Source: an optimization exercise on an open RTL-to-GDS flow (aim: small area, a short achievable clock period and few clock cycles). Production flows keep margins and buffers that such runs may drop.
At most, simulation tests tie the RTL to the original design; equivalence was not proved.
Not every run is shown, and edits may drop behaviour that the tests do not exercise.
The RTL of runs 4 and 5 was laid out without a check of its function.

**Run 1: M1 wires**

Scale: 2 px per um. Supply wires on this layer in grey.
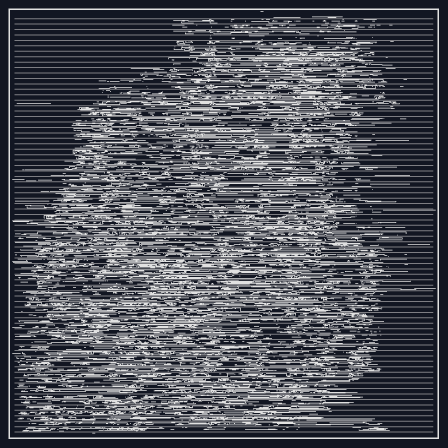
**Run 1: metal 2**

Scale: 3 px per um.
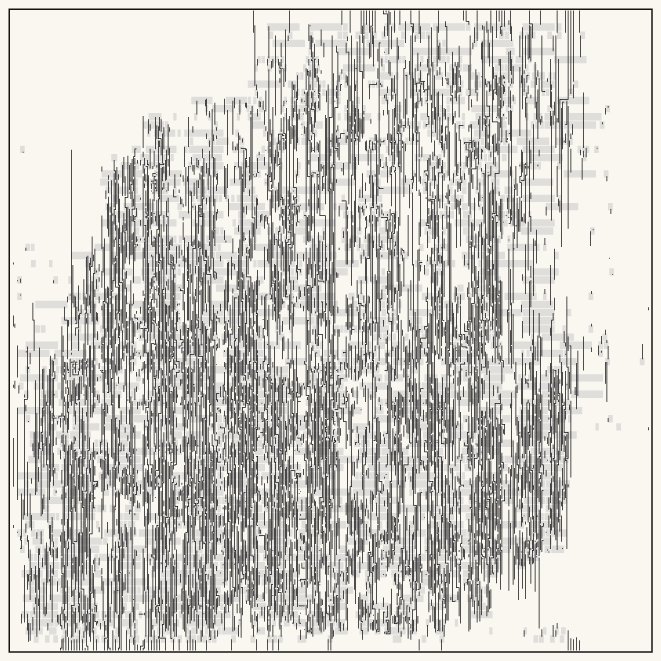
**Run 1: M3 wires**

Scale: 3 px per um.
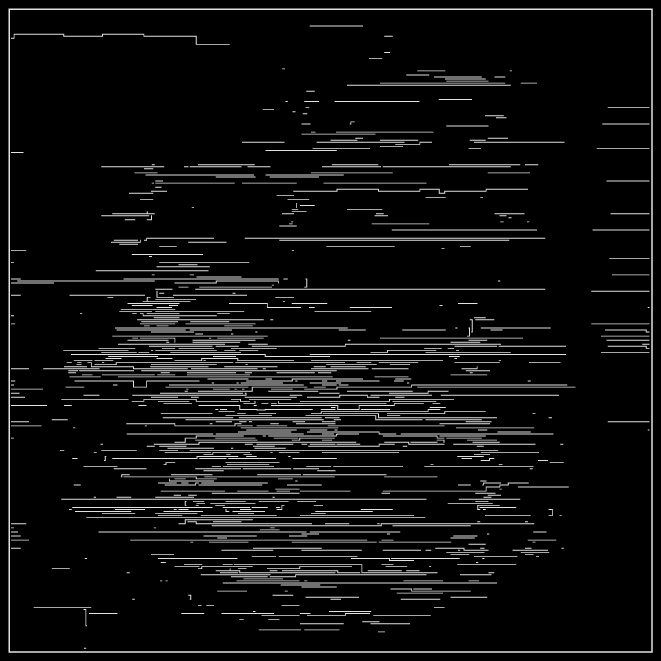
$ cat flow/config.mk
export PLATFORM = sky130hd
export DESIGN_NAME = mult32x32_fast
export DESIGN_NICKNAME = mult32x32_fast
export VERILOG_FILES = /design/flow/design.v
export SDC_FILE = /design/flow/constraint.sdc
export NUM_CORES = 4
export LEC_CHECK = 0
export ABC_AREA = 1
export CAP_MARGIN = 20
export CORE_MARGIN = 2
export CORE_UTILIZATION = 40
export PLACE_DENSITY = 0.6
export SETUP_SLACK_MARGIN = 4
export SLEW_MARGIN = 20
$ cat flow/constraint.sdc
create_clock -name core_clock -period 12.0 [get_ports {clk}]
set_input_delay 2.4000 -clock core_clock [delete_from_list [all_inputs] [get_ports {clk}]]
set_output_delay 2.4000 -clock core_clock [all_outputs]
set_load 0.01 [all_outputs]
$ cat flow/design.v
module mult32x32_fast_arith (
    input  logic [31:0] a,
    input  logic [31:0] b,
    input  logic        sel,
    input  logic [47:0] r16,
    output logic [63:0] s
);
logic one0;
logic two0;
logic neg0;
logic onel0;
logic twol0;
logic oneh0;
logic twoh0;
logic pp1;
logic pp2;
logic pp3;
logic pp4;
logic pp5;
logic pp6;
logic pp7;
logic pp8;
logic pp9;
logic pp10;
logic pp11;
logic pp12;
logic pp13;
logic pp14;
logic pp15;
logic pp16;
logic pp17;
logic pp18;
logic pp19;
logic pp20;
logic pp21;
logic pp22;
logic pp23;
logic pp24;
logic pp25;
logic pp26;
logic pp27;
logic pp28;
logic pp29;
logic pp30;
logic pp31;
logic pp32;
logic pp33;
logic nn34;
logic one1;
logic two1;
logic neg1;
logic onel1;
logic twol1;
logic oneh1;
logic twoh1;
logic pp35;
logic pp36;
logic pp37;
logic pp38;
logic pp39;
logic pp40;
logic pp41;
logic pp42;
logic pp43;
logic pp44;
logic pp45;
logic pp46;
logic pp47;
logic pp48;
logic pp49;
logic pp50;
logic pp51;
logic pp52;
logic pp53;
logic pp54;
logic pp55;
logic pp56;
logic pp57;
logic pp58;
logic pp59;
logic pp60;
logic pp61;
logic pp62;
logic pp63;
logic pp64;
logic pp65;
logic pp66;
logic pp67;
logic nn68;
logic one2;
logic two2;
logic neg2;
logic onel2;
logic twol2;
logic oneh2;
logic twoh2;
logic pp69;
logic pp70;
logic pp71;
logic pp72;
logic pp73;
logic pp74;
logic pp75;
logic pp76;
logic pp77;
logic pp78;
logic pp79;
logic pp80;
logic pp81;
logic pp82;
logic pp83;
logic pp84;
logic pp85;
logic pp86;
logic pp87;
logic pp88;
logic pp89;
logic pp90;
logic pp91;
logic pp92;
logic pp93;
logic pp94;
logic pp95;
logic pp96;
logic pp97;
logic pp98;
logic pp99;
logic pp100;
logic pp101;
logic nn102;
logic one3;
logic two3;
logic neg3;
logic onel3;
logic twol3;
logic oneh3;
logic twoh3;
logic pp103;
logic pp104;
logic pp105;
logic pp106;
logic pp107;
logic pp108;
logic pp109;
logic pp110;
logic pp111;
logic pp112;
logic pp113;
logic pp114;
logic pp115;
logic pp116;
logic pp117;
logic pp118;
logic pp119;
logic pp120;
logic pp121;
logic pp122;
logic pp123;
logic pp124;
logic pp125;
logic pp126;
logic pp127;
logic pp128;
logic pp129;
logic pp130;
logic pp131;
logic pp132;
logic pp133;
logic pp134;
logic pp135;
logic nn136;
logic one4;
logic two4;
logic neg4;
logic onel4;
logic twol4;
logic oneh4;
logic twoh4;
logic pp137;
logic pp138;
logic pp139;
logic pp140;
logic pp141;
logic pp142;
logic pp143;
logic pp144;
logic pp145;
logic pp146;
logic pp147;
logic pp148;
logic pp149;
logic pp150;
logic pp151;
logic pp152;
logic pp153;
logic pp154;
logic pp155;
logic pp156;
logic pp157;
logic pp158;
logic pp159;
logic pp160;
logic pp161;
logic pp162;
logic pp163;
logic pp164;
logic pp165;
logic pp166;
logic pp167;
logic pp168;
logic pp169;
logic nn170;
logic one5;
logic two5;
logic neg5;
logic onel5;
logic twol5;
logic oneh5;
logic twoh5;
logic pp171;
logic pp172;
logic pp173;
logic pp174;
logic pp175;
logic pp176;
logic pp177;
logic pp178;
logic pp179;
logic pp180;
logic pp181;
logic pp182;
logic pp183;
logic pp184;
logic pp185;
logic pp186;
logic pp187;
logic pp188;
logic pp189;
logic pp190;
logic pp191;
logic pp192;
logic pp193;
logic pp194;
logic pp195;
logic pp196;
logic pp197;
logic pp198;
logic pp199;
logic pp200;
logic pp201;
logic pp202;
logic pp203;
logic nn204;
logic one6;
logic two6;
logic neg6;
logic onel6;
logic twol6;
logic oneh6;
logic twoh6;
logic pp205;
logic pp206;
logic pp207;
logic pp208;
logic pp209;
logic pp210;
logic pp211;
logic pp212;
logic pp213;
logic pp214;
logic pp215;
logic pp216;
logic pp217;
logic pp218;
logic pp219;
logic pp220;
logic pp221;
logic pp222;
logic pp223;
logic pp224;
logic pp225;
logic pp226;
logic pp227;
logic pp228;
logic pp229;
logic pp230;
logic pp231;
logic pp232;
logic pp233;
logic pp234;
logic pp235;
logic pp236;
logic pp237;
logic nn238;
logic one7;
logic two7;
logic neg7;
logic onel7;
logic twol7;
logic oneh7;
logic twoh7;
logic pp239;
logic pp240;
logic pp241;
logic pp242;
logic pp243;
logic pp244;
logic pp245;
logic pp246;
logic pp247;
logic pp248;
logic pp249;
logic pp250;
logic pp251;
logic pp252;
logic pp253;
logic pp254;
logic pp255;
logic pp256;
logic pp257;
logic pp258;
logic pp259;
logic pp260;
logic pp261;
logic pp262;
logic pp263;
logic pp264;
logic pp265;
logic pp266;
logic pp267;
logic pp268;
logic pp269;
logic pp270;
logic pp271;
logic nn272;
logic kx273;
logic kx274;
logic s275;
logic c276;
logic s277;
logic c278;
logic s279;
logic c280;
logic t281;
logic s282;
logic c283;
logic s284;
logic c285;
logic t286;
logic s287;
logic c288;
logic s289;
logic c290;
logic t291;
logic s292;
logic c293;
logic t294;
logic s295;
logic c296;
logic s297;
logic c298;
logic t299;
logic s300;
logic c301;
logic t302;
logic s303;
logic c304;
logic s305;
logic c306;
logic t307;
logic s308;
logic c309;
logic t310;
logic s311;
logic c312;
logic t313;
logic s314;
logic c315;
logic t316;
logic s317;
logic c318;
logic t319;
logic s320;
logic c321;
logic t322;
logic s323;
logic c324;
logic t325;
logic s326;
logic c327;
logic t328;
logic s329;
logic c330;
logic t331;
logic s332;
logic c333;
logic t334;
logic s335;
logic c336;
logic t337;
logic s338;
logic c339;
logic t340;
logic s341;
logic c342;
logic t343;
logic s344;
logic c345;
logic t346;
logic s347;
logic c348;
logic t349;
logic s350;
logic c351;
logic t352;
logic s353;
logic c354;
logic t355;
logic s356;
logic c357;
logic t358;
logic s359;
logic c360;
logic t361;
logic s362;
logic c363;
logic t364;
logic s365;
logic c366;
logic t367;
logic s368;
logic c369;
logic t370;
logic s371;
logic c372;
logic t373;
logic s374;
logic c375;
logic t376;
logic s377;
logic c378;
logic t379;
logic s380;
logic c381;
logic t382;
logic s383;
logic c384;
logic t385;
logic s386;
logic c387;
logic t388;
logic s389;
logic c390;
logic t391;
logic s392;
logic c393;
logic t394;
logic s395;
logic c396;
logic t397;
logic s398;
logic c399;
logic t400;
logic s401;
logic c402;
logic t403;
logic s404;
logic c405;
logic t406;
logic s407;
logic c408;
logic t409;
logic s410;
logic c411;
logic t412;
logic s413;
logic c414;
logic t415;
logic s416;
logic c417;
logic t418;
logic s419;
logic c420;
logic t421;
logic s422;
logic c423;
logic t424;
logic s425;
logic c426;
logic t427;
logic s428;
logic c429;
logic t430;
logic s431;
logic c432;
logic t433;
logic s434;
logic c435;
logic t436;
logic s437;
logic c438;
logic t439;
logic s440;
logic c441;
logic t442;
logic s443;
logic c444;
logic t445;
logic s446;
logic c447;
logic t448;
logic s449;
logic c450;
logic t451;
logic s452;
logic c453;
logic t454;
logic s455;
logic c456;
logic t457;
logic s458;
logic c459;
logic t460;
logic s461;
logic c462;
logic t463;
logic s464;
logic c465;
logic t466;
logic s467;
logic c468;
logic t469;
logic s470;
logic c471;
logic t472;
logic s473;
logic c474;
logic t475;
logic s476;
logic c477;
logic t478;
logic s479;
logic c480;
logic t481;
logic s482;
logic c483;
logic t484;
logic s485;
logic c486;
logic t487;
logic s488;
logic c489;
logic t490;
logic s491;
logic c492;
logic s493;
logic c494;
logic t495;
logic s496;
logic c497;
logic t498;
logic s499;
logic c500;
logic t501;
logic s502;
logic c503;
logic s504;
logic c505;
logic t506;
logic s507;
logic c508;
logic s509;
logic c510;
logic s511;
logic c512;
logic s513;
logic c514;
logic t515;
logic s516;
logic c517;
logic s518;
logic c519;
logic t520;
logic s521;
logic c522;
logic s523;
logic c524;
logic t525;
logic s526;
logic c527;
logic t528;
logic s529;
logic c530;
logic t531;
logic s532;
logic c533;
logic t534;
logic s535;
logic c536;
logic t537;
logic s538;
logic c539;
logic t540;
logic s541;
logic c542;
logic t543;
logic s544;
logic c545;
logic t546;
logic s547;
logic c548;
logic t549;
logic s550;
logic c551;
logic t552;
logic s553;
logic c554;
logic t555;
logic s556;
logic c557;
logic t558;
logic s559;
logic c560;
logic t561;
logic s562;
logic c563;
logic t564;
logic s565;
logic c566;
logic t567;
logic s568;
logic c569;
logic t570;
logic s571;
logic c572;
logic t573;
logic s574;
logic c575;
logic t576;
logic s577;
logic c578;
logic t579;
logic s580;
logic c581;
logic t582;
logic s583;
logic c584;
logic t585;
logic s586;
logic c587;
logic t588;
logic s589;
logic c590;
logic t591;
logic s592;
logic c593;
logic t594;
logic s595;
logic c596;
logic t597;
logic s598;
logic c599;
logic t600;
logic s601;
logic c602;
logic t603;
logic s604;
logic c605;
logic t606;
logic s607;
logic c608;
logic t609;
logic s610;
logic c611;
logic t612;
logic s613;
logic c614;
logic t615;
logic s616;
logic c617;
logic t618;
logic s619;
logic c620;
logic t621;
logic s622;
logic c623;
logic t624;
logic s625;
logic c626;
logic t627;
logic s628;
logic c629;
logic t630;
logic s631;
logic c632;
logic t633;
logic s634;
logic c635;
logic t636;
logic s637;
logic c638;
logic t639;
logic s640;
logic c641;
logic t642;
logic s643;
logic c644;
logic t645;
logic s646;
logic c647;
logic t648;
logic s649;
logic c650;
logic t651;
logic s652;
logic c653;
logic t654;
logic s655;
logic c656;
logic t657;
logic s658;
logic c659;
logic t660;
logic s661;
logic c662;
logic t663;
logic s664;
logic c665;
logic t666;
logic s667;
logic c668;
logic t669;
logic s670;
logic c671;
logic t672;
logic s673;
logic c674;
logic t675;
logic s676;
logic c677;
logic t678;
logic s679;
logic c680;
logic t681;
logic s682;
logic c683;
logic t684;
logic s685;
logic c686;
logic t687;
logic s688;
logic c689;
logic t690;
logic s691;
logic c692;
logic t693;
logic s694;
logic c695;
logic t696;
logic s697;
logic c698;
logic t699;
logic s700;
logic c701;
logic t702;
logic s703;
logic c704;
logic t705;
logic s706;
logic c707;
logic t708;
logic s709;
logic c710;
logic t711;
logic s712;
logic c713;
logic t714;
logic s715;
logic c716;
logic t717;
logic s718;
logic c719;
logic s720;
logic c721;
logic t722;
logic s723;
logic c724;
logic s725;
logic c726;
logic s727;
logic c728;
logic s729;
logic c730;
logic t731;
logic s732;
logic c733;
logic t734;
logic s735;
logic c736;
logic t737;
logic s738;
logic c739;
logic t740;
logic s741;
logic c742;
logic t743;
logic s744;
logic c745;
logic t746;
logic s747;
logic c748;
logic t749;
logic s750;
logic c751;
logic t752;
logic s753;
logic c754;
logic t755;
logic s756;
logic c757;
logic t758;
logic s759;
logic c760;
logic t761;
logic s762;
logic c763;
logic t764;
logic s765;
logic c766;
logic t767;
logic s768;
logic c769;
logic t770;
logic s771;
logic c772;
logic t773;
logic s774;
logic c775;
logic t776;
logic s777;
logic c778;
logic t779;
logic s780;
logic c781;
logic t782;
logic s783;
logic c784;
logic t785;
logic s786;
logic c787;
logic t788;
logic s789;
logic c790;
logic t791;
logic s792;
logic c793;
logic t794;
logic s795;
logic c796;
logic t797;
logic s798;
logic c799;
logic t800;
logic s801;
logic c802;
logic t803;
logic s804;
logic c805;
logic t806;
logic s807;
logic c808;
logic t809;
logic s810;
logic c811;
logic t812;
logic s813;
logic c814;
logic t815;
logic s816;
logic c817;
logic t818;
logic s819;
logic c820;
logic t821;
logic s822;
logic c823;
logic t824;
logic s825;
logic c826;
logic t827;
logic s828;
logic c829;
logic t830;
logic s831;
logic c832;
logic t833;
logic s834;
logic c835;
logic t836;
logic s837;
logic c838;
logic t839;
logic s840;
logic c841;
logic t842;
logic s843;
logic c844;
logic t845;
logic s846;
logic c847;
logic t848;
logic s849;
logic c850;
logic s851;
logic c852;
logic s853;
logic c854;
logic s855;
logic c856;
logic t857;
logic s858;
logic c859;
logic t860;
logic s861;
logic c862;
logic t863;
logic s864;
logic c865;
logic t866;
logic s867;
logic c868;
logic t869;
logic s870;
logic c871;
logic t872;
logic s873;
logic c874;
logic t875;
logic s876;
logic c877;
logic t878;
logic s879;
logic c880;
logic t881;
logic s882;
logic c883;
logic t884;
logic s885;
logic c886;
logic t887;
logic s888;
logic c889;
logic t890;
logic s891;
logic c892;
logic t893;
logic s894;
logic c895;
logic t896;
logic s897;
logic c898;
logic t899;
logic s900;
logic c901;
logic t902;
logic s903;
logic c904;
logic t905;
logic s906;
logic c907;
logic t908;
logic s909;
logic c910;
logic t911;
logic s912;
logic c913;
logic t914;
logic s915;
logic c916;
logic t917;
logic s918;
logic c919;
logic t920;
logic s921;
logic c922;
logic t923;
logic s924;
logic c925;
logic t926;
logic s927;
logic c928;
logic t929;
logic s930;
logic c931;
logic t932;
logic s933;
logic c934;
logic t935;
logic s936;
logic c937;
logic t938;
logic s939;
logic c940;
logic t941;
logic s942;
logic c943;
logic t944;
logic s945;
logic c946;
logic t947;
logic s948;
logic c949;
logic t950;
logic s951;
logic c952;
logic t953;
logic s954;
logic c955;
logic t956;
logic s957;
logic c958;
logic t959;
logic s960;
logic c961;
logic t962;
logic s963;
logic c964;
logic t965;
logic s966;
logic c967;
logic t968;
logic s969;
logic c970;
logic t971;
logic s972;
logic c973;
logic t974;
logic s975;
logic c976;
logic t977;
logic s978;
logic c979;
logic t980;
logic s981;
logic c982;
logic t983;
logic s984;
logic c985;
logic t986;
logic s987;
logic c988;
logic s989;
logic c990;
logic s991;
logic c992;
logic s993;
logic c994;
logic s995;
logic c996;
logic s997;
logic c998;
logic s999;
logic c1000;
logic s1001;
logic c1002;
logic s1003;
logic c1004;
logic s1005;
logic c1006;
logic s1007;
logic c1008;
logic s1009;
logic c1010;
logic s1011;
logic c1012;
logic s1013;
logic c1014;
logic s1015;
logic c1016;
logic s1017;
logic c1018;
logic [63:0] r0, r1;
assign onel0 = b[0] ^ 1'b0;
assign twol0 = (b[1] & ~b[0] & ~1'b0) | (~b[1] & b[0] & 1'b0);
assign oneh0 = b[16] ^ b[15];
assign twoh0 = (b[17] & ~b[16] & ~b[15]) | (~b[17] & b[16] & b[15]);
assign one0 = sel ? oneh0 : onel0;
assign two0 = sel ? twoh0 : twol0;
assign neg0 = sel ? b[17] : b[1];
assign pp1 = ((one0 & a[0])) ^ neg0;
assign pp2 = ((one0 & a[1]) | (two0 & a[0])) ^ neg0;
assign pp3 = ((one0 & a[2]) | (two0 & a[1])) ^ neg0;
assign pp4 = ((one0 & a[3]) | (two0 & a[2])) ^ neg0;
assign pp5 = ((one0 & a[4]) | (two0 & a[3])) ^ neg0;
assign pp6 = ((one0 & a[5]) | (two0 & a[4])) ^ neg0;
assign pp7 = ((one0 & a[6]) | (two0 & a[5])) ^ neg0;
assign pp8 = ((one0 & a[7]) | (two0 & a[6])) ^ neg0;
assign pp9 = ((one0 & a[8]) | (two0 & a[7])) ^ neg0;
assign pp10 = ((one0 & a[9]) | (two0 & a[8])) ^ neg0;
assign pp11 = ((one0 & a[10]) | (two0 & a[9])) ^ neg0;
assign pp12 = ((one0 & a[11]) | (two0 & a[10])) ^ neg0;
assign pp13 = ((one0 & a[12]) | (two0 & a[11])) ^ neg0;
assign pp14 = ((one0 & a[13]) | (two0 & a[12])) ^ neg0;
assign pp15 = ((one0 & a[14]) | (two0 & a[13])) ^ neg0;
assign pp16 = ((one0 & a[15]) | (two0 & a[14])) ^ neg0;
assign pp17 = ((one0 & a[16]) | (two0 & a[15])) ^ neg0;
assign pp18 = ((one0 & a[17]) | (two0 & a[16])) ^ neg0;
assign pp19 = ((one0 & a[18]) | (two0 & a[17])) ^ neg0;
assign pp20 = ((one0 & a[19]) | (two0 & a[18])) ^ neg0;
assign pp21 = ((one0 & a[20]) | (two0 & a[19])) ^ neg0;
assign pp22 = ((one0 & a[21]) | (two0 & a[20])) ^ neg0;
assign pp23 = ((one0 & a[22]) | (two0 & a[21])) ^ neg0;
assign pp24 = ((one0 & a[23]) | (two0 & a[22])) ^ neg0;
assign pp25 = ((one0 & a[24]) | (two0 & a[23])) ^ neg0;
assign pp26 = ((one0 & a[25]) | (two0 & a[24])) ^ neg0;
assign pp27 = ((one0 & a[26]) | (two0 & a[25])) ^ neg0;
assign pp28 = ((one0 & a[27]) | (two0 & a[26])) ^ neg0;
assign pp29 = ((one0 & a[28]) | (two0 & a[27])) ^ neg0;
assign pp30 = ((one0 & a[29]) | (two0 & a[28])) ^ neg0;
assign pp31 = ((one0 & a[30]) | (two0 & a[29])) ^ neg0;
assign pp32 = ((one0 & a[31]) | (two0 & a[30])) ^ neg0;
assign pp33 = ((two0 & a[31])) ^ neg0;
assign nn34 = ~neg0;
assign onel1 = b[2] ^ b[1];
assign twol1 = (b[3] & ~b[2] & ~b[1]) | (~b[3] & b[2] & b[1]);
assign oneh1 = b[18] ^ b[17];
assign twoh1 = (b[19] & ~b[18] & ~b[17]) | (~b[19] & b[18] & b[17]);
assign one1 = sel ? oneh1 : onel1;
assign two1 = sel ? twoh1 : twol1;
assign neg1 = sel ? b[19] : b[3];
assign pp35 = ((one1 & a[0])) ^ neg1;
assign pp36 = ((one1 & a[1]) | (two1 & a[0])) ^ neg1;
assign pp37 = ((one1 & a[2]) | (two1 & a[1])) ^ neg1;
assign pp38 = ((one1 & a[3]) | (two1 & a[2])) ^ neg1;
assign pp39 = ((one1 & a[4]) | (two1 & a[3])) ^ neg1;
assign pp40 = ((one1 & a[5]) | (two1 & a[4])) ^ neg1;
assign pp41 = ((one1 & a[6]) | (two1 & a[5])) ^ neg1;
assign pp42 = ((one1 & a[7]) | (two1 & a[6])) ^ neg1;
assign pp43 = ((one1 & a[8]) | (two1 & a[7])) ^ neg1;
assign pp44 = ((one1 & a[9]) | (two1 & a[8])) ^ neg1;
assign pp45 = ((one1 & a[10]) | (two1 & a[9])) ^ neg1;
assign pp46 = ((one1 & a[11]) | (two1 & a[10])) ^ neg1;
assign pp47 = ((one1 & a[12]) | (two1 & a[11])) ^ neg1;
assign pp48 = ((one1 & a[13]) | (two1 & a[12])) ^ neg1;
assign pp49 = ((one1 & a[14]) | (two1 & a[13])) ^ neg1;
assign pp50 = ((one1 & a[15]) | (two1 & a[14])) ^ neg1;
assign pp51 = ((one1 & a[16]) | (two1 & a[15])) ^ neg1;
assign pp52 = ((one1 & a[17]) | (two1 & a[16])) ^ neg1;
assign pp53 = ((one1 & a[18]) | (two1 & a[17])) ^ neg1;
assign pp54 = ((one1 & a[19]) | (two1 & a[18])) ^ neg1;
assign pp55 = ((one1 & a[20]) | (two1 & a[19])) ^ neg1;
assign pp56 = ((one1 & a[21]) | (two1 & a[20])) ^ neg1;
assign pp57 = ((one1 & a[22]) | (two1 & a[21])) ^ neg1;
assign pp58 = ((one1 & a[23]) | (two1 & a[22])) ^ neg1;
assign pp59 = ((one1 & a[24]) | (two1 & a[23])) ^ neg1;
assign pp60 = ((one1 & a[25]) | (two1 & a[24])) ^ neg1;
assign pp61 = ((one1 & a[26]) | (two1 & a[25])) ^ neg1;
assign pp62 = ((one1 & a[27]) | (two1 & a[26])) ^ neg1;
assign pp63 = ((one1 & a[28]) | (two1 & a[27])) ^ neg1;
assign pp64 = ((one1 & a[29]) | (two1 & a[28])) ^ neg1;
assign pp65 = ((one1 & a[30]) | (two1 & a[29])) ^ neg1;
assign pp66 = ((one1 & a[31]) | (two1 & a[30])) ^ neg1;
assign pp67 = ((two1 & a[31])) ^ neg1;
assign nn68 = ~neg1;
assign onel2 = b[4] ^ b[3];
assign twol2 = (b[5] & ~b[4] & ~b[3]) | (~b[5] & b[4] & b[3]);
assign oneh2 = b[20] ^ b[19];
assign twoh2 = (b[21] & ~b[20] & ~b[19]) | (~b[21] & b[20] & b[19]);
assign one2 = sel ? oneh2 : onel2;
assign two2 = sel ? twoh2 : twol2;
assign neg2 = sel ? b[21] : b[5];
assign pp69 = ((one2 & a[0])) ^ neg2;
assign pp70 = ((one2 & a[1]) | (two2 & a[0])) ^ neg2;
assign pp71 = ((one2 & a[2]) | (two2 & a[1])) ^ neg2;
assign pp72 = ((one2 & a[3]) | (two2 & a[2])) ^ neg2;
assign pp73 = ((one2 & a[4]) | (two2 & a[3])) ^ neg2;
assign pp74 = ((one2 & a[5]) | (two2 & a[4])) ^ neg2;
assign pp75 = ((one2 & a[6]) | (two2 & a[5])) ^ neg2;
assign pp76 = ((one2 & a[7]) | (two2 & a[6])) ^ neg2;
assign pp77 = ((one2 & a[8]) | (two2 & a[7])) ^ neg2;
assign pp78 = ((one2 & a[9]) | (two2 & a[8])) ^ neg2;
assign pp79 = ((one2 & a[10]) | (two2 & a[9])) ^ neg2;
assign pp80 = ((one2 & a[11]) | (two2 & a[10])) ^ neg2;
assign pp81 = ((one2 & a[12]) | (two2 & a[11])) ^ neg2;
assign pp82 = ((one2 & a[13]) | (two2 & a[12])) ^ neg2;
assign pp83 = ((one2 & a[14]) | (two2 & a[13])) ^ neg2;
assign pp84 = ((one2 & a[15]) | (two2 & a[14])) ^ neg2;
assign pp85 = ((one2 & a[16]) | (two2 & a[15])) ^ neg2;
assign pp86 = ((one2 & a[17]) | (two2 & a[16])) ^ neg2;
assign pp87 = ((one2 & a[18]) | (two2 & a[17])) ^ neg2;
assign pp88 = ((one2 & a[19]) | (two2 & a[18])) ^ neg2;
assign pp89 = ((one2 & a[20]) | (two2 & a[19])) ^ neg2;
assign pp90 = ((one2 & a[21]) | (two2 & a[20])) ^ neg2;
assign pp91 = ((one2 & a[22]) | (two2 & a[21])) ^ neg2;
assign pp92 = ((one2 & a[23]) | (two2 & a[22])) ^ neg2;
assign pp93 = ((one2 & a[24]) | (two2 & a[23])) ^ neg2;
assign pp94 = ((one2 & a[25]) | (two2 & a[24])) ^ neg2;
assign pp95 = ((one2 & a[26]) | (two2 & a[25])) ^ neg2;
assign pp96 = ((one2 & a[27]) | (two2 & a[26])) ^ neg2;
assign pp97 = ((one2 & a[28]) | (two2 & a[27])) ^ neg2;
assign pp98 = ((one2 & a[29]) | (two2 & a[28])) ^ neg2;
assign pp99 = ((one2 & a[30]) | (two2 & a[29])) ^ neg2;
assign pp100 = ((one2 & a[31]) | (two2 & a[30])) ^ neg2;
assign pp101 = ((two2 & a[31])) ^ neg2;
assign nn102 = ~neg2;
assign onel3 = b[6] ^ b[5];
assign twol3 = (b[7] & ~b[6] & ~b[5]) | (~b[7] & b[6] & b[5]);
assign oneh3 = b[22] ^ b[21];
assign twoh3 = (b[23] & ~b[22] & ~b[21]) | (~b[23] & b[22] & b[21]);
assign one3 = sel ? oneh3 : onel3;
assign two3 = sel ? twoh3 : twol3;
assign neg3 = sel ? b[23] : b[7];
assign pp103 = ((one3 & a[0])) ^ neg3;
assign pp104 = ((one3 & a[1]) | (two3 & a[0])) ^ neg3;
assign pp105 = ((one3 & a[2]) | (two3 & a[1])) ^ neg3;
assign pp106 = ((one3 & a[3]) | (two3 & a[2])) ^ neg3;
assign pp107 = ((one3 & a[4]) | (two3 & a[3])) ^ neg3;
assign pp108 = ((one3 & a[5]) | (two3 & a[4])) ^ neg3;
assign pp109 = ((one3 & a[6]) | (two3 & a[5])) ^ neg3;
assign pp110 = ((one3 & a[7]) | (two3 & a[6])) ^ neg3;
assign pp111 = ((one3 & a[8]) | (two3 & a[7])) ^ neg3;
assign pp112 = ((one3 & a[9]) | (two3 & a[8])) ^ neg3;
assign pp113 = ((one3 & a[10]) | (two3 & a[9])) ^ neg3;
assign pp114 = ((one3 & a[11]) | (two3 & a[10])) ^ neg3;
assign pp115 = ((one3 & a[12]) | (two3 & a[11])) ^ neg3;
assign pp116 = ((one3 & a[13]) | (two3 & a[12])) ^ neg3;
assign pp117 = ((one3 & a[14]) | (two3 & a[13])) ^ neg3;
assign pp118 = ((one3 & a[15]) | (two3 & a[14])) ^ neg3;
assign pp119 = ((one3 & a[16]) | (two3 & a[15])) ^ neg3;
assign pp120 = ((one3 & a[17]) | (two3 & a[16])) ^ neg3;
assign pp121 = ((one3 & a[18]) | (two3 & a[17])) ^ neg3;
assign pp122 = ((one3 & a[19]) | (two3 & a[18])) ^ neg3;
assign pp123 = ((one3 & a[20]) | (two3 & a[19])) ^ neg3;
assign pp124 = ((one3 & a[21]) | (two3 & a[20])) ^ neg3;
assign pp125 = ((one3 & a[22]) | (two3 & a[21])) ^ neg3;
assign pp126 = ((one3 & a[23]) | (two3 & a[22])) ^ neg3;
assign pp127 = ((one3 & a[24]) | (two3 & a[23])) ^ neg3;
assign pp128 = ((one3 & a[25]) | (two3 & a[24])) ^ neg3;
assign pp129 = ((one3 & a[26]) | (two3 & a[25])) ^ neg3;
assign pp130 = ((one3 & a[27]) | (two3 & a[26])) ^ neg3;
assign pp131 = ((one3 & a[28]) | (two3 & a[27])) ^ neg3;
assign pp132 = ((one3 & a[29]) | (two3 & a[28])) ^ neg3;
assign pp133 = ((one3 & a[30]) | (two3 & a[29])) ^ neg3;
assign pp134 = ((one3 & a[31]) | (two3 & a[30])) ^ neg3;
assign pp135 = ((two3 & a[31])) ^ neg3;
assign nn136 = ~neg3;
assign onel4 = b[8] ^ b[7];
assign twol4 = (b[9] & ~b[8] & ~b[7]) | (~b[9] & b[8] & b[7]);
assign oneh4 = b[24] ^ b[23];
assign twoh4 = (b[25] & ~b[24] & ~b[23]) | (~b[25] & b[24] & b[23]);
assign one4 = sel ? oneh4 : onel4;
assign two4 = sel ? twoh4 : twol4;
assign neg4 = sel ? b[25] : b[9];
assign pp137 = ((one4 & a[0])) ^ neg4;
assign pp138 = ((one4 & a[1]) | (two4 & a[0])) ^ neg4;
assign pp139 = ((one4 & a[2]) | (two4 & a[1])) ^ neg4;
assign pp140 = ((one4 & a[3]) | (two4 & a[2])) ^ neg4;
assign pp141 = ((one4 & a[4]) | (two4 & a[3])) ^ neg4;
assign pp142 = ((one4 & a[5]) | (two4 & a[4])) ^ neg4;
assign pp143 = ((one4 & a[6]) | (two4 & a[5])) ^ neg4;
assign pp144 = ((one4 & a[7]) | (two4 & a[6])) ^ neg4;
assign pp145 = ((one4 & a[8]) | (two4 & a[7])) ^ neg4;
assign pp146 = ((one4 & a[9]) | (two4 & a[8])) ^ neg4;
assign pp147 = ((one4 & a[10]) | (two4 & a[9])) ^ neg4;
assign pp148 = ((one4 & a[11]) | (two4 & a[10])) ^ neg4;
assign pp149 = ((one4 & a[12]) | (two4 & a[11])) ^ neg4;
assign pp150 = ((one4 & a[13]) | (two4 & a[12])) ^ neg4;
assign pp151 = ((one4 & a[14]) | (two4 & a[13])) ^ neg4;
assign pp152 = ((one4 & a[15]) | (two4 & a[14])) ^ neg4;
assign pp153 = ((one4 & a[16]) | (two4 & a[15])) ^ neg4;
assign pp154 = ((one4 & a[17]) | (two4 & a[16])) ^ neg4;
assign pp155 = ((one4 & a[18]) | (two4 & a[17])) ^ neg4;
assign pp156 = ((one4 & a[19]) | (two4 & a[18])) ^ neg4;
assign pp157 = ((one4 & a[20]) | (two4 & a[19])) ^ neg4;
assign pp158 = ((one4 & a[21]) | (two4 & a[20])) ^ neg4;
assign pp159 = ((one4 & a[22]) | (two4 & a[21])) ^ neg4;
assign pp160 = ((one4 & a[23]) | (two4 & a[22])) ^ neg4;
assign pp161 = ((one4 & a[24]) | (two4 & a[23])) ^ neg4;
assign pp162 = ((one4 & a[25]) | (two4 & a[24])) ^ neg4;
assign pp163 = ((one4 & a[26]) | (two4 & a[25])) ^ neg4;
assign pp164 = ((one4 & a[27]) | (two4 & a[26])) ^ neg4;
assign pp165 = ((one4 & a[28]) | (two4 & a[27])) ^ neg4;
assign pp166 = ((one4 & a[29]) | (two4 & a[28])) ^ neg4;
assign pp167 = ((one4 & a[30]) | (two4 & a[29])) ^ neg4;
assign pp168 = ((one4 & a[31]) | (two4 & a[30])) ^ neg4;
assign pp169 = ((two4 & a[31])) ^ neg4;
assign nn170 = ~neg4;
assign onel5 = b[10] ^ b[9];
assign twol5 = (b[11] & ~b[10] & ~b[9]) | (~b[11] & b[10] & b[9]);
assign oneh5 = b[26] ^ b[25];
assign twoh5 = (b[27] & ~b[26] & ~b[25]) | (~b[27] & b[26] & b[25]);
assign one5 = sel ? oneh5 : onel5;
assign two5 = sel ? twoh5 : twol5;
assign neg5 = sel ? b[27] : b[11];
assign pp171 = ((one5 & a[0])) ^ neg5;
assign pp172 = ((one5 & a[1]) | (two5 & a[0])) ^ neg5;
assign pp173 = ((one5 & a[2]) | (two5 & a[1])) ^ neg5;
assign pp174 = ((one5 & a[3]) | (two5 & a[2])) ^ neg5;
assign pp175 = ((one5 & a[4]) | (two5 & a[3])) ^ neg5;
assign pp176 = ((one5 & a[5]) | (two5 & a[4])) ^ neg5;
assign pp177 = ((one5 & a[6]) | (two5 & a[5])) ^ neg5;
assign pp178 = ((one5 & a[7]) | (two5 & a[6])) ^ neg5;
assign pp179 = ((one5 & a[8]) | (two5 & a[7])) ^ neg5;
assign pp180 = ((one5 & a[9]) | (two5 & a[8])) ^ neg5;
assign pp181 = ((one5 & a[10]) | (two5 & a[9])) ^ neg5;
assign pp182 = ((one5 & a[11]) | (two5 & a[10])) ^ neg5;
assign pp183 = ((one5 & a[12]) | (two5 & a[11])) ^ neg5;
assign pp184 = ((one5 & a[13]) | (two5 & a[12])) ^ neg5;
assign pp185 = ((one5 & a[14]) | (two5 & a[13])) ^ neg5;
assign pp186 = ((one5 & a[15]) | (two5 & a[14])) ^ neg5;
assign pp187 = ((one5 & a[16]) | (two5 & a[15])) ^ neg5;
assign pp188 = ((one5 & a[17]) | (two5 & a[16])) ^ neg5;
assign pp189 = ((one5 & a[18]) | (two5 & a[17])) ^ neg5;
assign pp190 = ((one5 & a[19]) | (two5 & a[18])) ^ neg5;
assign pp191 = ((one5 & a[20]) | (two5 & a[19])) ^ neg5;
assign pp192 = ((one5 & a[21]) | (two5 & a[20])) ^ neg5;
assign pp193 = ((one5 & a[22]) | (two5 & a[21])) ^ neg5;
assign pp194 = ((one5 & a[23]) | (two5 & a[22])) ^ neg5;
assign pp195 = ((one5 & a[24]) | (two5 & a[23])) ^ neg5;
assign pp196 = ((one5 & a[25]) | (two5 & a[24])) ^ neg5;
assign pp197 = ((one5 & a[26]) | (two5 & a[25])) ^ neg5;
assign pp198 = ((one5 & a[27]) | (two5 & a[26])) ^ neg5;
assign pp199 = ((one5 & a[28]) | (two5 & a[27])) ^ neg5;
assign pp200 = ((one5 & a[29]) | (two5 & a[28])) ^ neg5;
assign pp201 = ((one5 & a[30]) | (two5 & a[29])) ^ neg5;
assign pp202 = ((one5 & a[31]) | (two5 & a[30])) ^ neg5;
assign pp203 = ((two5 & a[31])) ^ neg5;
assign nn204 = ~neg5;
assign onel6 = b[12] ^ b[11];
assign twol6 = (b[13] & ~b[12] & ~b[11]) | (~b[13] & b[12] & b[11]);
assign oneh6 = b[28] ^ b[27];
assign twoh6 = (b[29] & ~b[28] & ~b[27]) | (~b[29] & b[28] & b[27]);
assign one6 = sel ? oneh6 : onel6;
assign two6 = sel ? twoh6 : twol6;
assign neg6 = sel ? b[29] : b[13];
assign pp205 = ((one6 & a[0])) ^ neg6;
assign pp206 = ((one6 & a[1]) | (two6 & a[0])) ^ neg6;
assign pp207 = ((one6 & a[2]) | (two6 & a[1])) ^ neg6;
assign pp208 = ((one6 & a[3]) | (two6 & a[2])) ^ neg6;
assign pp209 = ((one6 & a[4]) | (two6 & a[3])) ^ neg6;
assign pp210 = ((one6 & a[5]) | (two6 & a[4])) ^ neg6;
assign pp211 = ((one6 & a[6]) | (two6 & a[5])) ^ neg6;
assign pp212 = ((one6 & a[7]) | (two6 & a[6])) ^ neg6;
assign pp213 = ((one6 & a[8]) | (two6 & a[7])) ^ neg6;
assign pp214 = ((one6 & a[9]) | (two6 & a[8])) ^ neg6;
assign pp215 = ((one6 & a[10]) | (two6 & a[9])) ^ neg6;
assign pp216 = ((one6 & a[11]) | (two6 & a[10])) ^ neg6;
assign pp217 = ((one6 & a[12]) | (two6 & a[11])) ^ neg6;
assign pp218 = ((one6 & a[13]) | (two6 & a[12])) ^ neg6;
assign pp219 = ((one6 & a[14]) | (two6 & a[13])) ^ neg6;
assign pp220 = ((one6 & a[15]) | (two6 & a[14])) ^ neg6;
assign pp221 = ((one6 & a[16]) | (two6 & a[15])) ^ neg6;
assign pp222 = ((one6 & a[17]) | (two6 & a[16])) ^ neg6;
assign pp223 = ((one6 & a[18]) | (two6 & a[17])) ^ neg6;
assign pp224 = ((one6 & a[19]) | (two6 & a[18])) ^ neg6;
assign pp225 = ((one6 & a[20]) | (two6 & a[19])) ^ neg6;
assign pp226 = ((one6 & a[21]) | (two6 & a[20])) ^ neg6;
assign pp227 = ((one6 & a[22]) | (two6 & a[21])) ^ neg6;
assign pp228 = ((one6 & a[23]) | (two6 & a[22])) ^ neg6;
assign pp229 = ((one6 & a[24]) | (two6 & a[23])) ^ neg6;
assign pp230 = ((one6 & a[25]) | (two6 & a[24])) ^ neg6;
assign pp231 = ((one6 & a[26]) | (two6 & a[25])) ^ neg6;
assign pp232 = ((one6 & a[27]) | (two6 & a[26])) ^ neg6;
assign pp233 = ((one6 & a[28]) | (two6 & a[27])) ^ neg6;
assign pp234 = ((one6 & a[29]) | (two6 & a[28])) ^ neg6;
assign pp235 = ((one6 & a[30]) | (two6 & a[29])) ^ neg6;
assign pp236 = ((one6 & a[31]) | (two6 & a[30])) ^ neg6;
assign pp237 = ((two6 & a[31])) ^ neg6;
assign nn238 = ~neg6;
assign onel7 = b[14] ^ b[13];
assign twol7 = (b[15] & ~b[14] & ~b[13]) | (~b[15] & b[14] & b[13]);
assign oneh7 = b[30] ^ b[29];
assign twoh7 = (b[31] & ~b[30] & ~b[29]) | (~b[31] & b[30] & b[29]);
assign one7 = sel ? oneh7 : onel7;
assign two7 = sel ? twoh7 : twol7;
assign neg7 = sel ? b[31] : b[15];
assign pp239 = ((one7 & a[0])) ^ neg7;
assign pp240 = ((one7 & a[1]) | (two7 & a[0])) ^ neg7;
assign pp241 = ((one7 & a[2]) | (two7 & a[1])) ^ neg7;
assign pp242 = ((one7 & a[3]) | (two7 & a[2])) ^ neg7;
assign pp243 = ((one7 & a[4]) | (two7 & a[3])) ^ neg7;
assign pp244 = ((one7 & a[5]) | (two7 & a[4])) ^ neg7;
assign pp245 = ((one7 & a[6]) | (two7 & a[5])) ^ neg7;
assign pp246 = ((one7 & a[7]) | (two7 & a[6])) ^ neg7;
assign pp247 = ((one7 & a[8]) | (two7 & a[7])) ^ neg7;
assign pp248 = ((one7 & a[9]) | (two7 & a[8])) ^ neg7;
assign pp249 = ((one7 & a[10]) | (two7 & a[9])) ^ neg7;
assign pp250 = ((one7 & a[11]) | (two7 & a[10])) ^ neg7;
assign pp251 = ((one7 & a[12]) | (two7 & a[11])) ^ neg7;
assign pp252 = ((one7 & a[13]) | (two7 & a[12])) ^ neg7;
assign pp253 = ((one7 & a[14]) | (two7 & a[13])) ^ neg7;
assign pp254 = ((one7 & a[15]) | (two7 & a[14])) ^ neg7;
assign pp255 = ((one7 & a[16]) | (two7 & a[15])) ^ neg7;
assign pp256 = ((one7 & a[17]) | (two7 & a[16])) ^ neg7;
assign pp257 = ((one7 & a[18]) | (two7 & a[17])) ^ neg7;
assign pp258 = ((one7 & a[19]) | (two7 & a[18])) ^ neg7;
assign pp259 = ((one7 & a[20]) | (two7 & a[19])) ^ neg7;
assign pp260 = ((one7 & a[21]) | (two7 & a[20])) ^ neg7;
assign pp261 = ((one7 & a[22]) | (two7 & a[21])) ^ neg7;
assign pp262 = ((one7 & a[23]) | (two7 & a[22])) ^ neg7;
assign pp263 = ((one7 & a[24]) | (two7 & a[23])) ^ neg7;
assign pp264 = ((one7 & a[25]) | (two7 & a[24])) ^ neg7;
assign pp265 = ((one7 & a[26]) | (two7 & a[25])) ^ neg7;
assign pp266 = ((one7 & a[27]) | (two7 & a[26])) ^ neg7;
assign pp267 = ((one7 & a[28]) | (two7 & a[27])) ^ neg7;
assign pp268 = ((one7 & a[29]) | (two7 & a[28])) ^ neg7;
assign pp269 = ((one7 & a[30]) | (two7 & a[29])) ^ neg7;
assign pp270 = ((one7 & a[31]) | (two7 & a[30])) ^ neg7;
assign pp271 = ((two7 & a[31])) ^ neg7;
assign nn272 = ~neg7;
assign kx273 = ~nn34;
assign kx274 = ~nn34;
assign s275 = neg5 ^ pp11;
assign c276 = neg5 & pp11;
assign s277 = pp12 ^ pp44;
assign c278 = pp12 & pp44;
assign t281 = neg6 ^ pp13;
assign s279 = t281 ^ pp45;
assign c280 = (neg6 & pp13) | (t281 & pp45);
assign s282 = pp77 ^ pp109;
assign c283 = pp77 & pp109;
assign t286 = pp14 ^ pp46;
assign s284 = t286 ^ pp78;
assign c285 = (pp14 & pp46) | (t286 & pp78);
assign s287 = pp110 ^ pp142;
assign c288 = pp110 & pp142;
assign t291 = neg7 ^ pp15;
assign s289 = t291 ^ pp47;
assign c290 = (neg7 & pp15) | (t291 & pp47);
assign t294 = pp79 ^ pp111;
assign s292 = t294 ^ pp143;
assign c293 = (pp79 & pp111) | (t294 & pp143);
assign s295 = pp175 ^ pp207;
assign c296 = pp175 & pp207;
assign t299 = pp16 ^ pp48;
assign s297 = t299 ^ pp80;
assign c298 = (pp16 & pp48) | (t299 & pp80);
assign t302 = pp112 ^ pp144;
assign s300 = t302 ^ pp176;
assign c301 = (pp112 & pp144) | (t302 & pp176);
assign s303 = pp208 ^ pp240;
assign c304 = pp208 & pp240;
assign t307 = r16[0] ^ pp17;
assign s305 = t307 ^ pp49;
assign c306 = (r16[0] & pp17) | (t307 & pp49);
assign t310 = pp81 ^ pp113;
assign s308 = t310 ^ pp145;
assign c309 = (pp81 & pp113) | (t310 & pp145);
assign t313 = pp177 ^ pp209;
assign s311 = t313 ^ pp241;
assign c312 = (pp177 & pp209) | (t313 & pp241);
assign t316 = r16[1] ^ pp18;
assign s314 = t316 ^ pp50;
assign c315 = (r16[1] & pp18) | (t316 & pp50);
assign t319 = pp82 ^ pp114;
assign s317 = t319 ^ pp146;
assign c318 = (pp82 & pp114) | (t319 & pp146);
assign t322 = pp178 ^ pp210;
assign s320 = t322 ^ pp242;
assign c321 = (pp178 & pp210) | (t322 & pp242);
assign t325 = r16[2] ^ pp19;
assign s323 = t325 ^ pp51;
assign c324 = (r16[2] & pp19) | (t325 & pp51);
assign t328 = pp83 ^ pp115;
assign s326 = t328 ^ pp147;
assign c327 = (pp83 & pp115) | (t328 & pp147);
assign t331 = pp179 ^ pp211;
assign s329 = t331 ^ pp243;
assign c330 = (pp179 & pp211) | (t331 & pp243);
assign t334 = r16[3] ^ pp20;
assign s332 = t334 ^ pp52;
assign c333 = (r16[3] & pp20) | (t334 & pp52);
assign t337 = pp84 ^ pp116;
assign s335 = t337 ^ pp148;
assign c336 = (pp84 & pp116) | (t337 & pp148);
assign t340 = pp180 ^ pp212;
assign s338 = t340 ^ pp244;
assign c339 = (pp180 & pp212) | (t340 & pp244);
assign t343 = r16[4] ^ pp21;
assign s341 = t343 ^ pp53;
assign c342 = (r16[4] & pp21) | (t343 & pp53);
assign t346 = pp85 ^ pp117;
assign s344 = t346 ^ pp149;
assign c345 = (pp85 & pp117) | (t346 & pp149);
assign t349 = pp181 ^ pp213;
assign s347 = t349 ^ pp245;
assign c348 = (pp181 & pp213) | (t349 & pp245);
assign t352 = r16[5] ^ pp22;
assign s350 = t352 ^ pp54;
assign c351 = (r16[5] & pp22) | (t352 & pp54);
assign t355 = pp86 ^ pp118;
assign s353 = t355 ^ pp150;
assign c354 = (pp86 & pp118) | (t355 & pp150);
assign t358 = pp182 ^ pp214;
assign s356 = t358 ^ pp246;
assign c357 = (pp182 & pp214) | (t358 & pp246);
assign t361 = r16[6] ^ pp23;
assign s359 = t361 ^ pp55;
assign c360 = (r16[6] & pp23) | (t361 & pp55);
assign t364 = pp87 ^ pp119;
assign s362 = t364 ^ pp151;
assign c363 = (pp87 & pp119) | (t364 & pp151);
assign t367 = pp183 ^ pp215;
assign s365 = t367 ^ pp247;
assign c366 = (pp183 & pp215) | (t367 & pp247);
assign t370 = r16[7] ^ pp24;
assign s368 = t370 ^ pp56;
assign c369 = (r16[7] & pp24) | (t370 & pp56);
assign t373 = pp88 ^ pp120;
assign s371 = t373 ^ pp152;
assign c372 = (pp88 & pp120) | (t373 & pp152);
assign t376 = pp184 ^ pp216;
assign s374 = t376 ^ pp248;
assign c375 = (pp184 & pp216) | (t376 & pp248);
assign t379 = r16[8] ^ pp25;
assign s377 = t379 ^ pp57;
assign c378 = (r16[8] & pp25) | (t379 & pp57);
assign t382 = pp89 ^ pp121;
assign s380 = t382 ^ pp153;
assign c381 = (pp89 & pp121) | (t382 & pp153);
assign t385 = pp185 ^ pp217;
assign s383 = t385 ^ pp249;
assign c384 = (pp185 & pp217) | (t385 & pp249);
assign t388 = r16[9] ^ pp26;
assign s386 = t388 ^ pp58;
assign c387 = (r16[9] & pp26) | (t388 & pp58);
assign t391 = pp90 ^ pp122;
assign s389 = t391 ^ pp154;
assign c390 = (pp90 & pp122) | (t391 & pp154);
assign t394 = pp186 ^ pp218;
assign s392 = t394 ^ pp250;
assign c393 = (pp186 & pp218) | (t394 & pp250);
assign t397 = r16[10] ^ pp27;
assign s395 = t397 ^ pp59;
assign c396 = (r16[10] & pp27) | (t397 & pp59);
assign t400 = pp91 ^ pp123;
assign s398 = t400 ^ pp155;
assign c399 = (pp91 & pp123) | (t400 & pp155);
assign t403 = pp187 ^ pp219;
assign s401 = t403 ^ pp251;
assign c402 = (pp187 & pp219) | (t403 & pp251);
assign t406 = r16[11] ^ pp28;
assign s404 = t406 ^ pp60;
assign c405 = (r16[11] & pp28) | (t406 & pp60);
assign t409 = pp92 ^ pp124;
assign s407 = t409 ^ pp156;
assign c408 = (pp92 & pp124) | (t409 & pp156);
assign t412 = pp188 ^ pp220;
assign s410 = t412 ^ pp252;
assign c411 = (pp188 & pp220) | (t412 & pp252);
assign t415 = r16[12] ^ pp29;
assign s413 = t415 ^ pp61;
assign c414 = (r16[12] & pp29) | (t415 & pp61);
assign t418 = pp93 ^ pp125;
assign s416 = t418 ^ pp157;
assign c417 = (pp93 & pp125) | (t418 & pp157);
assign t421 = pp189 ^ pp221;
assign s419 = t421 ^ pp253;
assign c420 = (pp189 & pp221) | (t421 & pp253);
assign t424 = r16[13] ^ pp30;
assign s422 = t424 ^ pp62;
assign c423 = (r16[13] & pp30) | (t424 & pp62);
assign t427 = pp94 ^ pp126;
assign s425 = t427 ^ pp158;
assign c426 = (pp94 & pp126) | (t427 & pp158);
assign t430 = pp190 ^ pp222;
assign s428 = t430 ^ pp254;
assign c429 = (pp190 & pp222) | (t430 & pp254);
assign t433 = r16[14] ^ pp31;
assign s431 = t433 ^ pp63;
assign c432 = (r16[14] & pp31) | (t433 & pp63);
assign t436 = pp95 ^ pp127;
assign s434 = t436 ^ pp159;
assign c435 = (pp95 & pp127) | (t436 & pp159);
assign t439 = pp191 ^ pp223;
assign s437 = t439 ^ pp255;
assign c438 = (pp191 & pp223) | (t439 & pp255);
assign t442 = r16[15] ^ pp32;
assign s440 = t442 ^ pp64;
assign c441 = (r16[15] & pp32) | (t442 & pp64);
assign t445 = pp96 ^ pp128;
assign s443 = t445 ^ pp160;
assign c444 = (pp96 & pp128) | (t445 & pp160);
assign t448 = pp192 ^ pp224;
assign s446 = t448 ^ pp256;
assign c447 = (pp192 & pp224) | (t448 & pp256);
assign t451 = r16[16] ^ pp33;
assign s449 = t451 ^ pp65;
assign c450 = (r16[16] & pp33) | (t451 & pp65);
assign t454 = pp97 ^ pp129;
assign s452 = t454 ^ pp161;
assign c453 = (pp97 & pp129) | (t454 & pp161);
assign t457 = pp193 ^ pp225;
assign s455 = t457 ^ pp257;
assign c456 = (pp193 & pp225) | (t457 & pp257);
assign t460 = kx273 ^ r16[17];
assign s458 = t460 ^ pp66;
assign c459 = (kx273 & r16[17]) | (t460 & pp66);
assign t463 = pp98 ^ pp130;
assign s461 = t463 ^ pp162;
assign c462 = (pp98 & pp130) | (t463 & pp162);
assign t466 = pp194 ^ pp226;
assign s464 = t466 ^ pp258;
assign c465 = (pp194 & pp226) | (t466 & pp258);
assign t469 = kx274 ^ r16[18];
assign s467 = t469 ^ pp67;
assign c468 = (kx274 & r16[18]) | (t469 & pp67);
assign t472 = pp99 ^ pp131;
assign s470 = t472 ^ pp163;
assign c471 = (pp99 & pp131) | (t472 & pp163);
assign t475 = pp195 ^ pp227;
assign s473 = t475 ^ pp259;
assign c474 = (pp195 & pp227) | (t475 & pp259);
assign t478 = nn68 ^ nn34;
assign s476 = t478 ^ r16[19];
assign c477 = (nn68 & nn34) | (t478 & r16[19]);
assign t481 = pp100 ^ pp132;
assign s479 = t481 ^ pp164;
assign c480 = (pp100 & pp132) | (t481 & pp164);
assign t484 = pp196 ^ pp228;
assign s482 = t484 ^ pp260;
assign c483 = (pp196 & pp228) | (t484 & pp260);
assign t487 = 1'b1 ^ r16[20];
assign s485 = t487 ^ pp101;
assign c486 = (1'b1 & r16[20]) | (t487 & pp101);
assign t490 = pp133 ^ pp165;
assign s488 = t490 ^ pp197;
assign c489 = (pp133 & pp165) | (t490 & pp197);
assign s491 = pp229 ^ pp261;
assign c492 = pp229 & pp261;
assign t495 = nn102 ^ r16[21];
assign s493 = t495 ^ pp134;
assign c494 = (nn102 & r16[21]) | (t495 & pp134);
assign t498 = pp166 ^ pp198;
assign s496 = t498 ^ pp230;
assign c497 = (pp166 & pp198) | (t498 & pp230);
assign t501 = 1'b1 ^ r16[22];
assign s499 = t501 ^ pp135;
assign c500 = (1'b1 & r16[22]) | (t501 & pp135);
assign s502 = pp167 ^ pp199;
assign c503 = pp167 & pp199;
assign t506 = nn136 ^ r16[23];
assign s504 = t506 ^ pp168;
assign c505 = (nn136 & r16[23]) | (t506 & pp168);
assign s507 = 1'b1 ^ r16[24];
assign c508 = 1'b1 & r16[24];
assign s509 = neg3 ^ pp7;
assign c510 = neg3 & pp7;
assign s511 = pp8 ^ pp40;
assign c512 = pp8 & pp40;
assign t515 = neg4 ^ pp9;
assign s513 = t515 ^ pp41;
assign c514 = (neg4 & pp9) | (t515 & pp41);
assign s516 = pp73 ^ pp105;
assign c517 = pp73 & pp105;
assign t520 = pp10 ^ pp42;
assign s518 = t520 ^ pp74;
assign c519 = (pp10 & pp42) | (t520 & pp74);
assign s521 = pp106 ^ pp138;
assign c522 = pp106 & pp138;
assign t525 = pp43 ^ pp75;
assign s523 = t525 ^ pp107;
assign c524 = (pp43 & pp75) | (t525 & pp107);
assign t528 = pp139 ^ pp171;
assign s526 = t528 ^ s275;
assign c527 = (pp139 & pp171) | (t528 & s275);
assign t531 = pp76 ^ pp108;
assign s529 = t531 ^ pp140;
assign c530 = (pp76 & pp108) | (t531 & pp140);
assign t534 = pp172 ^ c276;
assign s532 = t534 ^ s277;
assign c533 = (pp172 & c276) | (t534 & s277);
assign t537 = pp141 ^ pp173;
assign s535 = t537 ^ pp205;
assign c536 = (pp141 & pp173) | (t537 & pp205);
assign t540 = c278 ^ s282;
assign s538 = t540 ^ s279;
assign c539 = (c278 & s282) | (t540 & s279);
assign t543 = pp174 ^ pp206;
assign s541 = t543 ^ c283;
assign c542 = (pp174 & pp206) | (t543 & c283);
assign t546 = s287 ^ c280;
assign s544 = t546 ^ s284;
assign c545 = (s287 & c280) | (t546 & s284);
assign t549 = pp239 ^ c288;
assign s547 = t549 ^ s295;
assign c548 = (pp239 & c288) | (t549 & s295);
assign t552 = c285 ^ s289;
assign s550 = t552 ^ s292;
assign c551 = (c285 & s289) | (t552 & s292);
assign t555 = c296 ^ s303;
assign s553 = t555 ^ c290;
assign c554 = (c296 & s303) | (t555 & c290);
assign t558 = c293 ^ s297;
assign s556 = t558 ^ s300;
assign c557 = (c293 & s297) | (t558 & s300);
assign t561 = c304 ^ c298;
assign s559 = t561 ^ c301;
assign c560 = (c304 & c298) | (t561 & c301);
assign t564 = s305 ^ s308;
assign s562 = t564 ^ s311;
assign c563 = (s305 & s308) | (t564 & s311);
assign t567 = c306 ^ c309;
assign s565 = t567 ^ c312;
assign c566 = (c306 & c309) | (t567 & c312);
assign t570 = s314 ^ s317;
assign s568 = t570 ^ s320;
assign c569 = (s314 & s317) | (t570 & s320);
assign t573 = c315 ^ c318;
assign s571 = t573 ^ c321;
assign c572 = (c315 & c318) | (t573 & c321);
assign t576 = s323 ^ s326;
assign s574 = t576 ^ s329;
assign c575 = (s323 & s326) | (t576 & s329);
assign t579 = c324 ^ c327;
assign s577 = t579 ^ c330;
assign c578 = (c324 & c327) | (t579 & c330);
assign t582 = s332 ^ s335;
assign s580 = t582 ^ s338;
assign c581 = (s332 & s335) | (t582 & s338);
assign t585 = c333 ^ c336;
assign s583 = t585 ^ c339;
assign c584 = (c333 & c336) | (t585 & c339);
assign t588 = s341 ^ s344;
assign s586 = t588 ^ s347;
assign c587 = (s341 & s344) | (t588 & s347);
assign t591 = c342 ^ c345;
assign s589 = t591 ^ c348;
assign c590 = (c342 & c345) | (t591 & c348);
assign t594 = s350 ^ s353;
assign s592 = t594 ^ s356;
assign c593 = (s350 & s353) | (t594 & s356);
assign t597 = c351 ^ c354;
assign s595 = t597 ^ c357;
assign c596 = (c351 & c354) | (t597 & c357);
assign t600 = s359 ^ s362;
assign s598 = t600 ^ s365;
assign c599 = (s359 & s362) | (t600 & s365);
assign t603 = c360 ^ c363;
assign s601 = t603 ^ c366;
assign c602 = (c360 & c363) | (t603 & c366);
assign t606 = s368 ^ s371;
assign s604 = t606 ^ s374;
assign c605 = (s368 & s371) | (t606 & s374);
assign t609 = c369 ^ c372;
assign s607 = t609 ^ c375;
assign c608 = (c369 & c372) | (t609 & c375);
assign t612 = s377 ^ s380;
assign s610 = t612 ^ s383;
assign c611 = (s377 & s380) | (t612 & s383);
assign t615 = c378 ^ c381;
assign s613 = t615 ^ c384;
assign c614 = (c378 & c381) | (t615 & c384);
assign t618 = s386 ^ s389;
assign s616 = t618 ^ s392;
assign c617 = (s386 & s389) | (t618 & s392);
assign t621 = c387 ^ c390;
assign s619 = t621 ^ c393;
assign c620 = (c387 & c390) | (t621 & c393);
assign t624 = s395 ^ s398;
assign s622 = t624 ^ s401;
assign c623 = (s395 & s398) | (t624 & s401);
assign t627 = c396 ^ c399;
assign s625 = t627 ^ c402;
assign c626 = (c396 & c399) | (t627 & c402);
assign t630 = s404 ^ s407;
assign s628 = t630 ^ s410;
assign c629 = (s404 & s407) | (t630 & s410);
assign t633 = c405 ^ c408;
assign s631 = t633 ^ c411;
assign c632 = (c405 & c408) | (t633 & c411);
assign t636 = s413 ^ s416;
assign s634 = t636 ^ s419;
assign c635 = (s413 & s416) | (t636 & s419);
assign t639 = c414 ^ c417;
assign s637 = t639 ^ c420;
assign c638 = (c414 & c417) | (t639 & c420);
assign t642 = s422 ^ s425;
assign s640 = t642 ^ s428;
assign c641 = (s422 & s425) | (t642 & s428);
assign t645 = c423 ^ c426;
assign s643 = t645 ^ c429;
assign c644 = (c423 & c426) | (t645 & c429);
assign t648 = s431 ^ s434;
assign s646 = t648 ^ s437;
assign c647 = (s431 & s434) | (t648 & s437);
assign t651 = c432 ^ c435;
assign s649 = t651 ^ c438;
assign c650 = (c432 & c435) | (t651 & c438);
assign t654 = s440 ^ s443;
assign s652 = t654 ^ s446;
assign c653 = (s440 & s443) | (t654 & s446);
assign t657 = c441 ^ c444;
assign s655 = t657 ^ c447;
assign c656 = (c441 & c444) | (t657 & c447);
assign t660 = s449 ^ s452;
assign s658 = t660 ^ s455;
assign c659 = (s449 & s452) | (t660 & s455);
assign t663 = c450 ^ c453;
assign s661 = t663 ^ c456;
assign c662 = (c450 & c453) | (t663 & c456);
assign t666 = s458 ^ s461;
assign s664 = t666 ^ s464;
assign c665 = (s458 & s461) | (t666 & s464);
assign t669 = c459 ^ c462;
assign s667 = t669 ^ c465;
assign c668 = (c459 & c462) | (t669 & c465);
assign t672 = s467 ^ s470;
assign s670 = t672 ^ s473;
assign c671 = (s467 & s470) | (t672 & s473);
assign t675 = s476 ^ c468;
assign s673 = t675 ^ c471;
assign c674 = (s476 & c468) | (t675 & c471);
assign t678 = c474 ^ s479;
assign s676 = t678 ^ s482;
assign c677 = (c474 & s479) | (t678 & s482);
assign t681 = s491 ^ c477;
assign s679 = t681 ^ c480;
assign c680 = (s491 & c477) | (t681 & c480);
assign t684 = c483 ^ s485;
assign s682 = t684 ^ s488;
assign c683 = (c483 & s485) | (t684 & s488);
assign t687 = pp262 ^ c492;
assign s685 = t687 ^ c486;
assign c686 = (pp262 & c492) | (t687 & c486);
assign t690 = c489 ^ s493;
assign s688 = t690 ^ s496;
assign c689 = (c489 & s493) | (t690 & s496);
assign t693 = pp231 ^ pp263;
assign s691 = t693 ^ s502;
assign c692 = (pp231 & pp263) | (t693 & s502);
assign t696 = c494 ^ c497;
assign s694 = t696 ^ s499;
assign c695 = (c494 & c497) | (t696 & s499);
assign t699 = pp200 ^ pp232;
assign s697 = t699 ^ pp264;
assign c698 = (pp200 & pp232) | (t699 & pp264);
assign t702 = c503 ^ c500;
assign s700 = t702 ^ s504;
assign c701 = (c503 & c500) | (t702 & s504);
assign t705 = pp169 ^ pp201;
assign s703 = t705 ^ pp233;
assign c704 = (pp169 & pp201) | (t705 & pp233);
assign t708 = pp265 ^ s507;
assign s706 = t708 ^ c505;
assign c707 = (pp265 & s507) | (t708 & c505);
assign t711 = nn170 ^ r16[25];
assign s709 = t711 ^ pp202;
assign c710 = (nn170 & r16[25]) | (t711 & pp202);
assign t714 = pp234 ^ pp266;
assign s712 = t714 ^ c508;
assign c713 = (pp234 & pp266) | (t714 & c508);
assign t717 = 1'b1 ^ r16[26];
assign s715 = t717 ^ pp203;
assign c716 = (1'b1 & r16[26]) | (t717 & pp203);
assign s718 = pp235 ^ pp267;
assign c719 = pp235 & pp267;
assign t722 = nn204 ^ r16[27];
assign s720 = t722 ^ pp236;
assign c721 = (nn204 & r16[27]) | (t722 & pp236);
assign s723 = 1'b1 ^ r16[28];
assign c724 = 1'b1 & r16[28];
assign s725 = neg2 ^ pp5;
assign c726 = neg2 & pp5;
assign s727 = pp6 ^ pp38;
assign c728 = pp6 & pp38;
assign t731 = pp39 ^ pp71;
assign s729 = t731 ^ pp103;
assign c730 = (pp39 & pp71) | (t731 & pp103);
assign t734 = pp72 ^ pp104;
assign s732 = t734 ^ c510;
assign c733 = (pp72 & pp104) | (t734 & c510);
assign t737 = pp137 ^ c512;
assign s735 = t737 ^ s516;
assign c736 = (pp137 & c512) | (t737 & s516);
assign t740 = c517 ^ s521;
assign s738 = t740 ^ c514;
assign c739 = (c517 & s521) | (t740 & c514);
assign t743 = c522 ^ c519;
assign s741 = t743 ^ s523;
assign c742 = (c522 & c519) | (t743 & s523);
assign t746 = c524 ^ s529;
assign s744 = t746 ^ c527;
assign c745 = (c524 & s529) | (t746 & c527);
assign t749 = c530 ^ s535;
assign s747 = t749 ^ c533;
assign c748 = (c530 & s535) | (t749 & c533);
assign t752 = c536 ^ s541;
assign s750 = t752 ^ c539;
assign c751 = (c536 & s541) | (t752 & c539);
assign t755 = c542 ^ s547;
assign s753 = t755 ^ c545;
assign c754 = (c542 & s547) | (t755 & c545);
assign t758 = c548 ^ c551;
assign s756 = t758 ^ s553;
assign c757 = (c548 & c551) | (t758 & s553);
assign t761 = c554 ^ c557;
assign s759 = t761 ^ s559;
assign c760 = (c554 & c557) | (t761 & s559);
assign t764 = c560 ^ c563;
assign s762 = t764 ^ s565;
assign c763 = (c560 & c563) | (t764 & s565);
assign t767 = c566 ^ c569;
assign s765 = t767 ^ s571;
assign c766 = (c566 & c569) | (t767 & s571);
assign t770 = c572 ^ c575;
assign s768 = t770 ^ s577;
assign c769 = (c572 & c575) | (t770 & s577);
assign t773 = c578 ^ c581;
assign s771 = t773 ^ s583;
assign c772 = (c578 & c581) | (t773 & s583);
assign t776 = c584 ^ c587;
assign s774 = t776 ^ s589;
assign c775 = (c584 & c587) | (t776 & s589);
assign t779 = c590 ^ c593;
assign s777 = t779 ^ s595;
assign c778 = (c590 & c593) | (t779 & s595);
assign t782 = c596 ^ c599;
assign s780 = t782 ^ s601;
assign c781 = (c596 & c599) | (t782 & s601);
assign t785 = c602 ^ c605;
assign s783 = t785 ^ s607;
assign c784 = (c602 & c605) | (t785 & s607);
assign t788 = c608 ^ c611;
assign s786 = t788 ^ s613;
assign c787 = (c608 & c611) | (t788 & s613);
assign t791 = c614 ^ c617;
assign s789 = t791 ^ s619;
assign c790 = (c614 & c617) | (t791 & s619);
assign t794 = c620 ^ c623;
assign s792 = t794 ^ s625;
assign c793 = (c620 & c623) | (t794 & s625);
assign t797 = c626 ^ c629;
assign s795 = t797 ^ s631;
assign c796 = (c626 & c629) | (t797 & s631);
assign t800 = c632 ^ c635;
assign s798 = t800 ^ s637;
assign c799 = (c632 & c635) | (t800 & s637);
assign t803 = c638 ^ c641;
assign s801 = t803 ^ s643;
assign c802 = (c638 & c641) | (t803 & s643);
assign t806 = c644 ^ c647;
assign s804 = t806 ^ s649;
assign c805 = (c644 & c647) | (t806 & s649);
assign t809 = c650 ^ c653;
assign s807 = t809 ^ s655;
assign c808 = (c650 & c653) | (t809 & s655);
assign t812 = c656 ^ c659;
assign s810 = t812 ^ s661;
assign c811 = (c656 & c659) | (t812 & s661);
assign t815 = c662 ^ c665;
assign s813 = t815 ^ s667;
assign c814 = (c662 & c665) | (t815 & s667);
assign t818 = c668 ^ c671;
assign s816 = t818 ^ s673;
assign c817 = (c668 & c671) | (t818 & s673);
assign t821 = c674 ^ c677;
assign s819 = t821 ^ s679;
assign c820 = (c674 & c677) | (t821 & s679);
assign t824 = c680 ^ c683;
assign s822 = t824 ^ s685;
assign c823 = (c680 & c683) | (t824 & s685);
assign t827 = s691 ^ c686;
assign s825 = t827 ^ c689;
assign c826 = (s691 & c686) | (t827 & c689);
assign t830 = s697 ^ c692;
assign s828 = t830 ^ c695;
assign c829 = (s697 & c692) | (t830 & c695);
assign t833 = c698 ^ s703;
assign s831 = t833 ^ c701;
assign c832 = (c698 & s703) | (t833 & c701);
assign t836 = c704 ^ s709;
assign s834 = t836 ^ s712;
assign c835 = (c704 & s709) | (t836 & s712);
assign t839 = s718 ^ c710;
assign s837 = t839 ^ s715;
assign c838 = (s718 & c710) | (t839 & s715);
assign t842 = pp268 ^ c719;
assign s840 = t842 ^ c716;
assign c841 = (pp268 & c719) | (t842 & c716);
assign t845 = pp237 ^ pp269;
assign s843 = t845 ^ s723;
assign c844 = (pp237 & pp269) | (t845 & s723);
assign t848 = nn238 ^ r16[29];
assign s846 = t848 ^ pp270;
assign c847 = (nn238 & r16[29]) | (t848 & pp270);
assign s849 = 1'b1 ^ r16[30];
assign c850 = 1'b1 & r16[30];
assign s851 = neg1 ^ pp3;
assign c852 = neg1 & pp3;
assign s853 = pp4 ^ pp36;
assign c854 = pp4 & pp36;
assign t857 = pp37 ^ pp69;
assign s855 = t857 ^ s725;
assign c856 = (pp37 & pp69) | (t857 & s725);
assign t860 = pp70 ^ c726;
assign s858 = t860 ^ s727;
assign c859 = (pp70 & c726) | (t860 & s727);
assign t863 = c728 ^ s509;
assign s861 = t863 ^ s729;
assign c862 = (c728 & s509) | (t863 & s729);
assign t866 = s511 ^ c730;
assign s864 = t866 ^ s732;
assign c865 = (s511 & c730) | (t866 & s732);
assign t869 = s513 ^ c733;
assign s867 = t869 ^ s735;
assign c868 = (s513 & c733) | (t869 & s735);
assign t872 = s518 ^ c736;
assign s870 = t872 ^ s738;
assign c871 = (s518 & c736) | (t872 & s738);
assign t875 = s526 ^ c739;
assign s873 = t875 ^ s741;
assign c874 = (s526 & c739) | (t875 & s741);
assign t878 = s532 ^ c742;
assign s876 = t878 ^ s744;
assign c877 = (s532 & c742) | (t878 & s744);
assign t881 = s538 ^ c745;
assign s879 = t881 ^ s747;
assign c880 = (s538 & c745) | (t881 & s747);
assign t884 = s544 ^ c748;
assign s882 = t884 ^ s750;
assign c883 = (s544 & c748) | (t884 & s750);
assign t887 = s550 ^ c751;
assign s885 = t887 ^ s753;
assign c886 = (s550 & c751) | (t887 & s753);
assign t890 = s556 ^ c754;
assign s888 = t890 ^ s756;
assign c889 = (s556 & c754) | (t890 & s756);
assign t893 = s562 ^ c757;
assign s891 = t893 ^ s759;
assign c892 = (s562 & c757) | (t893 & s759);
assign t896 = s568 ^ c760;
assign s894 = t896 ^ s762;
assign c895 = (s568 & c760) | (t896 & s762);
assign t899 = s574 ^ c763;
assign s897 = t899 ^ s765;
assign c898 = (s574 & c763) | (t899 & s765);
assign t902 = s580 ^ c766;
assign s900 = t902 ^ s768;
assign c901 = (s580 & c766) | (t902 & s768);
assign t905 = s586 ^ c769;
assign s903 = t905 ^ s771;
assign c904 = (s586 & c769) | (t905 & s771);
assign t908 = s592 ^ c772;
assign s906 = t908 ^ s774;
assign c907 = (s592 & c772) | (t908 & s774);
assign t911 = s598 ^ c775;
assign s909 = t911 ^ s777;
assign c910 = (s598 & c775) | (t911 & s777);
assign t914 = s604 ^ c778;
assign s912 = t914 ^ s780;
assign c913 = (s604 & c778) | (t914 & s780);
assign t917 = s610 ^ c781;
assign s915 = t917 ^ s783;
assign c916 = (s610 & c781) | (t917 & s783);
assign t920 = s616 ^ c784;
assign s918 = t920 ^ s786;
assign c919 = (s616 & c784) | (t920 & s786);
assign t923 = s622 ^ c787;
assign s921 = t923 ^ s789;
assign c922 = (s622 & c787) | (t923 & s789);
assign t926 = s628 ^ c790;
assign s924 = t926 ^ s792;
assign c925 = (s628 & c790) | (t926 & s792);
assign t929 = s634 ^ c793;
assign s927 = t929 ^ s795;
assign c928 = (s634 & c793) | (t929 & s795);
assign t932 = s640 ^ c796;
assign s930 = t932 ^ s798;
assign c931 = (s640 & c796) | (t932 & s798);
assign t935 = s646 ^ c799;
assign s933 = t935 ^ s801;
assign c934 = (s646 & c799) | (t935 & s801);
assign t938 = s652 ^ c802;
assign s936 = t938 ^ s804;
assign c937 = (s652 & c802) | (t938 & s804);
assign t941 = s658 ^ c805;
assign s939 = t941 ^ s807;
assign c940 = (s658 & c805) | (t941 & s807);
assign t944 = s664 ^ c808;
assign s942 = t944 ^ s810;
assign c943 = (s664 & c808) | (t944 & s810);
assign t947 = s670 ^ c811;
assign s945 = t947 ^ s813;
assign c946 = (s670 & c811) | (t947 & s813);
assign t950 = s676 ^ c814;
assign s948 = t950 ^ s816;
assign c949 = (s676 & c814) | (t950 & s816);
assign t953 = s682 ^ c817;
assign s951 = t953 ^ s819;
assign c952 = (s682 & c817) | (t953 & s819);
assign t956 = s688 ^ c820;
assign s954 = t956 ^ s822;
assign c955 = (s688 & c820) | (t956 & s822);
assign t959 = s694 ^ c823;
assign s957 = t959 ^ s825;
assign c958 = (s694 & c823) | (t959 & s825);
assign t962 = s700 ^ c826;
assign s960 = t962 ^ s828;
assign c961 = (s700 & c826) | (t962 & s828);
assign t965 = s706 ^ c829;
assign s963 = t965 ^ s831;
assign c964 = (s706 & c829) | (t965 & s831);
assign t968 = c707 ^ s834;
assign s966 = t968 ^ c832;
assign c967 = (c707 & s834) | (t968 & c832);
assign t971 = c713 ^ s837;
assign s969 = t971 ^ c835;
assign c970 = (c713 & s837) | (t971 & c835);
assign t974 = s720 ^ c838;
assign s972 = t974 ^ s840;
assign c973 = (s720 & c838) | (t974 & s840);
assign t977 = c721 ^ s843;
assign s975 = t977 ^ c841;
assign c976 = (c721 & s843) | (t977 & c841);
assign t980 = c724 ^ s846;
assign s978 = t980 ^ c844;
assign c979 = (c724 & s846) | (t980 & c844);
assign t983 = pp271 ^ s849;
assign s981 = t983 ^ c847;
assign c982 = (pp271 & s849) | (t983 & c847);
assign t986 = nn272 ^ r16[31];
assign s984 = t986 ^ c850;
assign c985 = (nn272 & r16[31]) | (t986 & c850);
assign s987 = 1'b1 ^ r16[32];
assign c988 = 1'b1 & r16[32];
assign s989 = 1'b1 ^ r16[33];
assign c990 = 1'b1 & r16[33];
assign s991 = 1'b1 ^ r16[34];
assign c992 = 1'b1 & r16[34];
assign s993 = 1'b1 ^ r16[35];
assign c994 = 1'b1 & r16[35];
assign s995 = 1'b1 ^ r16[36];
assign c996 = 1'b1 & r16[36];
assign s997 = 1'b1 ^ r16[37];
assign c998 = 1'b1 & r16[37];
assign s999 = 1'b1 ^ r16[38];
assign c1000 = 1'b1 & r16[38];
assign s1001 = 1'b1 ^ r16[39];
assign c1002 = 1'b1 & r16[39];
assign s1003 = 1'b1 ^ r16[40];
assign c1004 = 1'b1 & r16[40];
assign s1005 = 1'b1 ^ r16[41];
assign c1006 = 1'b1 & r16[41];
assign s1007 = 1'b1 ^ r16[42];
assign c1008 = 1'b1 & r16[42];
assign s1009 = 1'b1 ^ r16[43];
assign c1010 = 1'b1 & r16[43];
assign s1011 = 1'b1 ^ r16[44];
assign c1012 = 1'b1 & r16[44];
assign s1013 = 1'b1 ^ r16[45];
assign c1014 = 1'b1 & r16[45];
assign s1015 = 1'b1 ^ r16[46];
assign c1016 = 1'b1 & r16[46];
assign s1017 = 1'b1 ^ r16[47];
assign c1018 = 1'b1 & r16[47];
assign r0 = {c1016, c1014, c1012, c1010, c1008, c1006, c1004, c1002, c1000, c998, c996, c994, c992, c990, c988, c985, c982, c979, c976, c973, c970, c967, c964, c961, c958, c955, c952, c949, c946, c943, c940, c937, c934, c931, c928, c925, c922, c919, c916, c913, c910, c907, c904, c901, c898, c895, c892, c889, c886, c883, c880, c877, c874, c871, c868, c865, c862, c859, c856, c854, c852, s851, pp2, neg0};
assign r1 = {s1017, s1015, s1013, s1011, s1009, s1007, s1005, s1003, s1001, s999, s997, s995, s993, s991, s989, s987, s984, s981, s978, s975, s972, s969, s966, s963, s960, s957, s954, s951, s948, s945, s942, s939, s936, s933, s930, s927, s924, s921, s918, s915, s912, s909, s906, s903, s900, s897, s894, s891, s888, s885, s882, s879, s876, s873, s870, s867, s864, s861, s858, s855, s853, pp35, 1'b0, pp1};
assign s = r0 + r1;
endmodule
module mult32x32_fast_fsm (
    input  logic clk,
    input  logic reset,
    input  logic start,
    input  logic b_msw_is_0,
    output logic busy,
    output logic sel_hi
);
    assign sel_hi = ~busy & ~b_msw_is_0;
    always_ff @(posedge clk, posedge reset) begin
        if (reset)
            busy <= 1'b0;
        else
            busy <= start & sel_hi;
    end
endmodule
module mult32x32_fast (
    input  logic        clk,
    input  logic        reset,
    input  logic        start,
    input  logic [31:0] a,
    input  logic [31:0] b,
    output logic        busy,
    output logic [63:0] product
);
    logic        sel_hi;      
    logic        top;         
    logic [47:0] r16;
    logic [63:0] s;
    mult32x32_fast_fsm fsm_u (
        .clk(clk), .reset(reset), .start(start), .b_msw_is_0(b[31:16] == 16'd0),
        .busy(busy), .sel_hi(sel_hi)
    );
    assign top   = ~busy & (sel_hi ? b[31] : b[15]);
    assign r16   = busy ? product[47:0] : {16'd0, a & {32{top}}};
    mult32x32_fast_arith arith_u (.a(a), .b(b), .sel(sel_hi), .r16(r16), .s(s));
    always_ff @(posedge clk) begin
        if (start | busy)
            product <= s;
    end
endmodule
$ cat flow/flow/run.sh
#!/bin/bash
# Layout: the standard flow (standard.sh, its synthesis unchanged), with two changes:
# the ports are buffered with buf_2 cells instead of the delay buffers buffer_ports picks
# by default, and the resizer may swap a cell for one of another footprint.
# make's full output goes to standard_flow.log here; ORFS's per-step logs to orfs/logs/.
set -euo pipefail
bash standard.sh \
  "BUFFER_PORTS_ARGS=-buffer_cell sky130_fd_sc_hd__buf_2" \
  MATCH_CELL_FOOTPRINT=0 \
  finish > standard_flow.log 2>&1
$ cat flow/standard.sh
#!/bin/bash
# synth_recipe.tcl (not shown) runs the flow's synth.tcl, then flattens the netlist and writes it again
# the make line also repeats each setting of config.mk as NAME=value (left out here)
make -C /OpenROAD-flow-scripts/flow DESIGN_CONFIG=/design/flow/config.mk WORK_HOME=/design/flow/orfs CLKGATE_MAP_FILE= SYNTH_SCRIPT=/design/flow/synth_recipe.tcl "${@:-finish}"
==> reports/metrics.cfg, run 1 <==
[drt]
drtAntennaViolNets=0
first_iter_violations=2048
wl_per_cell_um=25.52
remaining_drc_errors=0
drt_pass1_iterations=8
vias_per_cell=6.014

[clock_network]
cts_resized=127
root_buffer=clkbuf_16
cts_tree=done
clk-insertion-delay-late_ns=0.38
cts_buffers=9
clkTransAtPathRegs_ns=0.06
clock_path_buffers=2
htree_num_levels=3
cts_hold_buf=0
post_cts_buffers=43

[die]
core_region_area_um2=43270
num_rows=76
die-area_um2=45690
tap_cells=585
die_w_um=213.8

[synth]
async_flop_share_pct=1.538
synth_top_area_cell=fa_1
synth_area_leaders=fa_1 25%, xor2_1 15%, edfxtp_1 11%, o22ai_1 8.0%, inv_1 6.6%
ys_seq_area_share_pct=11.06
synth.net_count=2541
synth_ff_type=edfxtp_1
syn_area_per_cell_um2=8.107
netlist_area_um2=17600
ys_ff_latch=65
synth.yosys.warnings=2
yosysUniqueCellTypes=55
synthCells=2171
synth_edf_count=64

[critical_path]
cp_num_cells=29
reg2reg_depth=26
crit_end=product[52]
path_buf_inv=7
crit_path_top_delay_cell=fa_2
r2r-end=product[52]
cp.required_ns=12.12
rrSetupSlack_ns=5.11
crit_path_start_kind=input pin
worstSetupEndpointType=flop
critPathTopFamily=adder cells
critPathLaunch=b[27]
worstSetupPathType=input pin to flop
reg2reg_from=fsm_u.busy

[final_layout]
num-nonclk-buffers=236
multi_input_gates=1654
final_core_util_pct=49.41
drive_above_1_share_pct=23.52
fillers=4096
areaGrowthSynthToFinish_pct=21.48
register_area_um2=1948
antennaDiodeCount=3
clk_share_pct=1.457
multi_input_area_share_pct=70.70
final_common_cell=inv_1
multi_input_area_um2=15110
nNetsFinal=2682
clkbuf_count=10
layout.non_clock_inverters=346
largest_class=multi-input gates
sh_seq_area_pct=9.112
final_cells=2905
design.seq.count=65

[sta]
setup_tns_ns=0
rsz0062_at_grt=yes
setup_viol=0
finalCritPeriodShare_pct=65.85
finalClockSkew_ns=0.008005
finalHoldViolCount=0
worst_pin_slew_ns=1.000
layout_setup_ws_ns=4.098
period_needed_ns=7.902
clock.fmax_ghz=0.1266

[placed_design]
place_ws_ns=2.167
portBuffers=131
hpwl_um=51530
dp.cells=2793

[min_path]
hold_depth=4
hold_start=product[47]
min_path_type=flop to flop

[global_routing]
grtUsageTotal_pct=31.89
grt_pass1_wl_um=108400
grt_pass1_vias=17560
antenna_found_initial=5
overflow=0

[status]
status=complete, no violations

[run]
maxCapViolations=0

Testbench counts for the RTL of run 1, summed over its fixed seeds: cycles 4,808.
Back to the opening pictures, 'M1 wires':
The longest straight run is 64.4 um. 2475 nets have wire on it. The wires run mostly horizontal. The layer carries 29.0 mm of wire. The layer holds 39% of the routed length.
met1 Usage GRT: 42.16%
vias: 17470
DRT Wirelength: 74150 um

Back to the opening pictures, 'metal 2':
The wires run mostly vertical. 2343 nets have wire on it.

Back to the opening pictures, 'M3 wires':
The wires run mostly horizontal. The layer holds 13% of the routed length. The layer carries 9890 um of wire.

run 1: tightest hold or removal path, delay by kind of cell (launching register included):
family           cells  cell delay (ns)
and+or+nand+nor      4             0.31
DFF                  1             0.36
run 1: state kept, by name (all words and copies together), names as in the netlist:
| register | count |
|---|---|
| product | 64 |
| fsm_u.busy | 1 |
run 1: per-stage QoR:
stage	cell area [um^2]	hold WS, ns
6_report	21380	0.7639
5_1_grt	21370	0.8718
4_1_cts	19870	0.7634
3_5_place_dp	18560	0.7556
3_3_place_gp	18560	0.7500
2_1_floorplan	17600	0.7639
run 1: cells in the mapped netlist (2+ instances only):
cell type / count
nand3_1: 32
nor2_2: 5
nor4_1: 5
buf_4: 7
inv_1: 309
xnor2_1: 17
o22ai_2: 22
o21bai_1: 5
nor2_1: 148
buf_2: 46
a21boi_0: 10
nand2_4: 4
o22ai_1: 225
o21ai_0: 91
fa_1: 221
buf_6: 12
xor2_1: 295
o211ai_1: 11
nor3_4: 3
inv_4: 2
ha_1: 82
nand2_2: 13
nor3_1: 17
nand4_1: 4
nand2_1: 275
clkinv_1: 30
o21ai_1: 9
a21oi_1: 91
clkbuf_1: 46
o31ai_1: 2
o21a_1: 11
a21o_1: 8
a31oi_4: 7
o21ai_2: 7
edfxtp_1: 64
nand3_2: 2
a31oi_1: 10
a221oi_1: 2
inv_2: 5
run 1: metal layers:
| metal | vias to the layer above | share of wire, % | GRT usage (%) |
|---|---|---|---|
| li1 | 7449 | - | - |
| met1 | 8455 | 39 | 42.16 |
| met2 | 1277 | 42 | 47.87 |
| met3 | 286 | 13 | 10.43 |
| met4 | 4 | 5.1 | 13.00 |
| met5 | - | 0.22 | 1.616 |
run 1: logic make-up (layout without fill, tap and decap cells):
kind of cell | Yosys count | count (layout) | synth area share (%)
xor+xnor | 312 | 312 | 15.53
fa+ha+maj | 303 | 303 | 30.97
flops | 65 | 65 | 11.06
other cells | 0 | 3 | 0
buf+inv | 459 | 598 | 10.96
mux | 1 | 1 | 0.07818
simple gates | 513 | 516 | 12.28
compound gates | 518 | 522 | 19.12
**Run 1: M4 wires**

Scale: 4 px per um. Supply wires on this layer in grey.
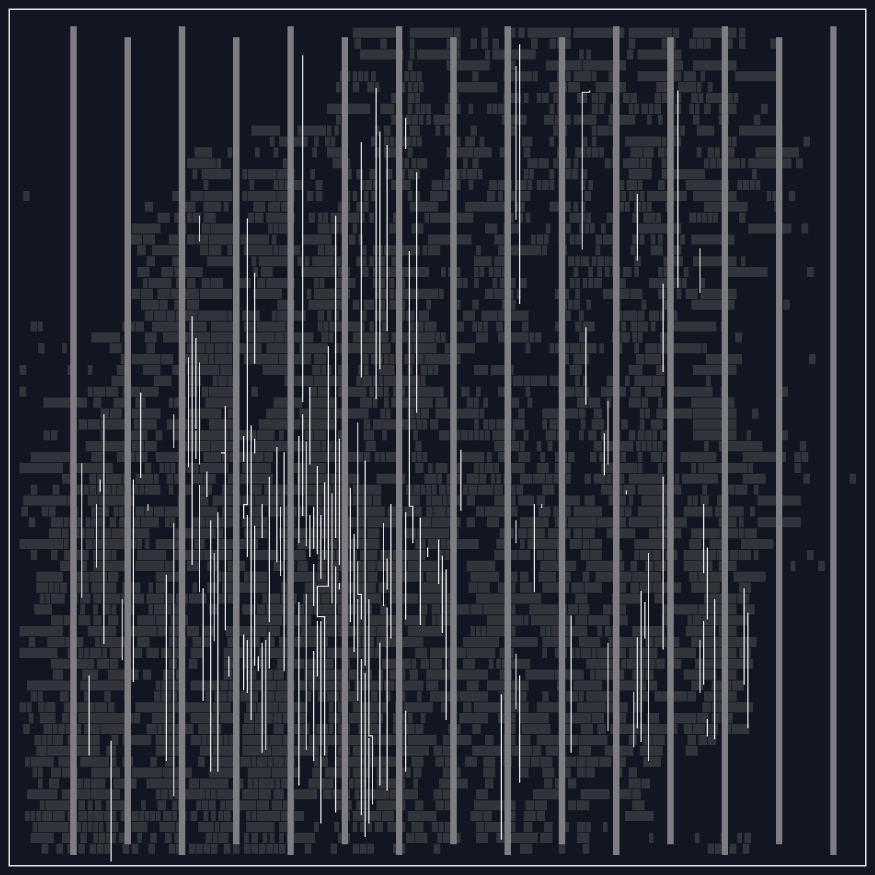

## Run 2: what changed since run 1
--- a/flow/config.mk
+++ b/flow/config.mk
@@ -12,3 +12,3 @@
 export PLACE_DENSITY = 0.6
-export SETUP_SLACK_MARGIN = 4
+export SETUP_SLACK_MARGIN = 3.5
 export SLEW_MARGIN = 20
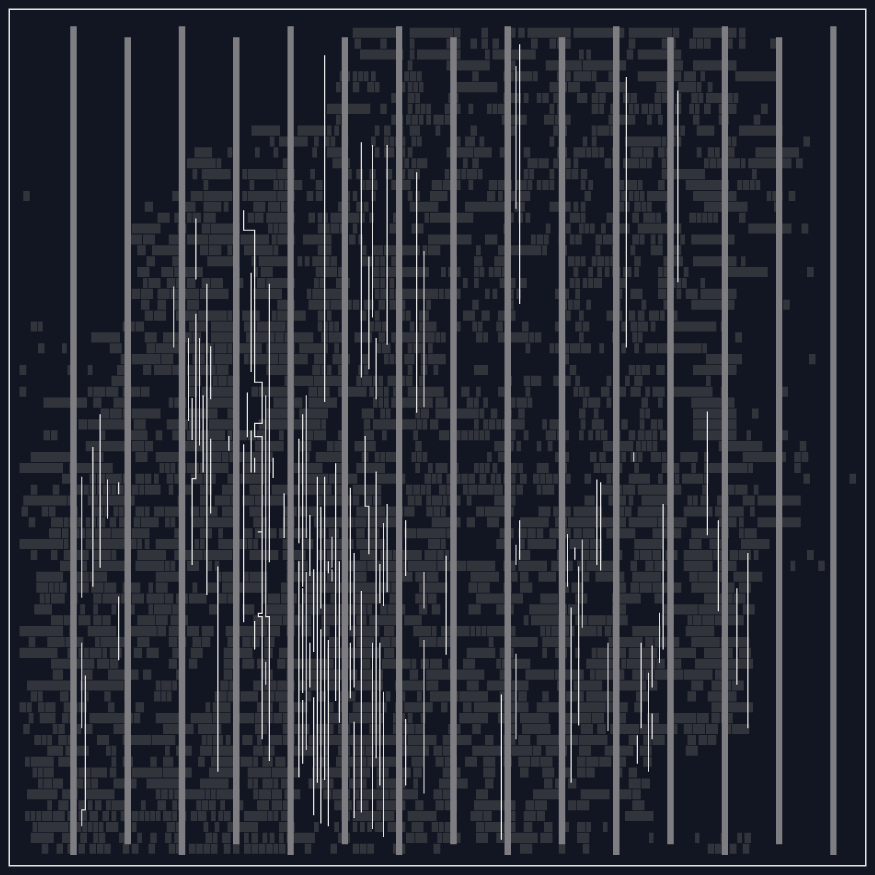
**Above:** run 2 (M4 wires).
Scale: 4 px per um. Supply wires on this layer in grey.
The wires run mostly vertical. The layer holds 4.6% of the routed length. 80 nets have wire on it. The longest straight run is 86.4 um. The layer carries 3270 um of wire.

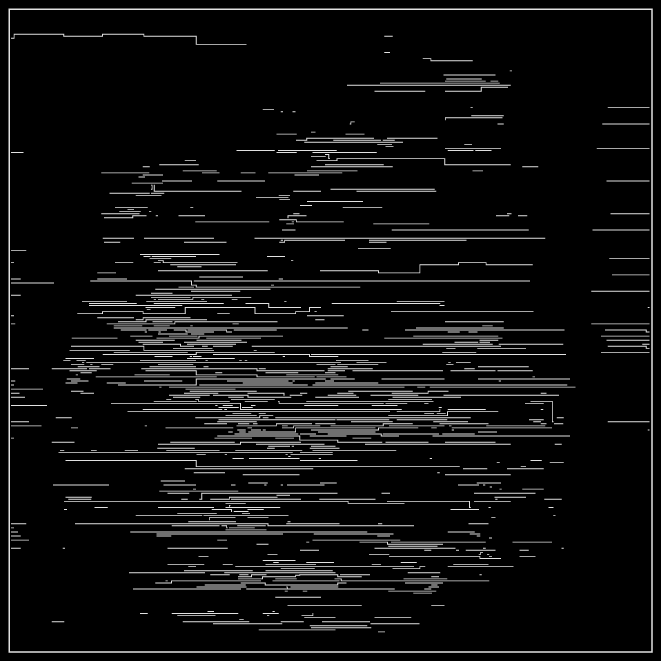
**Above:** run 2 (M3 wires).
Scale: 3 px per um.
vias: 17030
DRT Wirelength: 71100 um

==> run 2 against run 1 <==
Compared with the run above: critical path type unchanged; still clean on timing, DRC and antenna; final cell count shrank 1.8%; clock skew grew 0.0011 ns; highest routed layer is now met4; sequential cell count is the same.
==> reports/metrics.cfg, run 2 <==
[status]
status=complete, no violations

[synth]
async_flop_share_pct=1.538
netlist_area_um2=17600
synthCells=2171
syn_area_per_cell_um2=8.107
synth_edf_count=64
ys_seq_area_share_pct=11.06
synth.net_count=2541
synth_ff_type=edfxtp_1
synth_area_leaders=fa_1 25%, xor2_1 15%, edfxtp_1 11%, o22ai_1 8.0%, inv_1 6.6%

[critical_path]
reg2reg_depth=25
cp.required_ns=12.12
worstSetupPathType=input pin to flop
path_buf_inv=5
cp_num_cells=28

[clock_network]
clock_path_buffers=2
root_buffer=clkbuf_16
cts_tree=done
clkTransAtPathRegs_ns=0.06

[sta]
setup_viol=0
worst_pin_slew_ns=0.9830
clock.fmax_ghz=0.1206
period_needed_ns=8.291
finalHoldViolCount=0

[final_layout]
final_core_util_pct=45.39
max_flop_register=product
areaGrowthSynthToFinish_pct=11.59
largest_reg_flops=64
final_common_cell=inv_1
nNetsFinal=2632

[die]
die_w_um=213.8
num_rows=76
die-area_um2=45690

[global_routing]
antenna_found_initial=1
grt_pass1_vias=17340
grt_pass1_wl_um=107500
grtUsageTotal_pct=31.61
overflow=0

[drt]
drt_pass1_iterations=5
first_iter_violations=2063
vias_per_cell=5.970
drtAntennaViolNets=0

[min_path]
min_path_type=flop to flop

[placed_design]
portBuffers=131
hpwl_um=51530

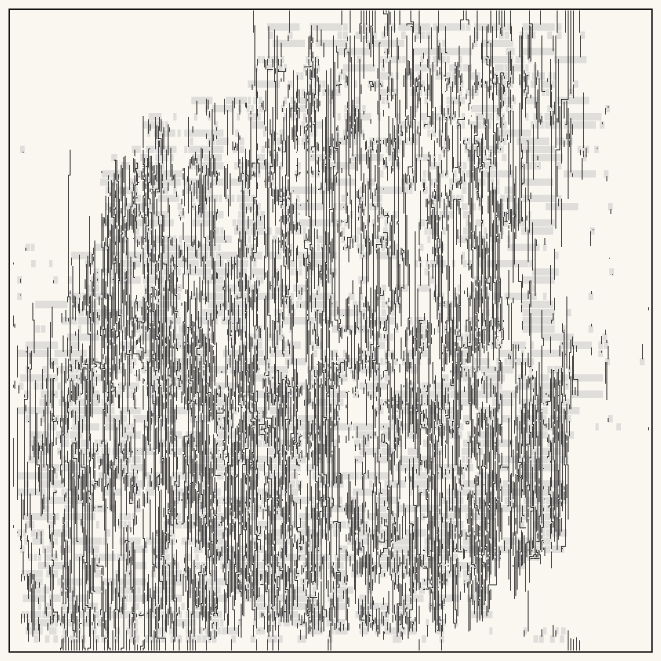
**Above:** run 2 (metal 2).
Scale: 3 px per um.
2258 nets have wire on it. The wires run mostly vertical. The layer holds 42% of the routed length. The longest straight run is 65.6 um.
M2 GR Usage: 47.35%

run 2: cell counts after synthesis:
Identical to the previous run, type by type.
run 2: cell type report:
class	instances	area, um^2
fill	4341	23630
multi-input combinational	1654	14090
sequential	65	1948
inverter	346	1321
timing repair buffer	186	1236
tap	585	732.0
clock buffer	10	229.0
clock inverter	6	82.58
run 2: worst reg2reg max path: cells and delay by family (launching register included):
family / cells / cell delay [ns]
AND/OR/NAND/NOR: 9 / 1.53
XOR/XNOR: 2 / 0.28
AO/OA/AOI/OAI: 3 / 0.71
adder cells (fa/ha/maj): 5 / 2.42
flip-flops: 1 / 0.34
buffers and inverters: 6 / 1.64
run 2: worst paths after layout:
path | startpoint | endpoint | slack [ns]
max in group asynchronous | reset | fsm_u.busy | 10.04
worst max-delay path | b[21] | product[58] | 3.71
worst min-delay path | product[47] | product[63] | 0.76
worst min register to register | product[47] | product[63] | 0.76
worst max register to register | fsm_u.busy | product[58] | 4.83
min in group asynchronous | reset | fsm_u.busy | 1.86
run 2: what timing repair did:
| item | CTS | global route |
|---|---|---|
| cloned | 6 | 2 |
| pin swaps | 9 | 2 |
| gates resized for setup | 32 | 57 |
| setup endpoints to repair | 42 | 28 |
| hold buffers | 0 | 0 |
| setup buffers | 23 | 12 |
run 2: through the flow:
stage / instance area (um^2) / hold WS (ns) / cells / worst slack (ns)
finish: 19640 / 0.7629 / 2852 / 3.709
global route: 19640 / 0.8716 / 2852 / 3.473
CTS: 19320 / 0.7634 / 2838 / 3.538
detailed placement: 18560 / 0.7556 / 2793 / 2.167
global placement: 18560 / 0.7500 / 2793 / 2.318
floorplan: 17600 / 0.7639 / 2171 / 4.209
run 2: logic make-up after synthesis:
kind of cell,after synthesis,synth area share (%)
mux,1,0.07818
simple gates,513,12.28
xor+xnor,312,15.53
buf+inv,459,10.96
fa+ha+maj,303,30.97
flops,65,11.06
compound gates,518,19.12
run 2: layer usage:
layer | GRT usage, % | vias to the layer above | part of all wire [%]
li1 | - | 7348 | -
met1 | 42.10 | 8312 | 40
met3 | 10.59 | 240 | 13
met5 | 0 | - | 0
met4 | 12.31 | 0 | 4.6
met2 | 47.35 | 1127 | 42
**Run 2: full-chip view from the flow's report step**

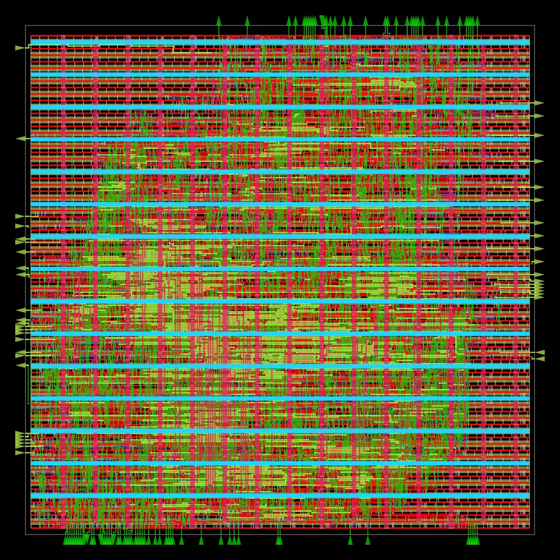

## Run 3: what changed since run 2
--- a/flow/config.mk
+++ b/flow/config.mk
@@ -11,2 +11,3 @@
 export CORE_UTILIZATION = 40
+export CTS_BUF_LIST = sky130_fd_sc_hd__clkbuf_4 sky130_fd_sc_hd__clkbuf_8
 export PLACE_DENSITY = 0.6
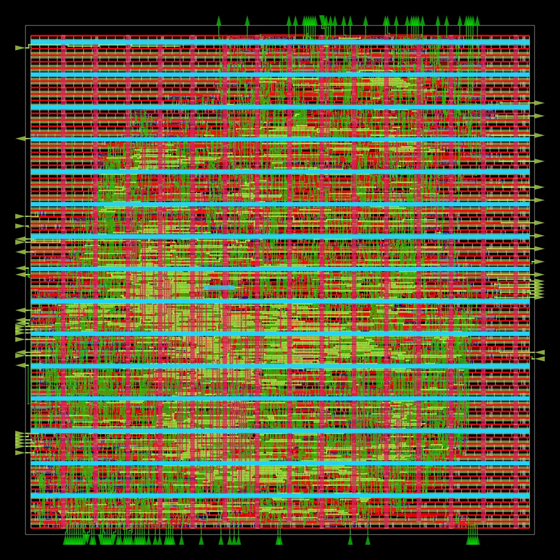
**Above:** run 3 (full-chip view from the flow's report step).
DRT Wirelength: 71040 um
die width: 213.8 um
Die ar.: 45690 um^2
post-layout util: 45.04%

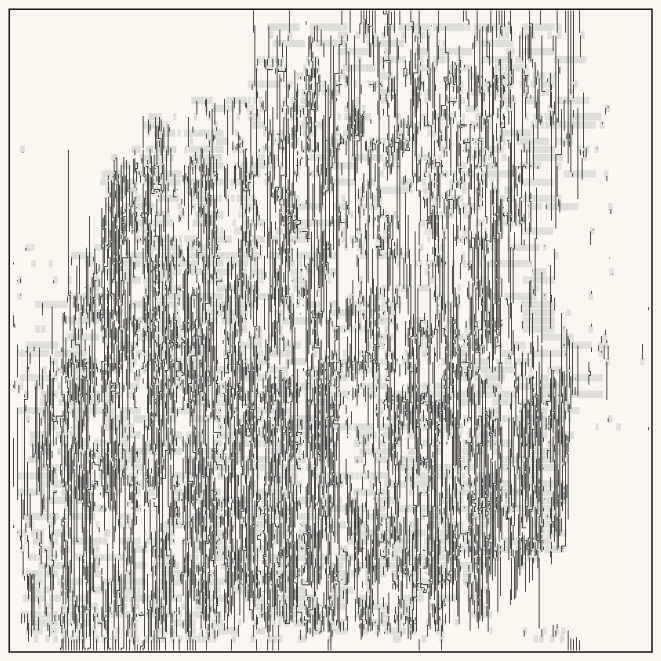
**Above:** run 3 (metal 2).
Scale: 3 px per um.
2266 nets have wire on it. The wires run mostly vertical. The layer carries 30.0 mm of wire. The longest straight run is 62.6 um. The layer holds 42% of the routed length.
vias: 17060
M2 GR Usage: 47.36%

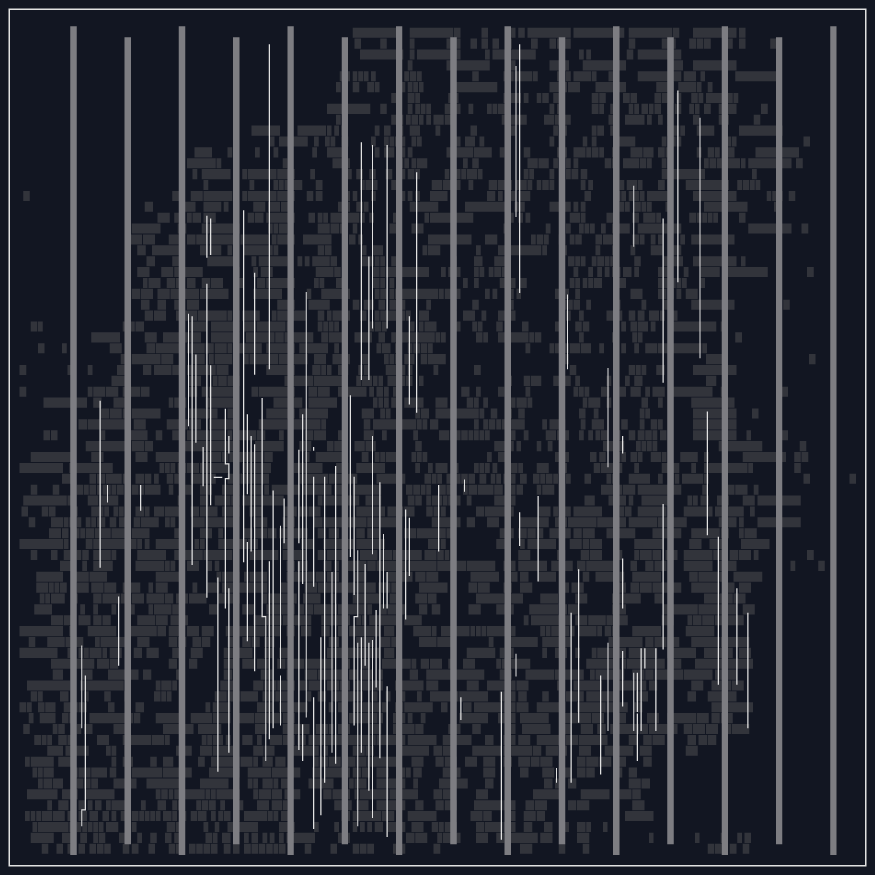
**Above:** run 3 (M4 wires).
Scale: 4 px per um. Supply wires on this layer in grey.
The longest straight run is 106 um. The wires run mostly vertical. The layer holds 4.5% of the routed length. The layer carries 3210 um of wire. 80 nets have wire on it.

==> run 3 against run 2 <==
Compared with the run above: via count increased by 0.16%; worst setup slack got worse by 0.028 ns; critical path depth fell by 1; maximum frequency decreased by 0.34%; first-iteration DRC count down 4.3%; wire length hardly changed; cell area shrank 0.78%; clock skew is 0.0043 ns higher; global-route usage shrank 0.070 points.
==> reports/metrics.cfg, run 3 <==
[final_layout]
top_regs=product: 64 flops, fsm_u.busy: 1 flops
areaGrowthSynthToFinish_pct=10.72
largest_reg_flops=64
register_area_um2=1948
fillers=4347
multi_input_area_um2=14040
final_common_cell=inv_1
nNetsFinal=2632
max_flop_register=product
final_cells=2853
drive_above_1_share_pct=13.85

[synth]
syn_area_per_cell_um2=8.107
synthCells=2171
async_flop_share_pct=1.538
synth_ff_type=edfxtp_1
synthMostInstantiatedCell=inv_1
synth_top_area_cell=fa_1
ys_ff_latch=65
yosysUniqueCellTypes=55
synth_common_cells=309 x inv_1, 295 x xor2_1, 275 x nand2_1, 225 x o22ai_1, 221 x fa_1
synth.yosys.warnings=2
synth_edf_count=64

[critical_path]
worstSetupEndpointType=flop
worstSetupPathType=input pin to flop
reg2reg_from=fsm_u.busy
crit_path_start_kind=input pin
r2r-end=product[56]
rrSetupSlack_ns=4.86
reg2reg_depth=24
cp.required_ns=12.15

[sta]
clock.fmax_ghz=0.1202
worst_pin_slew_ns=0.9658
finalClockSkew_ns=0.01342
period_needed_ns=8.320
finalCritPeriodShare_pct=69.33

[die]
core_region_area_um2=43270
num_rows=76

[clock_network]
cts_hold_buf=0
clkTransAtPathRegs_ns=0.08
htree_num_levels=3
clk-insertion-delay-late_ns=0.41
clock_path_buffers=2
cts_buffers=9
root_buffer=clkbuf_8
cts_tree=done

[global_routing]
grtUsageTotal_pct=31.54
grt_pass1_vias=17380
grt_pass1_wl_um=107400
overflow=0

[min_path]
hold_start=product[47]
hold_depth=4
hold_end=product[63]
min_path_type=flop to flop

[placed_design]
portBuffers=131
place_ws_ns=2.167

[drt]
wl_per_cell_um=24.90
drt_pass1_iterations=6
first_iter_violations=1974
remaining_drc_errors=0
drtAntennaViolNets=0
vias_per_cell=5.978

[status]
status=complete, no violations

[run]
maxCapViolations=0

## run 3: layer usage
layer	wire [um]	vias up	GRT usage, %
met5	11	-	0
met4	3207	2	12.26
met3	9619	227	11.19
met2	30000	1231	47.36
met1	28200	8252	41.53
li1	-	7343	-
## run 3: cells by family (layout without fill, tap and decap cells)
family,Yosys count,after routing,share of synthesized area [%]
AO/OA/AOI/OAI,518,522,19.12
AND/OR/NAND/NOR,513,516,12.28
buffers and inverters,459,548,10.96
XOR/XNOR,312,312,15.53
adder cells (fa/ha/maj),303,303,30.97
flip-flops,65,65,11.06
multiplexers,1,1,0.07818
other,0,1,0
## run 3: layout make-up
| type | instances | area share, % |
|---|---|---|
| diodes | 1 | 0.01284 |
| clock buffers | 10 | 0.6742 |
| clock inverters | 6 | 0.4238 |
| inverters | 346 | 6.781 |
| multi-input cells | 1654 | 72.03 |
| flip-flops and latches | 65 | 9.997 |
| well taps | 585 | 3.756 |
| repair buffers | 186 | 6.325 |
## run 3: timing repair
item / CTS / global route
cloned: 6 / 2
buffers inserted: 23 / 12
pin swaps: 9 / 1
hold endpoints to repair: 0 / 0
setup endpoints to repair: 39 / 26
resized for setup: 30 / 40
## run 3: worst max path at each step
| stage | slack (ns) | to | from | cells after the start |
|---|---|---|---|---|
| floorplan | 4.21 | product[56] | b[23] | 28 |
| detailed placement | 2.17 | product[56] | b[25] | 27 |
| CTS | 3.52 | product[56] | b[25] | 25 |
| global route | 3.44 | product[54] | b[17] | 30 |
| finish | 3.68 | product[56] | b[21] | 27 |
| global placement | 2.32 | product[56] | b[25] | 27 |
## run 3: critical path, stage by stage
cell      delay, ns
buf_2          0.13
nor2_1         0.19
nand2_1        0.10
nor2_2         0.12
nand2_4        0.14
nand2_8        0.15
o211ai_1       0.13
o21ai_2        0.08
buf_4          0.47
o22ai_1        0.16
xor2_1         0.20
fa_1           0.48
fa_1           0.51
fa_1           0.53
fa_1           0.56
inv_1          0.05
ha_1           0.38
nand2_1        0.14
nor2_2         0.19
inv_1          0.11
nor4_4         0.32
nand4_1        0.12
nand3_1        0.16
nand3_1        0.10
o211ai_1       0.19
a21oi_1        0.16
xnor2_1        0.16
## run 3: stage by stage
stage	cell area (um^2)	hold WS (ns)
after floorplan	17600	0.7639
after global placement	18560	0.7500
after detailed placement	18560	0.7556
after CTS	19210	0.7635
final	19490	0.7632
after global routing	19480	0.8739
**Run 3: M3 wires**

Scale: 3 px per um.
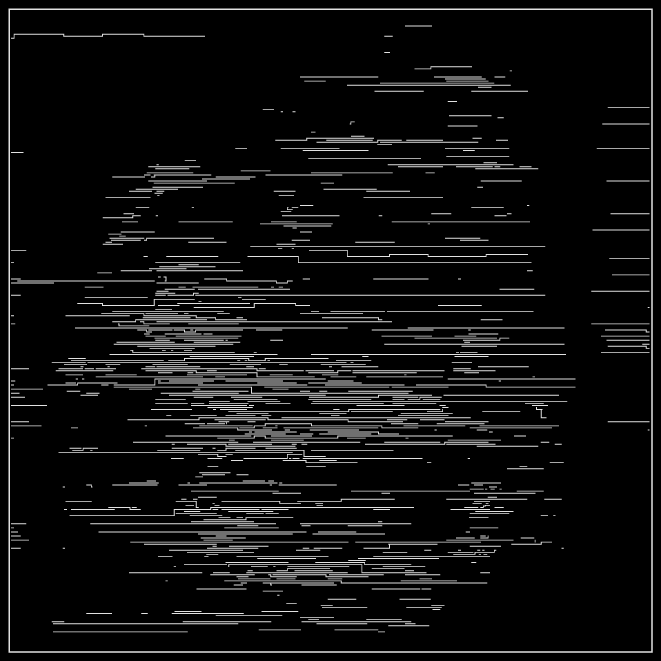

## Run 4: large edit since run 3, in outline
flow/design.v: 2201 -> 2755 lines; modules unchanged: 1
  mult32x32_fast_arith: edited, 2160 -> 2159 lines
  mult32x32_fast_add: new, 551 lines
  mult32x32_fast: edited, 25 -> 29 lines
==> module mult32x32_fast as of run 4 <==
module mult32x32_fast (
    input  logic        clk,
    input  logic        reset,
    input  logic        start,
    input  logic [31:0] a,
    input  logic [31:0] b,
    output logic        busy,
    output logic [63:0] product
);
    logic        sel_hi;      
    logic        top;         
    logic [47:0] r16;
    logic [63:0] r0, r1;               
    logic [63:0] sum_q, carry_q;       
    mult32x32_fast_fsm fsm_u (
        .clk(clk), .reset(reset), .start(start), .b_msw_is_0(b[31:16] == 16'd0),
        .busy(busy), .sel_hi(sel_hi)
    );
    assign top   = ~busy & (sel_hi ? b[31] : b[15]);
    assign r16   = busy ? product[47:0] : {16'd0, a & {32{top}}};
    mult32x32_fast_arith arith_u (.a(a), .b(b), .sel(sel_hi), .r16(r16), .r0(r0), .r1(r1));
    always_ff @(posedge clk) begin
        if (start | busy) begin
            sum_q   <= r0;
            carry_q <= r1;
        end
    end
    mult32x32_fast_add add_u (.u(sum_q), .v(carry_q), .y(product));
endmodule
--- a/flow/config.mk
+++ b/flow/config.mk
@@ -10,6 +10,5 @@
 export CORE_MARGIN = 2
 export CORE_UTILIZATION = 40
-export CTS_BUF_LIST = sky130_fd_sc_hd__clkbuf_4 sky130_fd_sc_hd__clkbuf_8
 export PLACE_DENSITY = 0.6
-export SETUP_SLACK_MARGIN = 3.5
+export SETUP_SLACK_MARGIN = 5
 export SLEW_MARGIN = 20
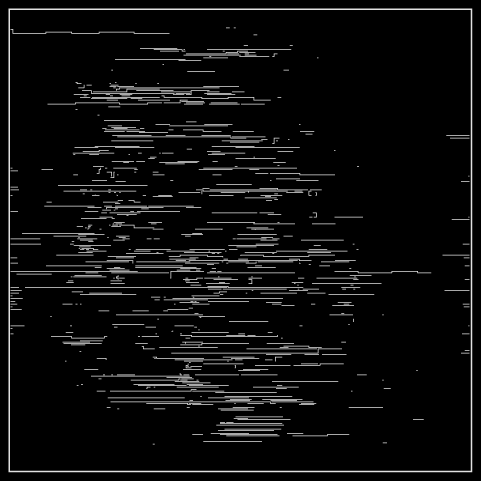
**Above:** run 4 (M3 wires).
Scale: 2 px per um.
The wires run mostly horizontal. The longest straight run is 101 um. The layer carries 6660 um of wire.
GRT met3 Usage: 5.952%
vias: 20080
DRT Wirelength: 73760 um

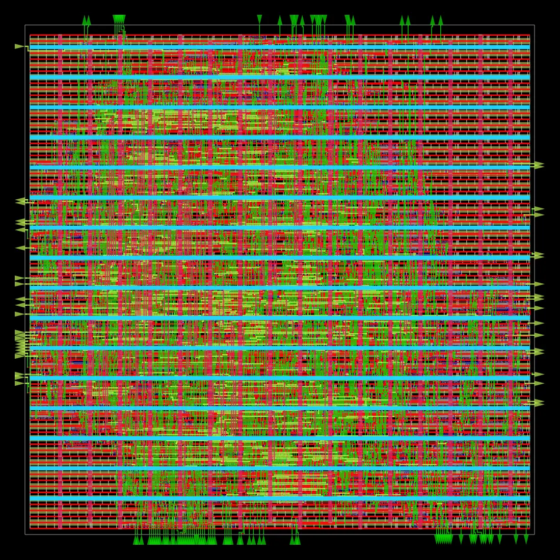
**Above:** run 4 (full-chip view from the flow's report step).
final non-filler cell total: 3598
Rows: 82

==> run 4 against run 3 <==
Compared with the run above: maximum frequency up 23%; synthesized cell count is 35% higher; clock skew rose by 0.0041 ns; synthesized area up 16%; sequential share of layout area is 7.5 points higher; critical path depth is 8 lower; via count up 18%.
==> reports/metrics.cfg, run 4 <==
[drt]
wl_per_cell_um=20.50
vias_per_cell=5.581
drt_pass1_iterations=7
first_iter_violations=1999
remaining_drc_errors=0

[critical_path]
worstSetupEndpointType=flop
cp_common_cell=fa_1
rrSetupSlack_ns=6.58
path_buf_inv=7
r2r-end=carry_q[35]

[clock_network]
clock_path_buffers=2
htree_num_levels=4
cts_resized=1
cts_hold_buf=0
cts_tree=done
clk-insertion-delay-late_ns=0.50

[sta]
period_needed_ns=6.763
finalCritPeriodShare_pct=56.36
setup_viol=0
setup_tns_ns=0
clock.fmax_ghz=0.1479
finalHoldViolCount=0

[global_routing]
grtUsageTotal_pct=28.38
overflow=0
grt_pass1_vias=20220
grt_pass1_wl_um=114300
antenna_found_initial=2

[synth]
synth_top_area_cell=fa_1
async_flop_share_pct=0.7813
synth_fa_ha_area_share_pct=29.63
synth_top_family_by_area=simple AND/OR/NAND/NOR gates
synth_ff_type=edfxtp_1
synth_compound_gate_area_share_pct=2.913
netlist_area_um2=20490
synth_area_leaders=fa_1 25%, nand2_1 22%, edfxtp_1 19%, nand3_1 13%, inv_1 6.2%
synthMostInstantiatedCell=nand2_1
synthMuxAreaShare_pct=0.05496
yosysUniqueCellTypes=35
ys_ff_latch=128

[status]
status=complete, no violations

[final_layout]
largest_reg_flops=64
max_flop_register=sum_q
top_regs=sum_q: 64 flops, carry_q: 63 flops, fsm_u.busy: 1 flops
nNetsFinal=3312

[run]
maxCapViolations=0

[min_path]
hold_end=carry_q[63]
hold_start=sum_q[47]

[placed_design]
hpwl_um=50220

[die]
core_region_area_um2=50380

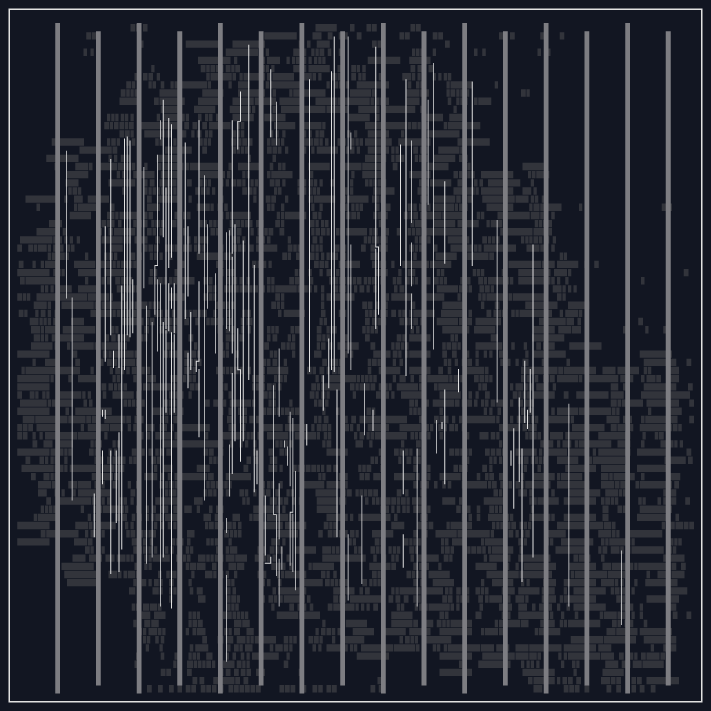
**Above:** run 4 (M4 wires).
Scale: 3 px per um. Supply wires on this layer in grey.
The layer carries 4540 um of wire. The longest straight run is 112 um.

-- run 4: cell count changes in the layout (fill, tap and decap cells not counted), sizes merged, moves of 22 or more --
| cell | before | now |
|---|---|---|
| nand2 | 295 | 1183 |
| nand3 | 34 | 513 |
| xor2 | 295 | 34 |
| o22ai | 247 | 8 |
| nor2 | 153 | 61 |
| a21oi | 91 | 26 |
| edfxtp | 64 | 127 |
| o21ai | 108 | 47 |
| inv | 316 | 355 |
| fa | 221 | 252 |
| clkinv | 32 | 3 |
| buf | 185 | 163 |
-- run 4: metal layers --
metal	part of all wire, %	track usage, %	wire length (um)
met5	0	0	0
met4	6.2	17.24	4537
met3	9.0	5.952	6662
met2	47	47.55	34810
met1	38	33.38	27750
-- run 4: metrics by stage --
step           setup WS, ns  hold slack, ns  instance area (um^2)
3_3_place_gp          4.483          0.7735                 21310
3_5_place_dp          4.392          0.7772                 21310
2_1_floorplan         5.907          0.7770                 20490
6_report              5.237          0.7901                 21980
5_1_grt               5.044          0.8439                 21970
4_1_cts               5.083          0.7981                 21900
-- run 4: worst register-to-register path, cell delays in order (launching register included) --
cell and delay (ns):
edfxtp_1 0.33, ha_1 0.16, ha_1 0.23, nand3_1 0.10, nand3_1 0.14, nand2_1 0.07, nand2_1 0.16, nand2_1 0.08
nand2_1 0.37, inv_1 0.24, fa_1 0.47, xor2_1 0.45, o21ai_0 0.29, inv_1 0.15, fa_1 0.45, fa_1 0.47
fa_1 0.48, fa_1 0.52, inv_1 0.04
-- run 4: area by class of cell --
type	count	area, um^2
inverters	348	1336
flip-flops and latches	128	3839
well taps	672	840.8
diodes	2	5.005
repair buffers	163	899.6
multi-input cells	2253	14470
clock inverters	15	162.7
fillers	5120	28400
clock buffers	17	425.4
-- run 4: how the worst max path moves through the flow --
stage,startpoint,endpoint,cells past startpoint
after global routing,b[29],carry_q[21],19
after CTS,b[29],carry_q[21],18
after detailed placement,b[29],carry_q[19],19
after floorplan,b[22],carry_q[18],17
after global placement,b[29],carry_q[19],19
final,b[29],carry_q[21],19
**Run 4: M1 wires**

Scale: 1.5 px per um. Supply wires on this layer in grey.
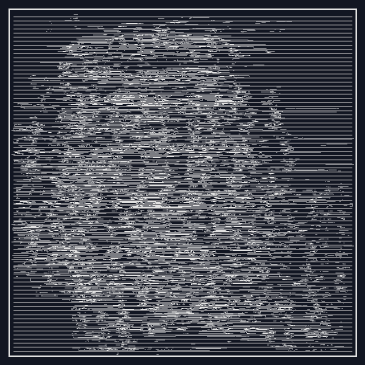

==> run 5: too many edits to list; what changed since run 4 <==
flow/design.v: 2755 -> 2789 lines; modules unchanged: 2
  mult32x32_fast_arith: edited, 2159 -> 2179 lines
  mult32x32_fast: edited, 29 -> 43 lines
==> module mult32x32_fast as of run 5 <==
module mult32x32_fast (
    input  logic        clk,
    input  logic        reset,
    input  logic        start,
    input  logic [31:0] a,
    input  logic [31:0] b,
    output logic        busy,
    output logic [63:0] product
);
    logic        sel_hi;      
    logic        t16, t32;    
    logic [63:0] x;           
    logic [63:0] r0, r1;      
    logic [63:0] sum_q, carry_q;
    mult32x32_fast_fsm fsm_u (
        .clk(clk), .reset(reset), .start(start), .b_msw_is_0(b[31:16] == 16'd0),
        .busy(busy), .sel_hi(sel_hi)
    );
    assign t16 = ~busy & ~sel_hi & b[15];
    assign t32 = sel_hi & b[31];
    always_comb begin
        if (busy) begin
            x = {16'd0, product[63:16]};
        end else begin
            x = {({32{t32}} & a), 32'd0} | {16'd0, ({32{t16}} & a), 16'd0};
            x[30] = x[30] | t32;
            x[14] = b[15];
        end
    end
    mult32x32_fast_arith arith_u (
        .a(a), .c(busy ? b[31:16] : b[15:0]), .cl(busy & b[15]), .x(x), .r0(r0), .r1(r1)
    );
    always_ff @(posedge clk) begin
        if (start & ~busy) begin
            sum_q   <= r0;
            carry_q <= r1;
        end else if (busy) begin
            sum_q   <= {r0[47:0], product[15:0]};
            carry_q <= {r1[47:0], 16'd0};
        end
    end
    mult32x32_fast_add add_u (.u(sum_q), .v(carry_q), .y(product));
endmodule
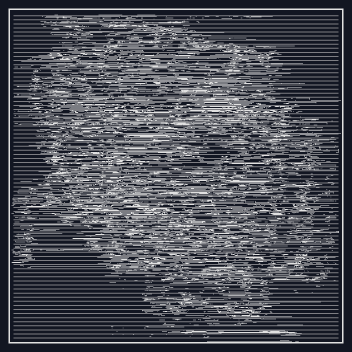
**Above:** run 5 (M1 wires).
Scale: 1.5 px per um. Supply wires on this layer in grey.
2208 nets have wire on it. The layer holds 37% of the routed length. The wires run mostly horizontal.
DRT Wirelength: 75870 um
met1 Usage GRT: 36.70%
vias: 16110

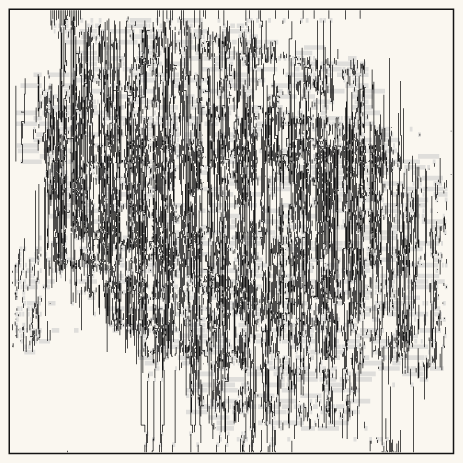
**Above:** run 5 (metal 2).
Scale: 2 px per um.
M2 GR Usage: 47.52%

==> run 5 against run 4 <==
Compared with the run above: worst hold slack got worse by 0.13 ns; global-route usage up 2.1 points; utilization increased by 0.74 points; highest routed layer unchanged.
==> reports/metrics.cfg, run 5 <==
[final_layout]
drive_above_1_share_pct=12.95
final_cells=2617
final_core_util_pct=44.37
areaGrowthSynthToFinish_pct=9.258
nNetsFinal=2409

[critical_path]
crit_path_start_kind=input pin
reg2reg_depth=13
critPathTopFamily=adder cells
worstSetupEndpointType=flop
r2r-end=carry_q[34]
crit_path_top_delay_cell=nor2_2
path_buf_inv=3
crit_end=carry_q[34]
cpPeakStageDelay_ns=0.96

[synth]
async_flop_share_pct=0.7752
syn_area_per_cell_um2=9.661
synth_top_family_by_area=adder cells
synth_ff_type=edfxtp_1
synth_xor_area_share_pct=13.16
synth_edf_count=128
netlist_area_um2=18910
synth_top_area_cell=fa_1
ys_seq_area_share_pct=20.46
synth.yosys.warnings=2
synth_simple_gate_area_share_pct=6.631
synth_fa_ha_area_share_pct=33.63

[sta]
worst_pin_slew_ns=1.199
rsz0062_at_grt=yes
clock.fmax_ghz=0.1429
setup_tns_ns=0
setup_viol=0
period_needed_ns=6.999

[global_routing]
overflow=0
grt_pass1_vias=16590
grt_pass1_wl_um=109900
grtUsageTotal_pct=30.51

[status]
status=complete, no violations

[run]
maxCapViolations=0

[placed_design]
portBuffers=131
dp.cells=2578

[clock_network]
clk-insertion-delay-late_ns=0.50
cts_hold_buf=0
cts_buffers=17
post_cts_buffers=0

[drt]
first_iter_violations=1838
wl_per_cell_um=28.99

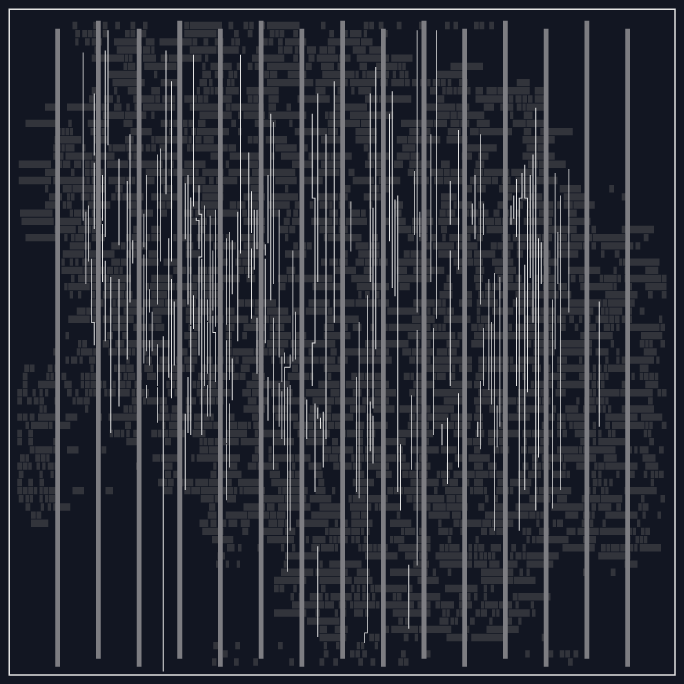
**Above:** run 5 (M4 wires).
Scale: 3 px per um. Supply wires on this layer in grey.

run 5: cell types whose count changed in the layout (fill, tap and decap cells not counted), sizes merged, moves of 23 or more:
cell | previous run | this run
mux2i | 0 | 45
clkinv | 3 | 35
nand3 | 513 | 14
xor2 | 34 | 262
a21oi | 26 | 61
nor2 | 61 | 84
o22ai | 8 | 248
o21ai | 47 | 86
nand2 | 1183 | 192
inv | 355 | 219
run 5: cell type report:
type	instances	area (um^2)
clock inverter	14	166.4
tap	607	759.5
inverter	248	933.4
timing repair buffer	155	850.8
multi-input combinational	1443	13640
clock buffer	18	429.2
fill	4470	25900
antenna	3	7.507
sequential	129	3870
run 5: worst register-to-register path, cell delays in order (launching register included):
cell and delay (ns):
dfrtp_2 0.75, buf_4 0.68, nand2_1 0.23, o21ai_4 0.10
buf_6 0.47, nor2_1 0.31, nor2_2 0.97, o22ai_1 0.18
xor2_1 0.22, fa_1 0.48, fa_1 0.58, fa_1 0.44
fa_1 0.63, mux2i_1 0.11
run 5: stage by stage:
step | hold WS (ns) | setup slack, ns | area, um^2
3_5_place_dp | 0.6534 | 4.224 | 19980
4_1_cts | 0.6694 | 5.019 | 20590
3_3_place_gp | 0.6463 | 4.268 | 19980
2_1_floorplan | 0.6856 | 6.073 | 18910
5_1_grt | 0.7161 | 4.975 | 20650
6_report | 0.6627 | 5.001 | 20660
run 5: per-layer routing:
layer / vias to the layer above / global-route usage [%] / share of wire (%)
li1: 6662 / - / -
met1: 7952 / 36.70 / 37
met2: 1158 / 47.52 / 44
met3: 338 / 9.282 / 11
met4: 0 / 19.78 / 7.6
met5: - / 0 / 0
run 5: how the worst min path moves through the flow:
stage / start / cells past startpoint / to
after floorplan: sum_q[0] / 3 / sum_q[0]
after global placement: sum_q[0] / 3 / sum_q[0]
after detailed placement: sum_q[0] / 3 / sum_q[0]
after CTS: sum_q[0] / 3 / sum_q[0]
after global routing: sum_q[0] / 3 / sum_q[0]
final: sum_q[0] / 3 / sum_q[0]

## separate check: timing with driven ports
The results above use ideal ports. As a check the final layouts listed here were re-extracted and re-timed, cells and wires unchanged. Step 1, drivers: a clkbuf_16 drives clk and a buf_2 each remaining input, both assumed. Step 2 adds t to the input delays and takes it off the output delays; t is the mean of the earliest and latest rising clock arrival at the registers after step 1. Input paths then give back, and output paths get back, about the clock's delay inside the block. a / b / c = no drivers / after step 1 / after step 2; a / b = the first two.
run	t (ns)	setup slack, ns	clock arrival spread, ns	slew at the worst register clock pin (ns)	pins driven straight from the clock port
run 1	0.424	4.098 / 4.131 / 3.707	0.008 / 0.008	0.07 / 0.07	1
run 2	0.419	3.709 / 3.740 / 3.320	0.009 / 0.009	0.07 / 0.07	1
run 3	0.448	3.680 / 3.707 / 3.260	0.013 / 0.013	0.09 / 0.09	1
run 4	0.550	5.237 / 5.278 / 4.728	0.018 / 0.018	0.08 / 0.08	1
run 5	0.550	5.001 / 5.039 / 4.490	0.017 / 0.017	0.07 / 0.07	1
After both steps setup and hold are still met in every run listed. For run 5, which loses most, drivers alone change the setup slack by +0.038 ns; drivers and shift together by -0.511 ns.
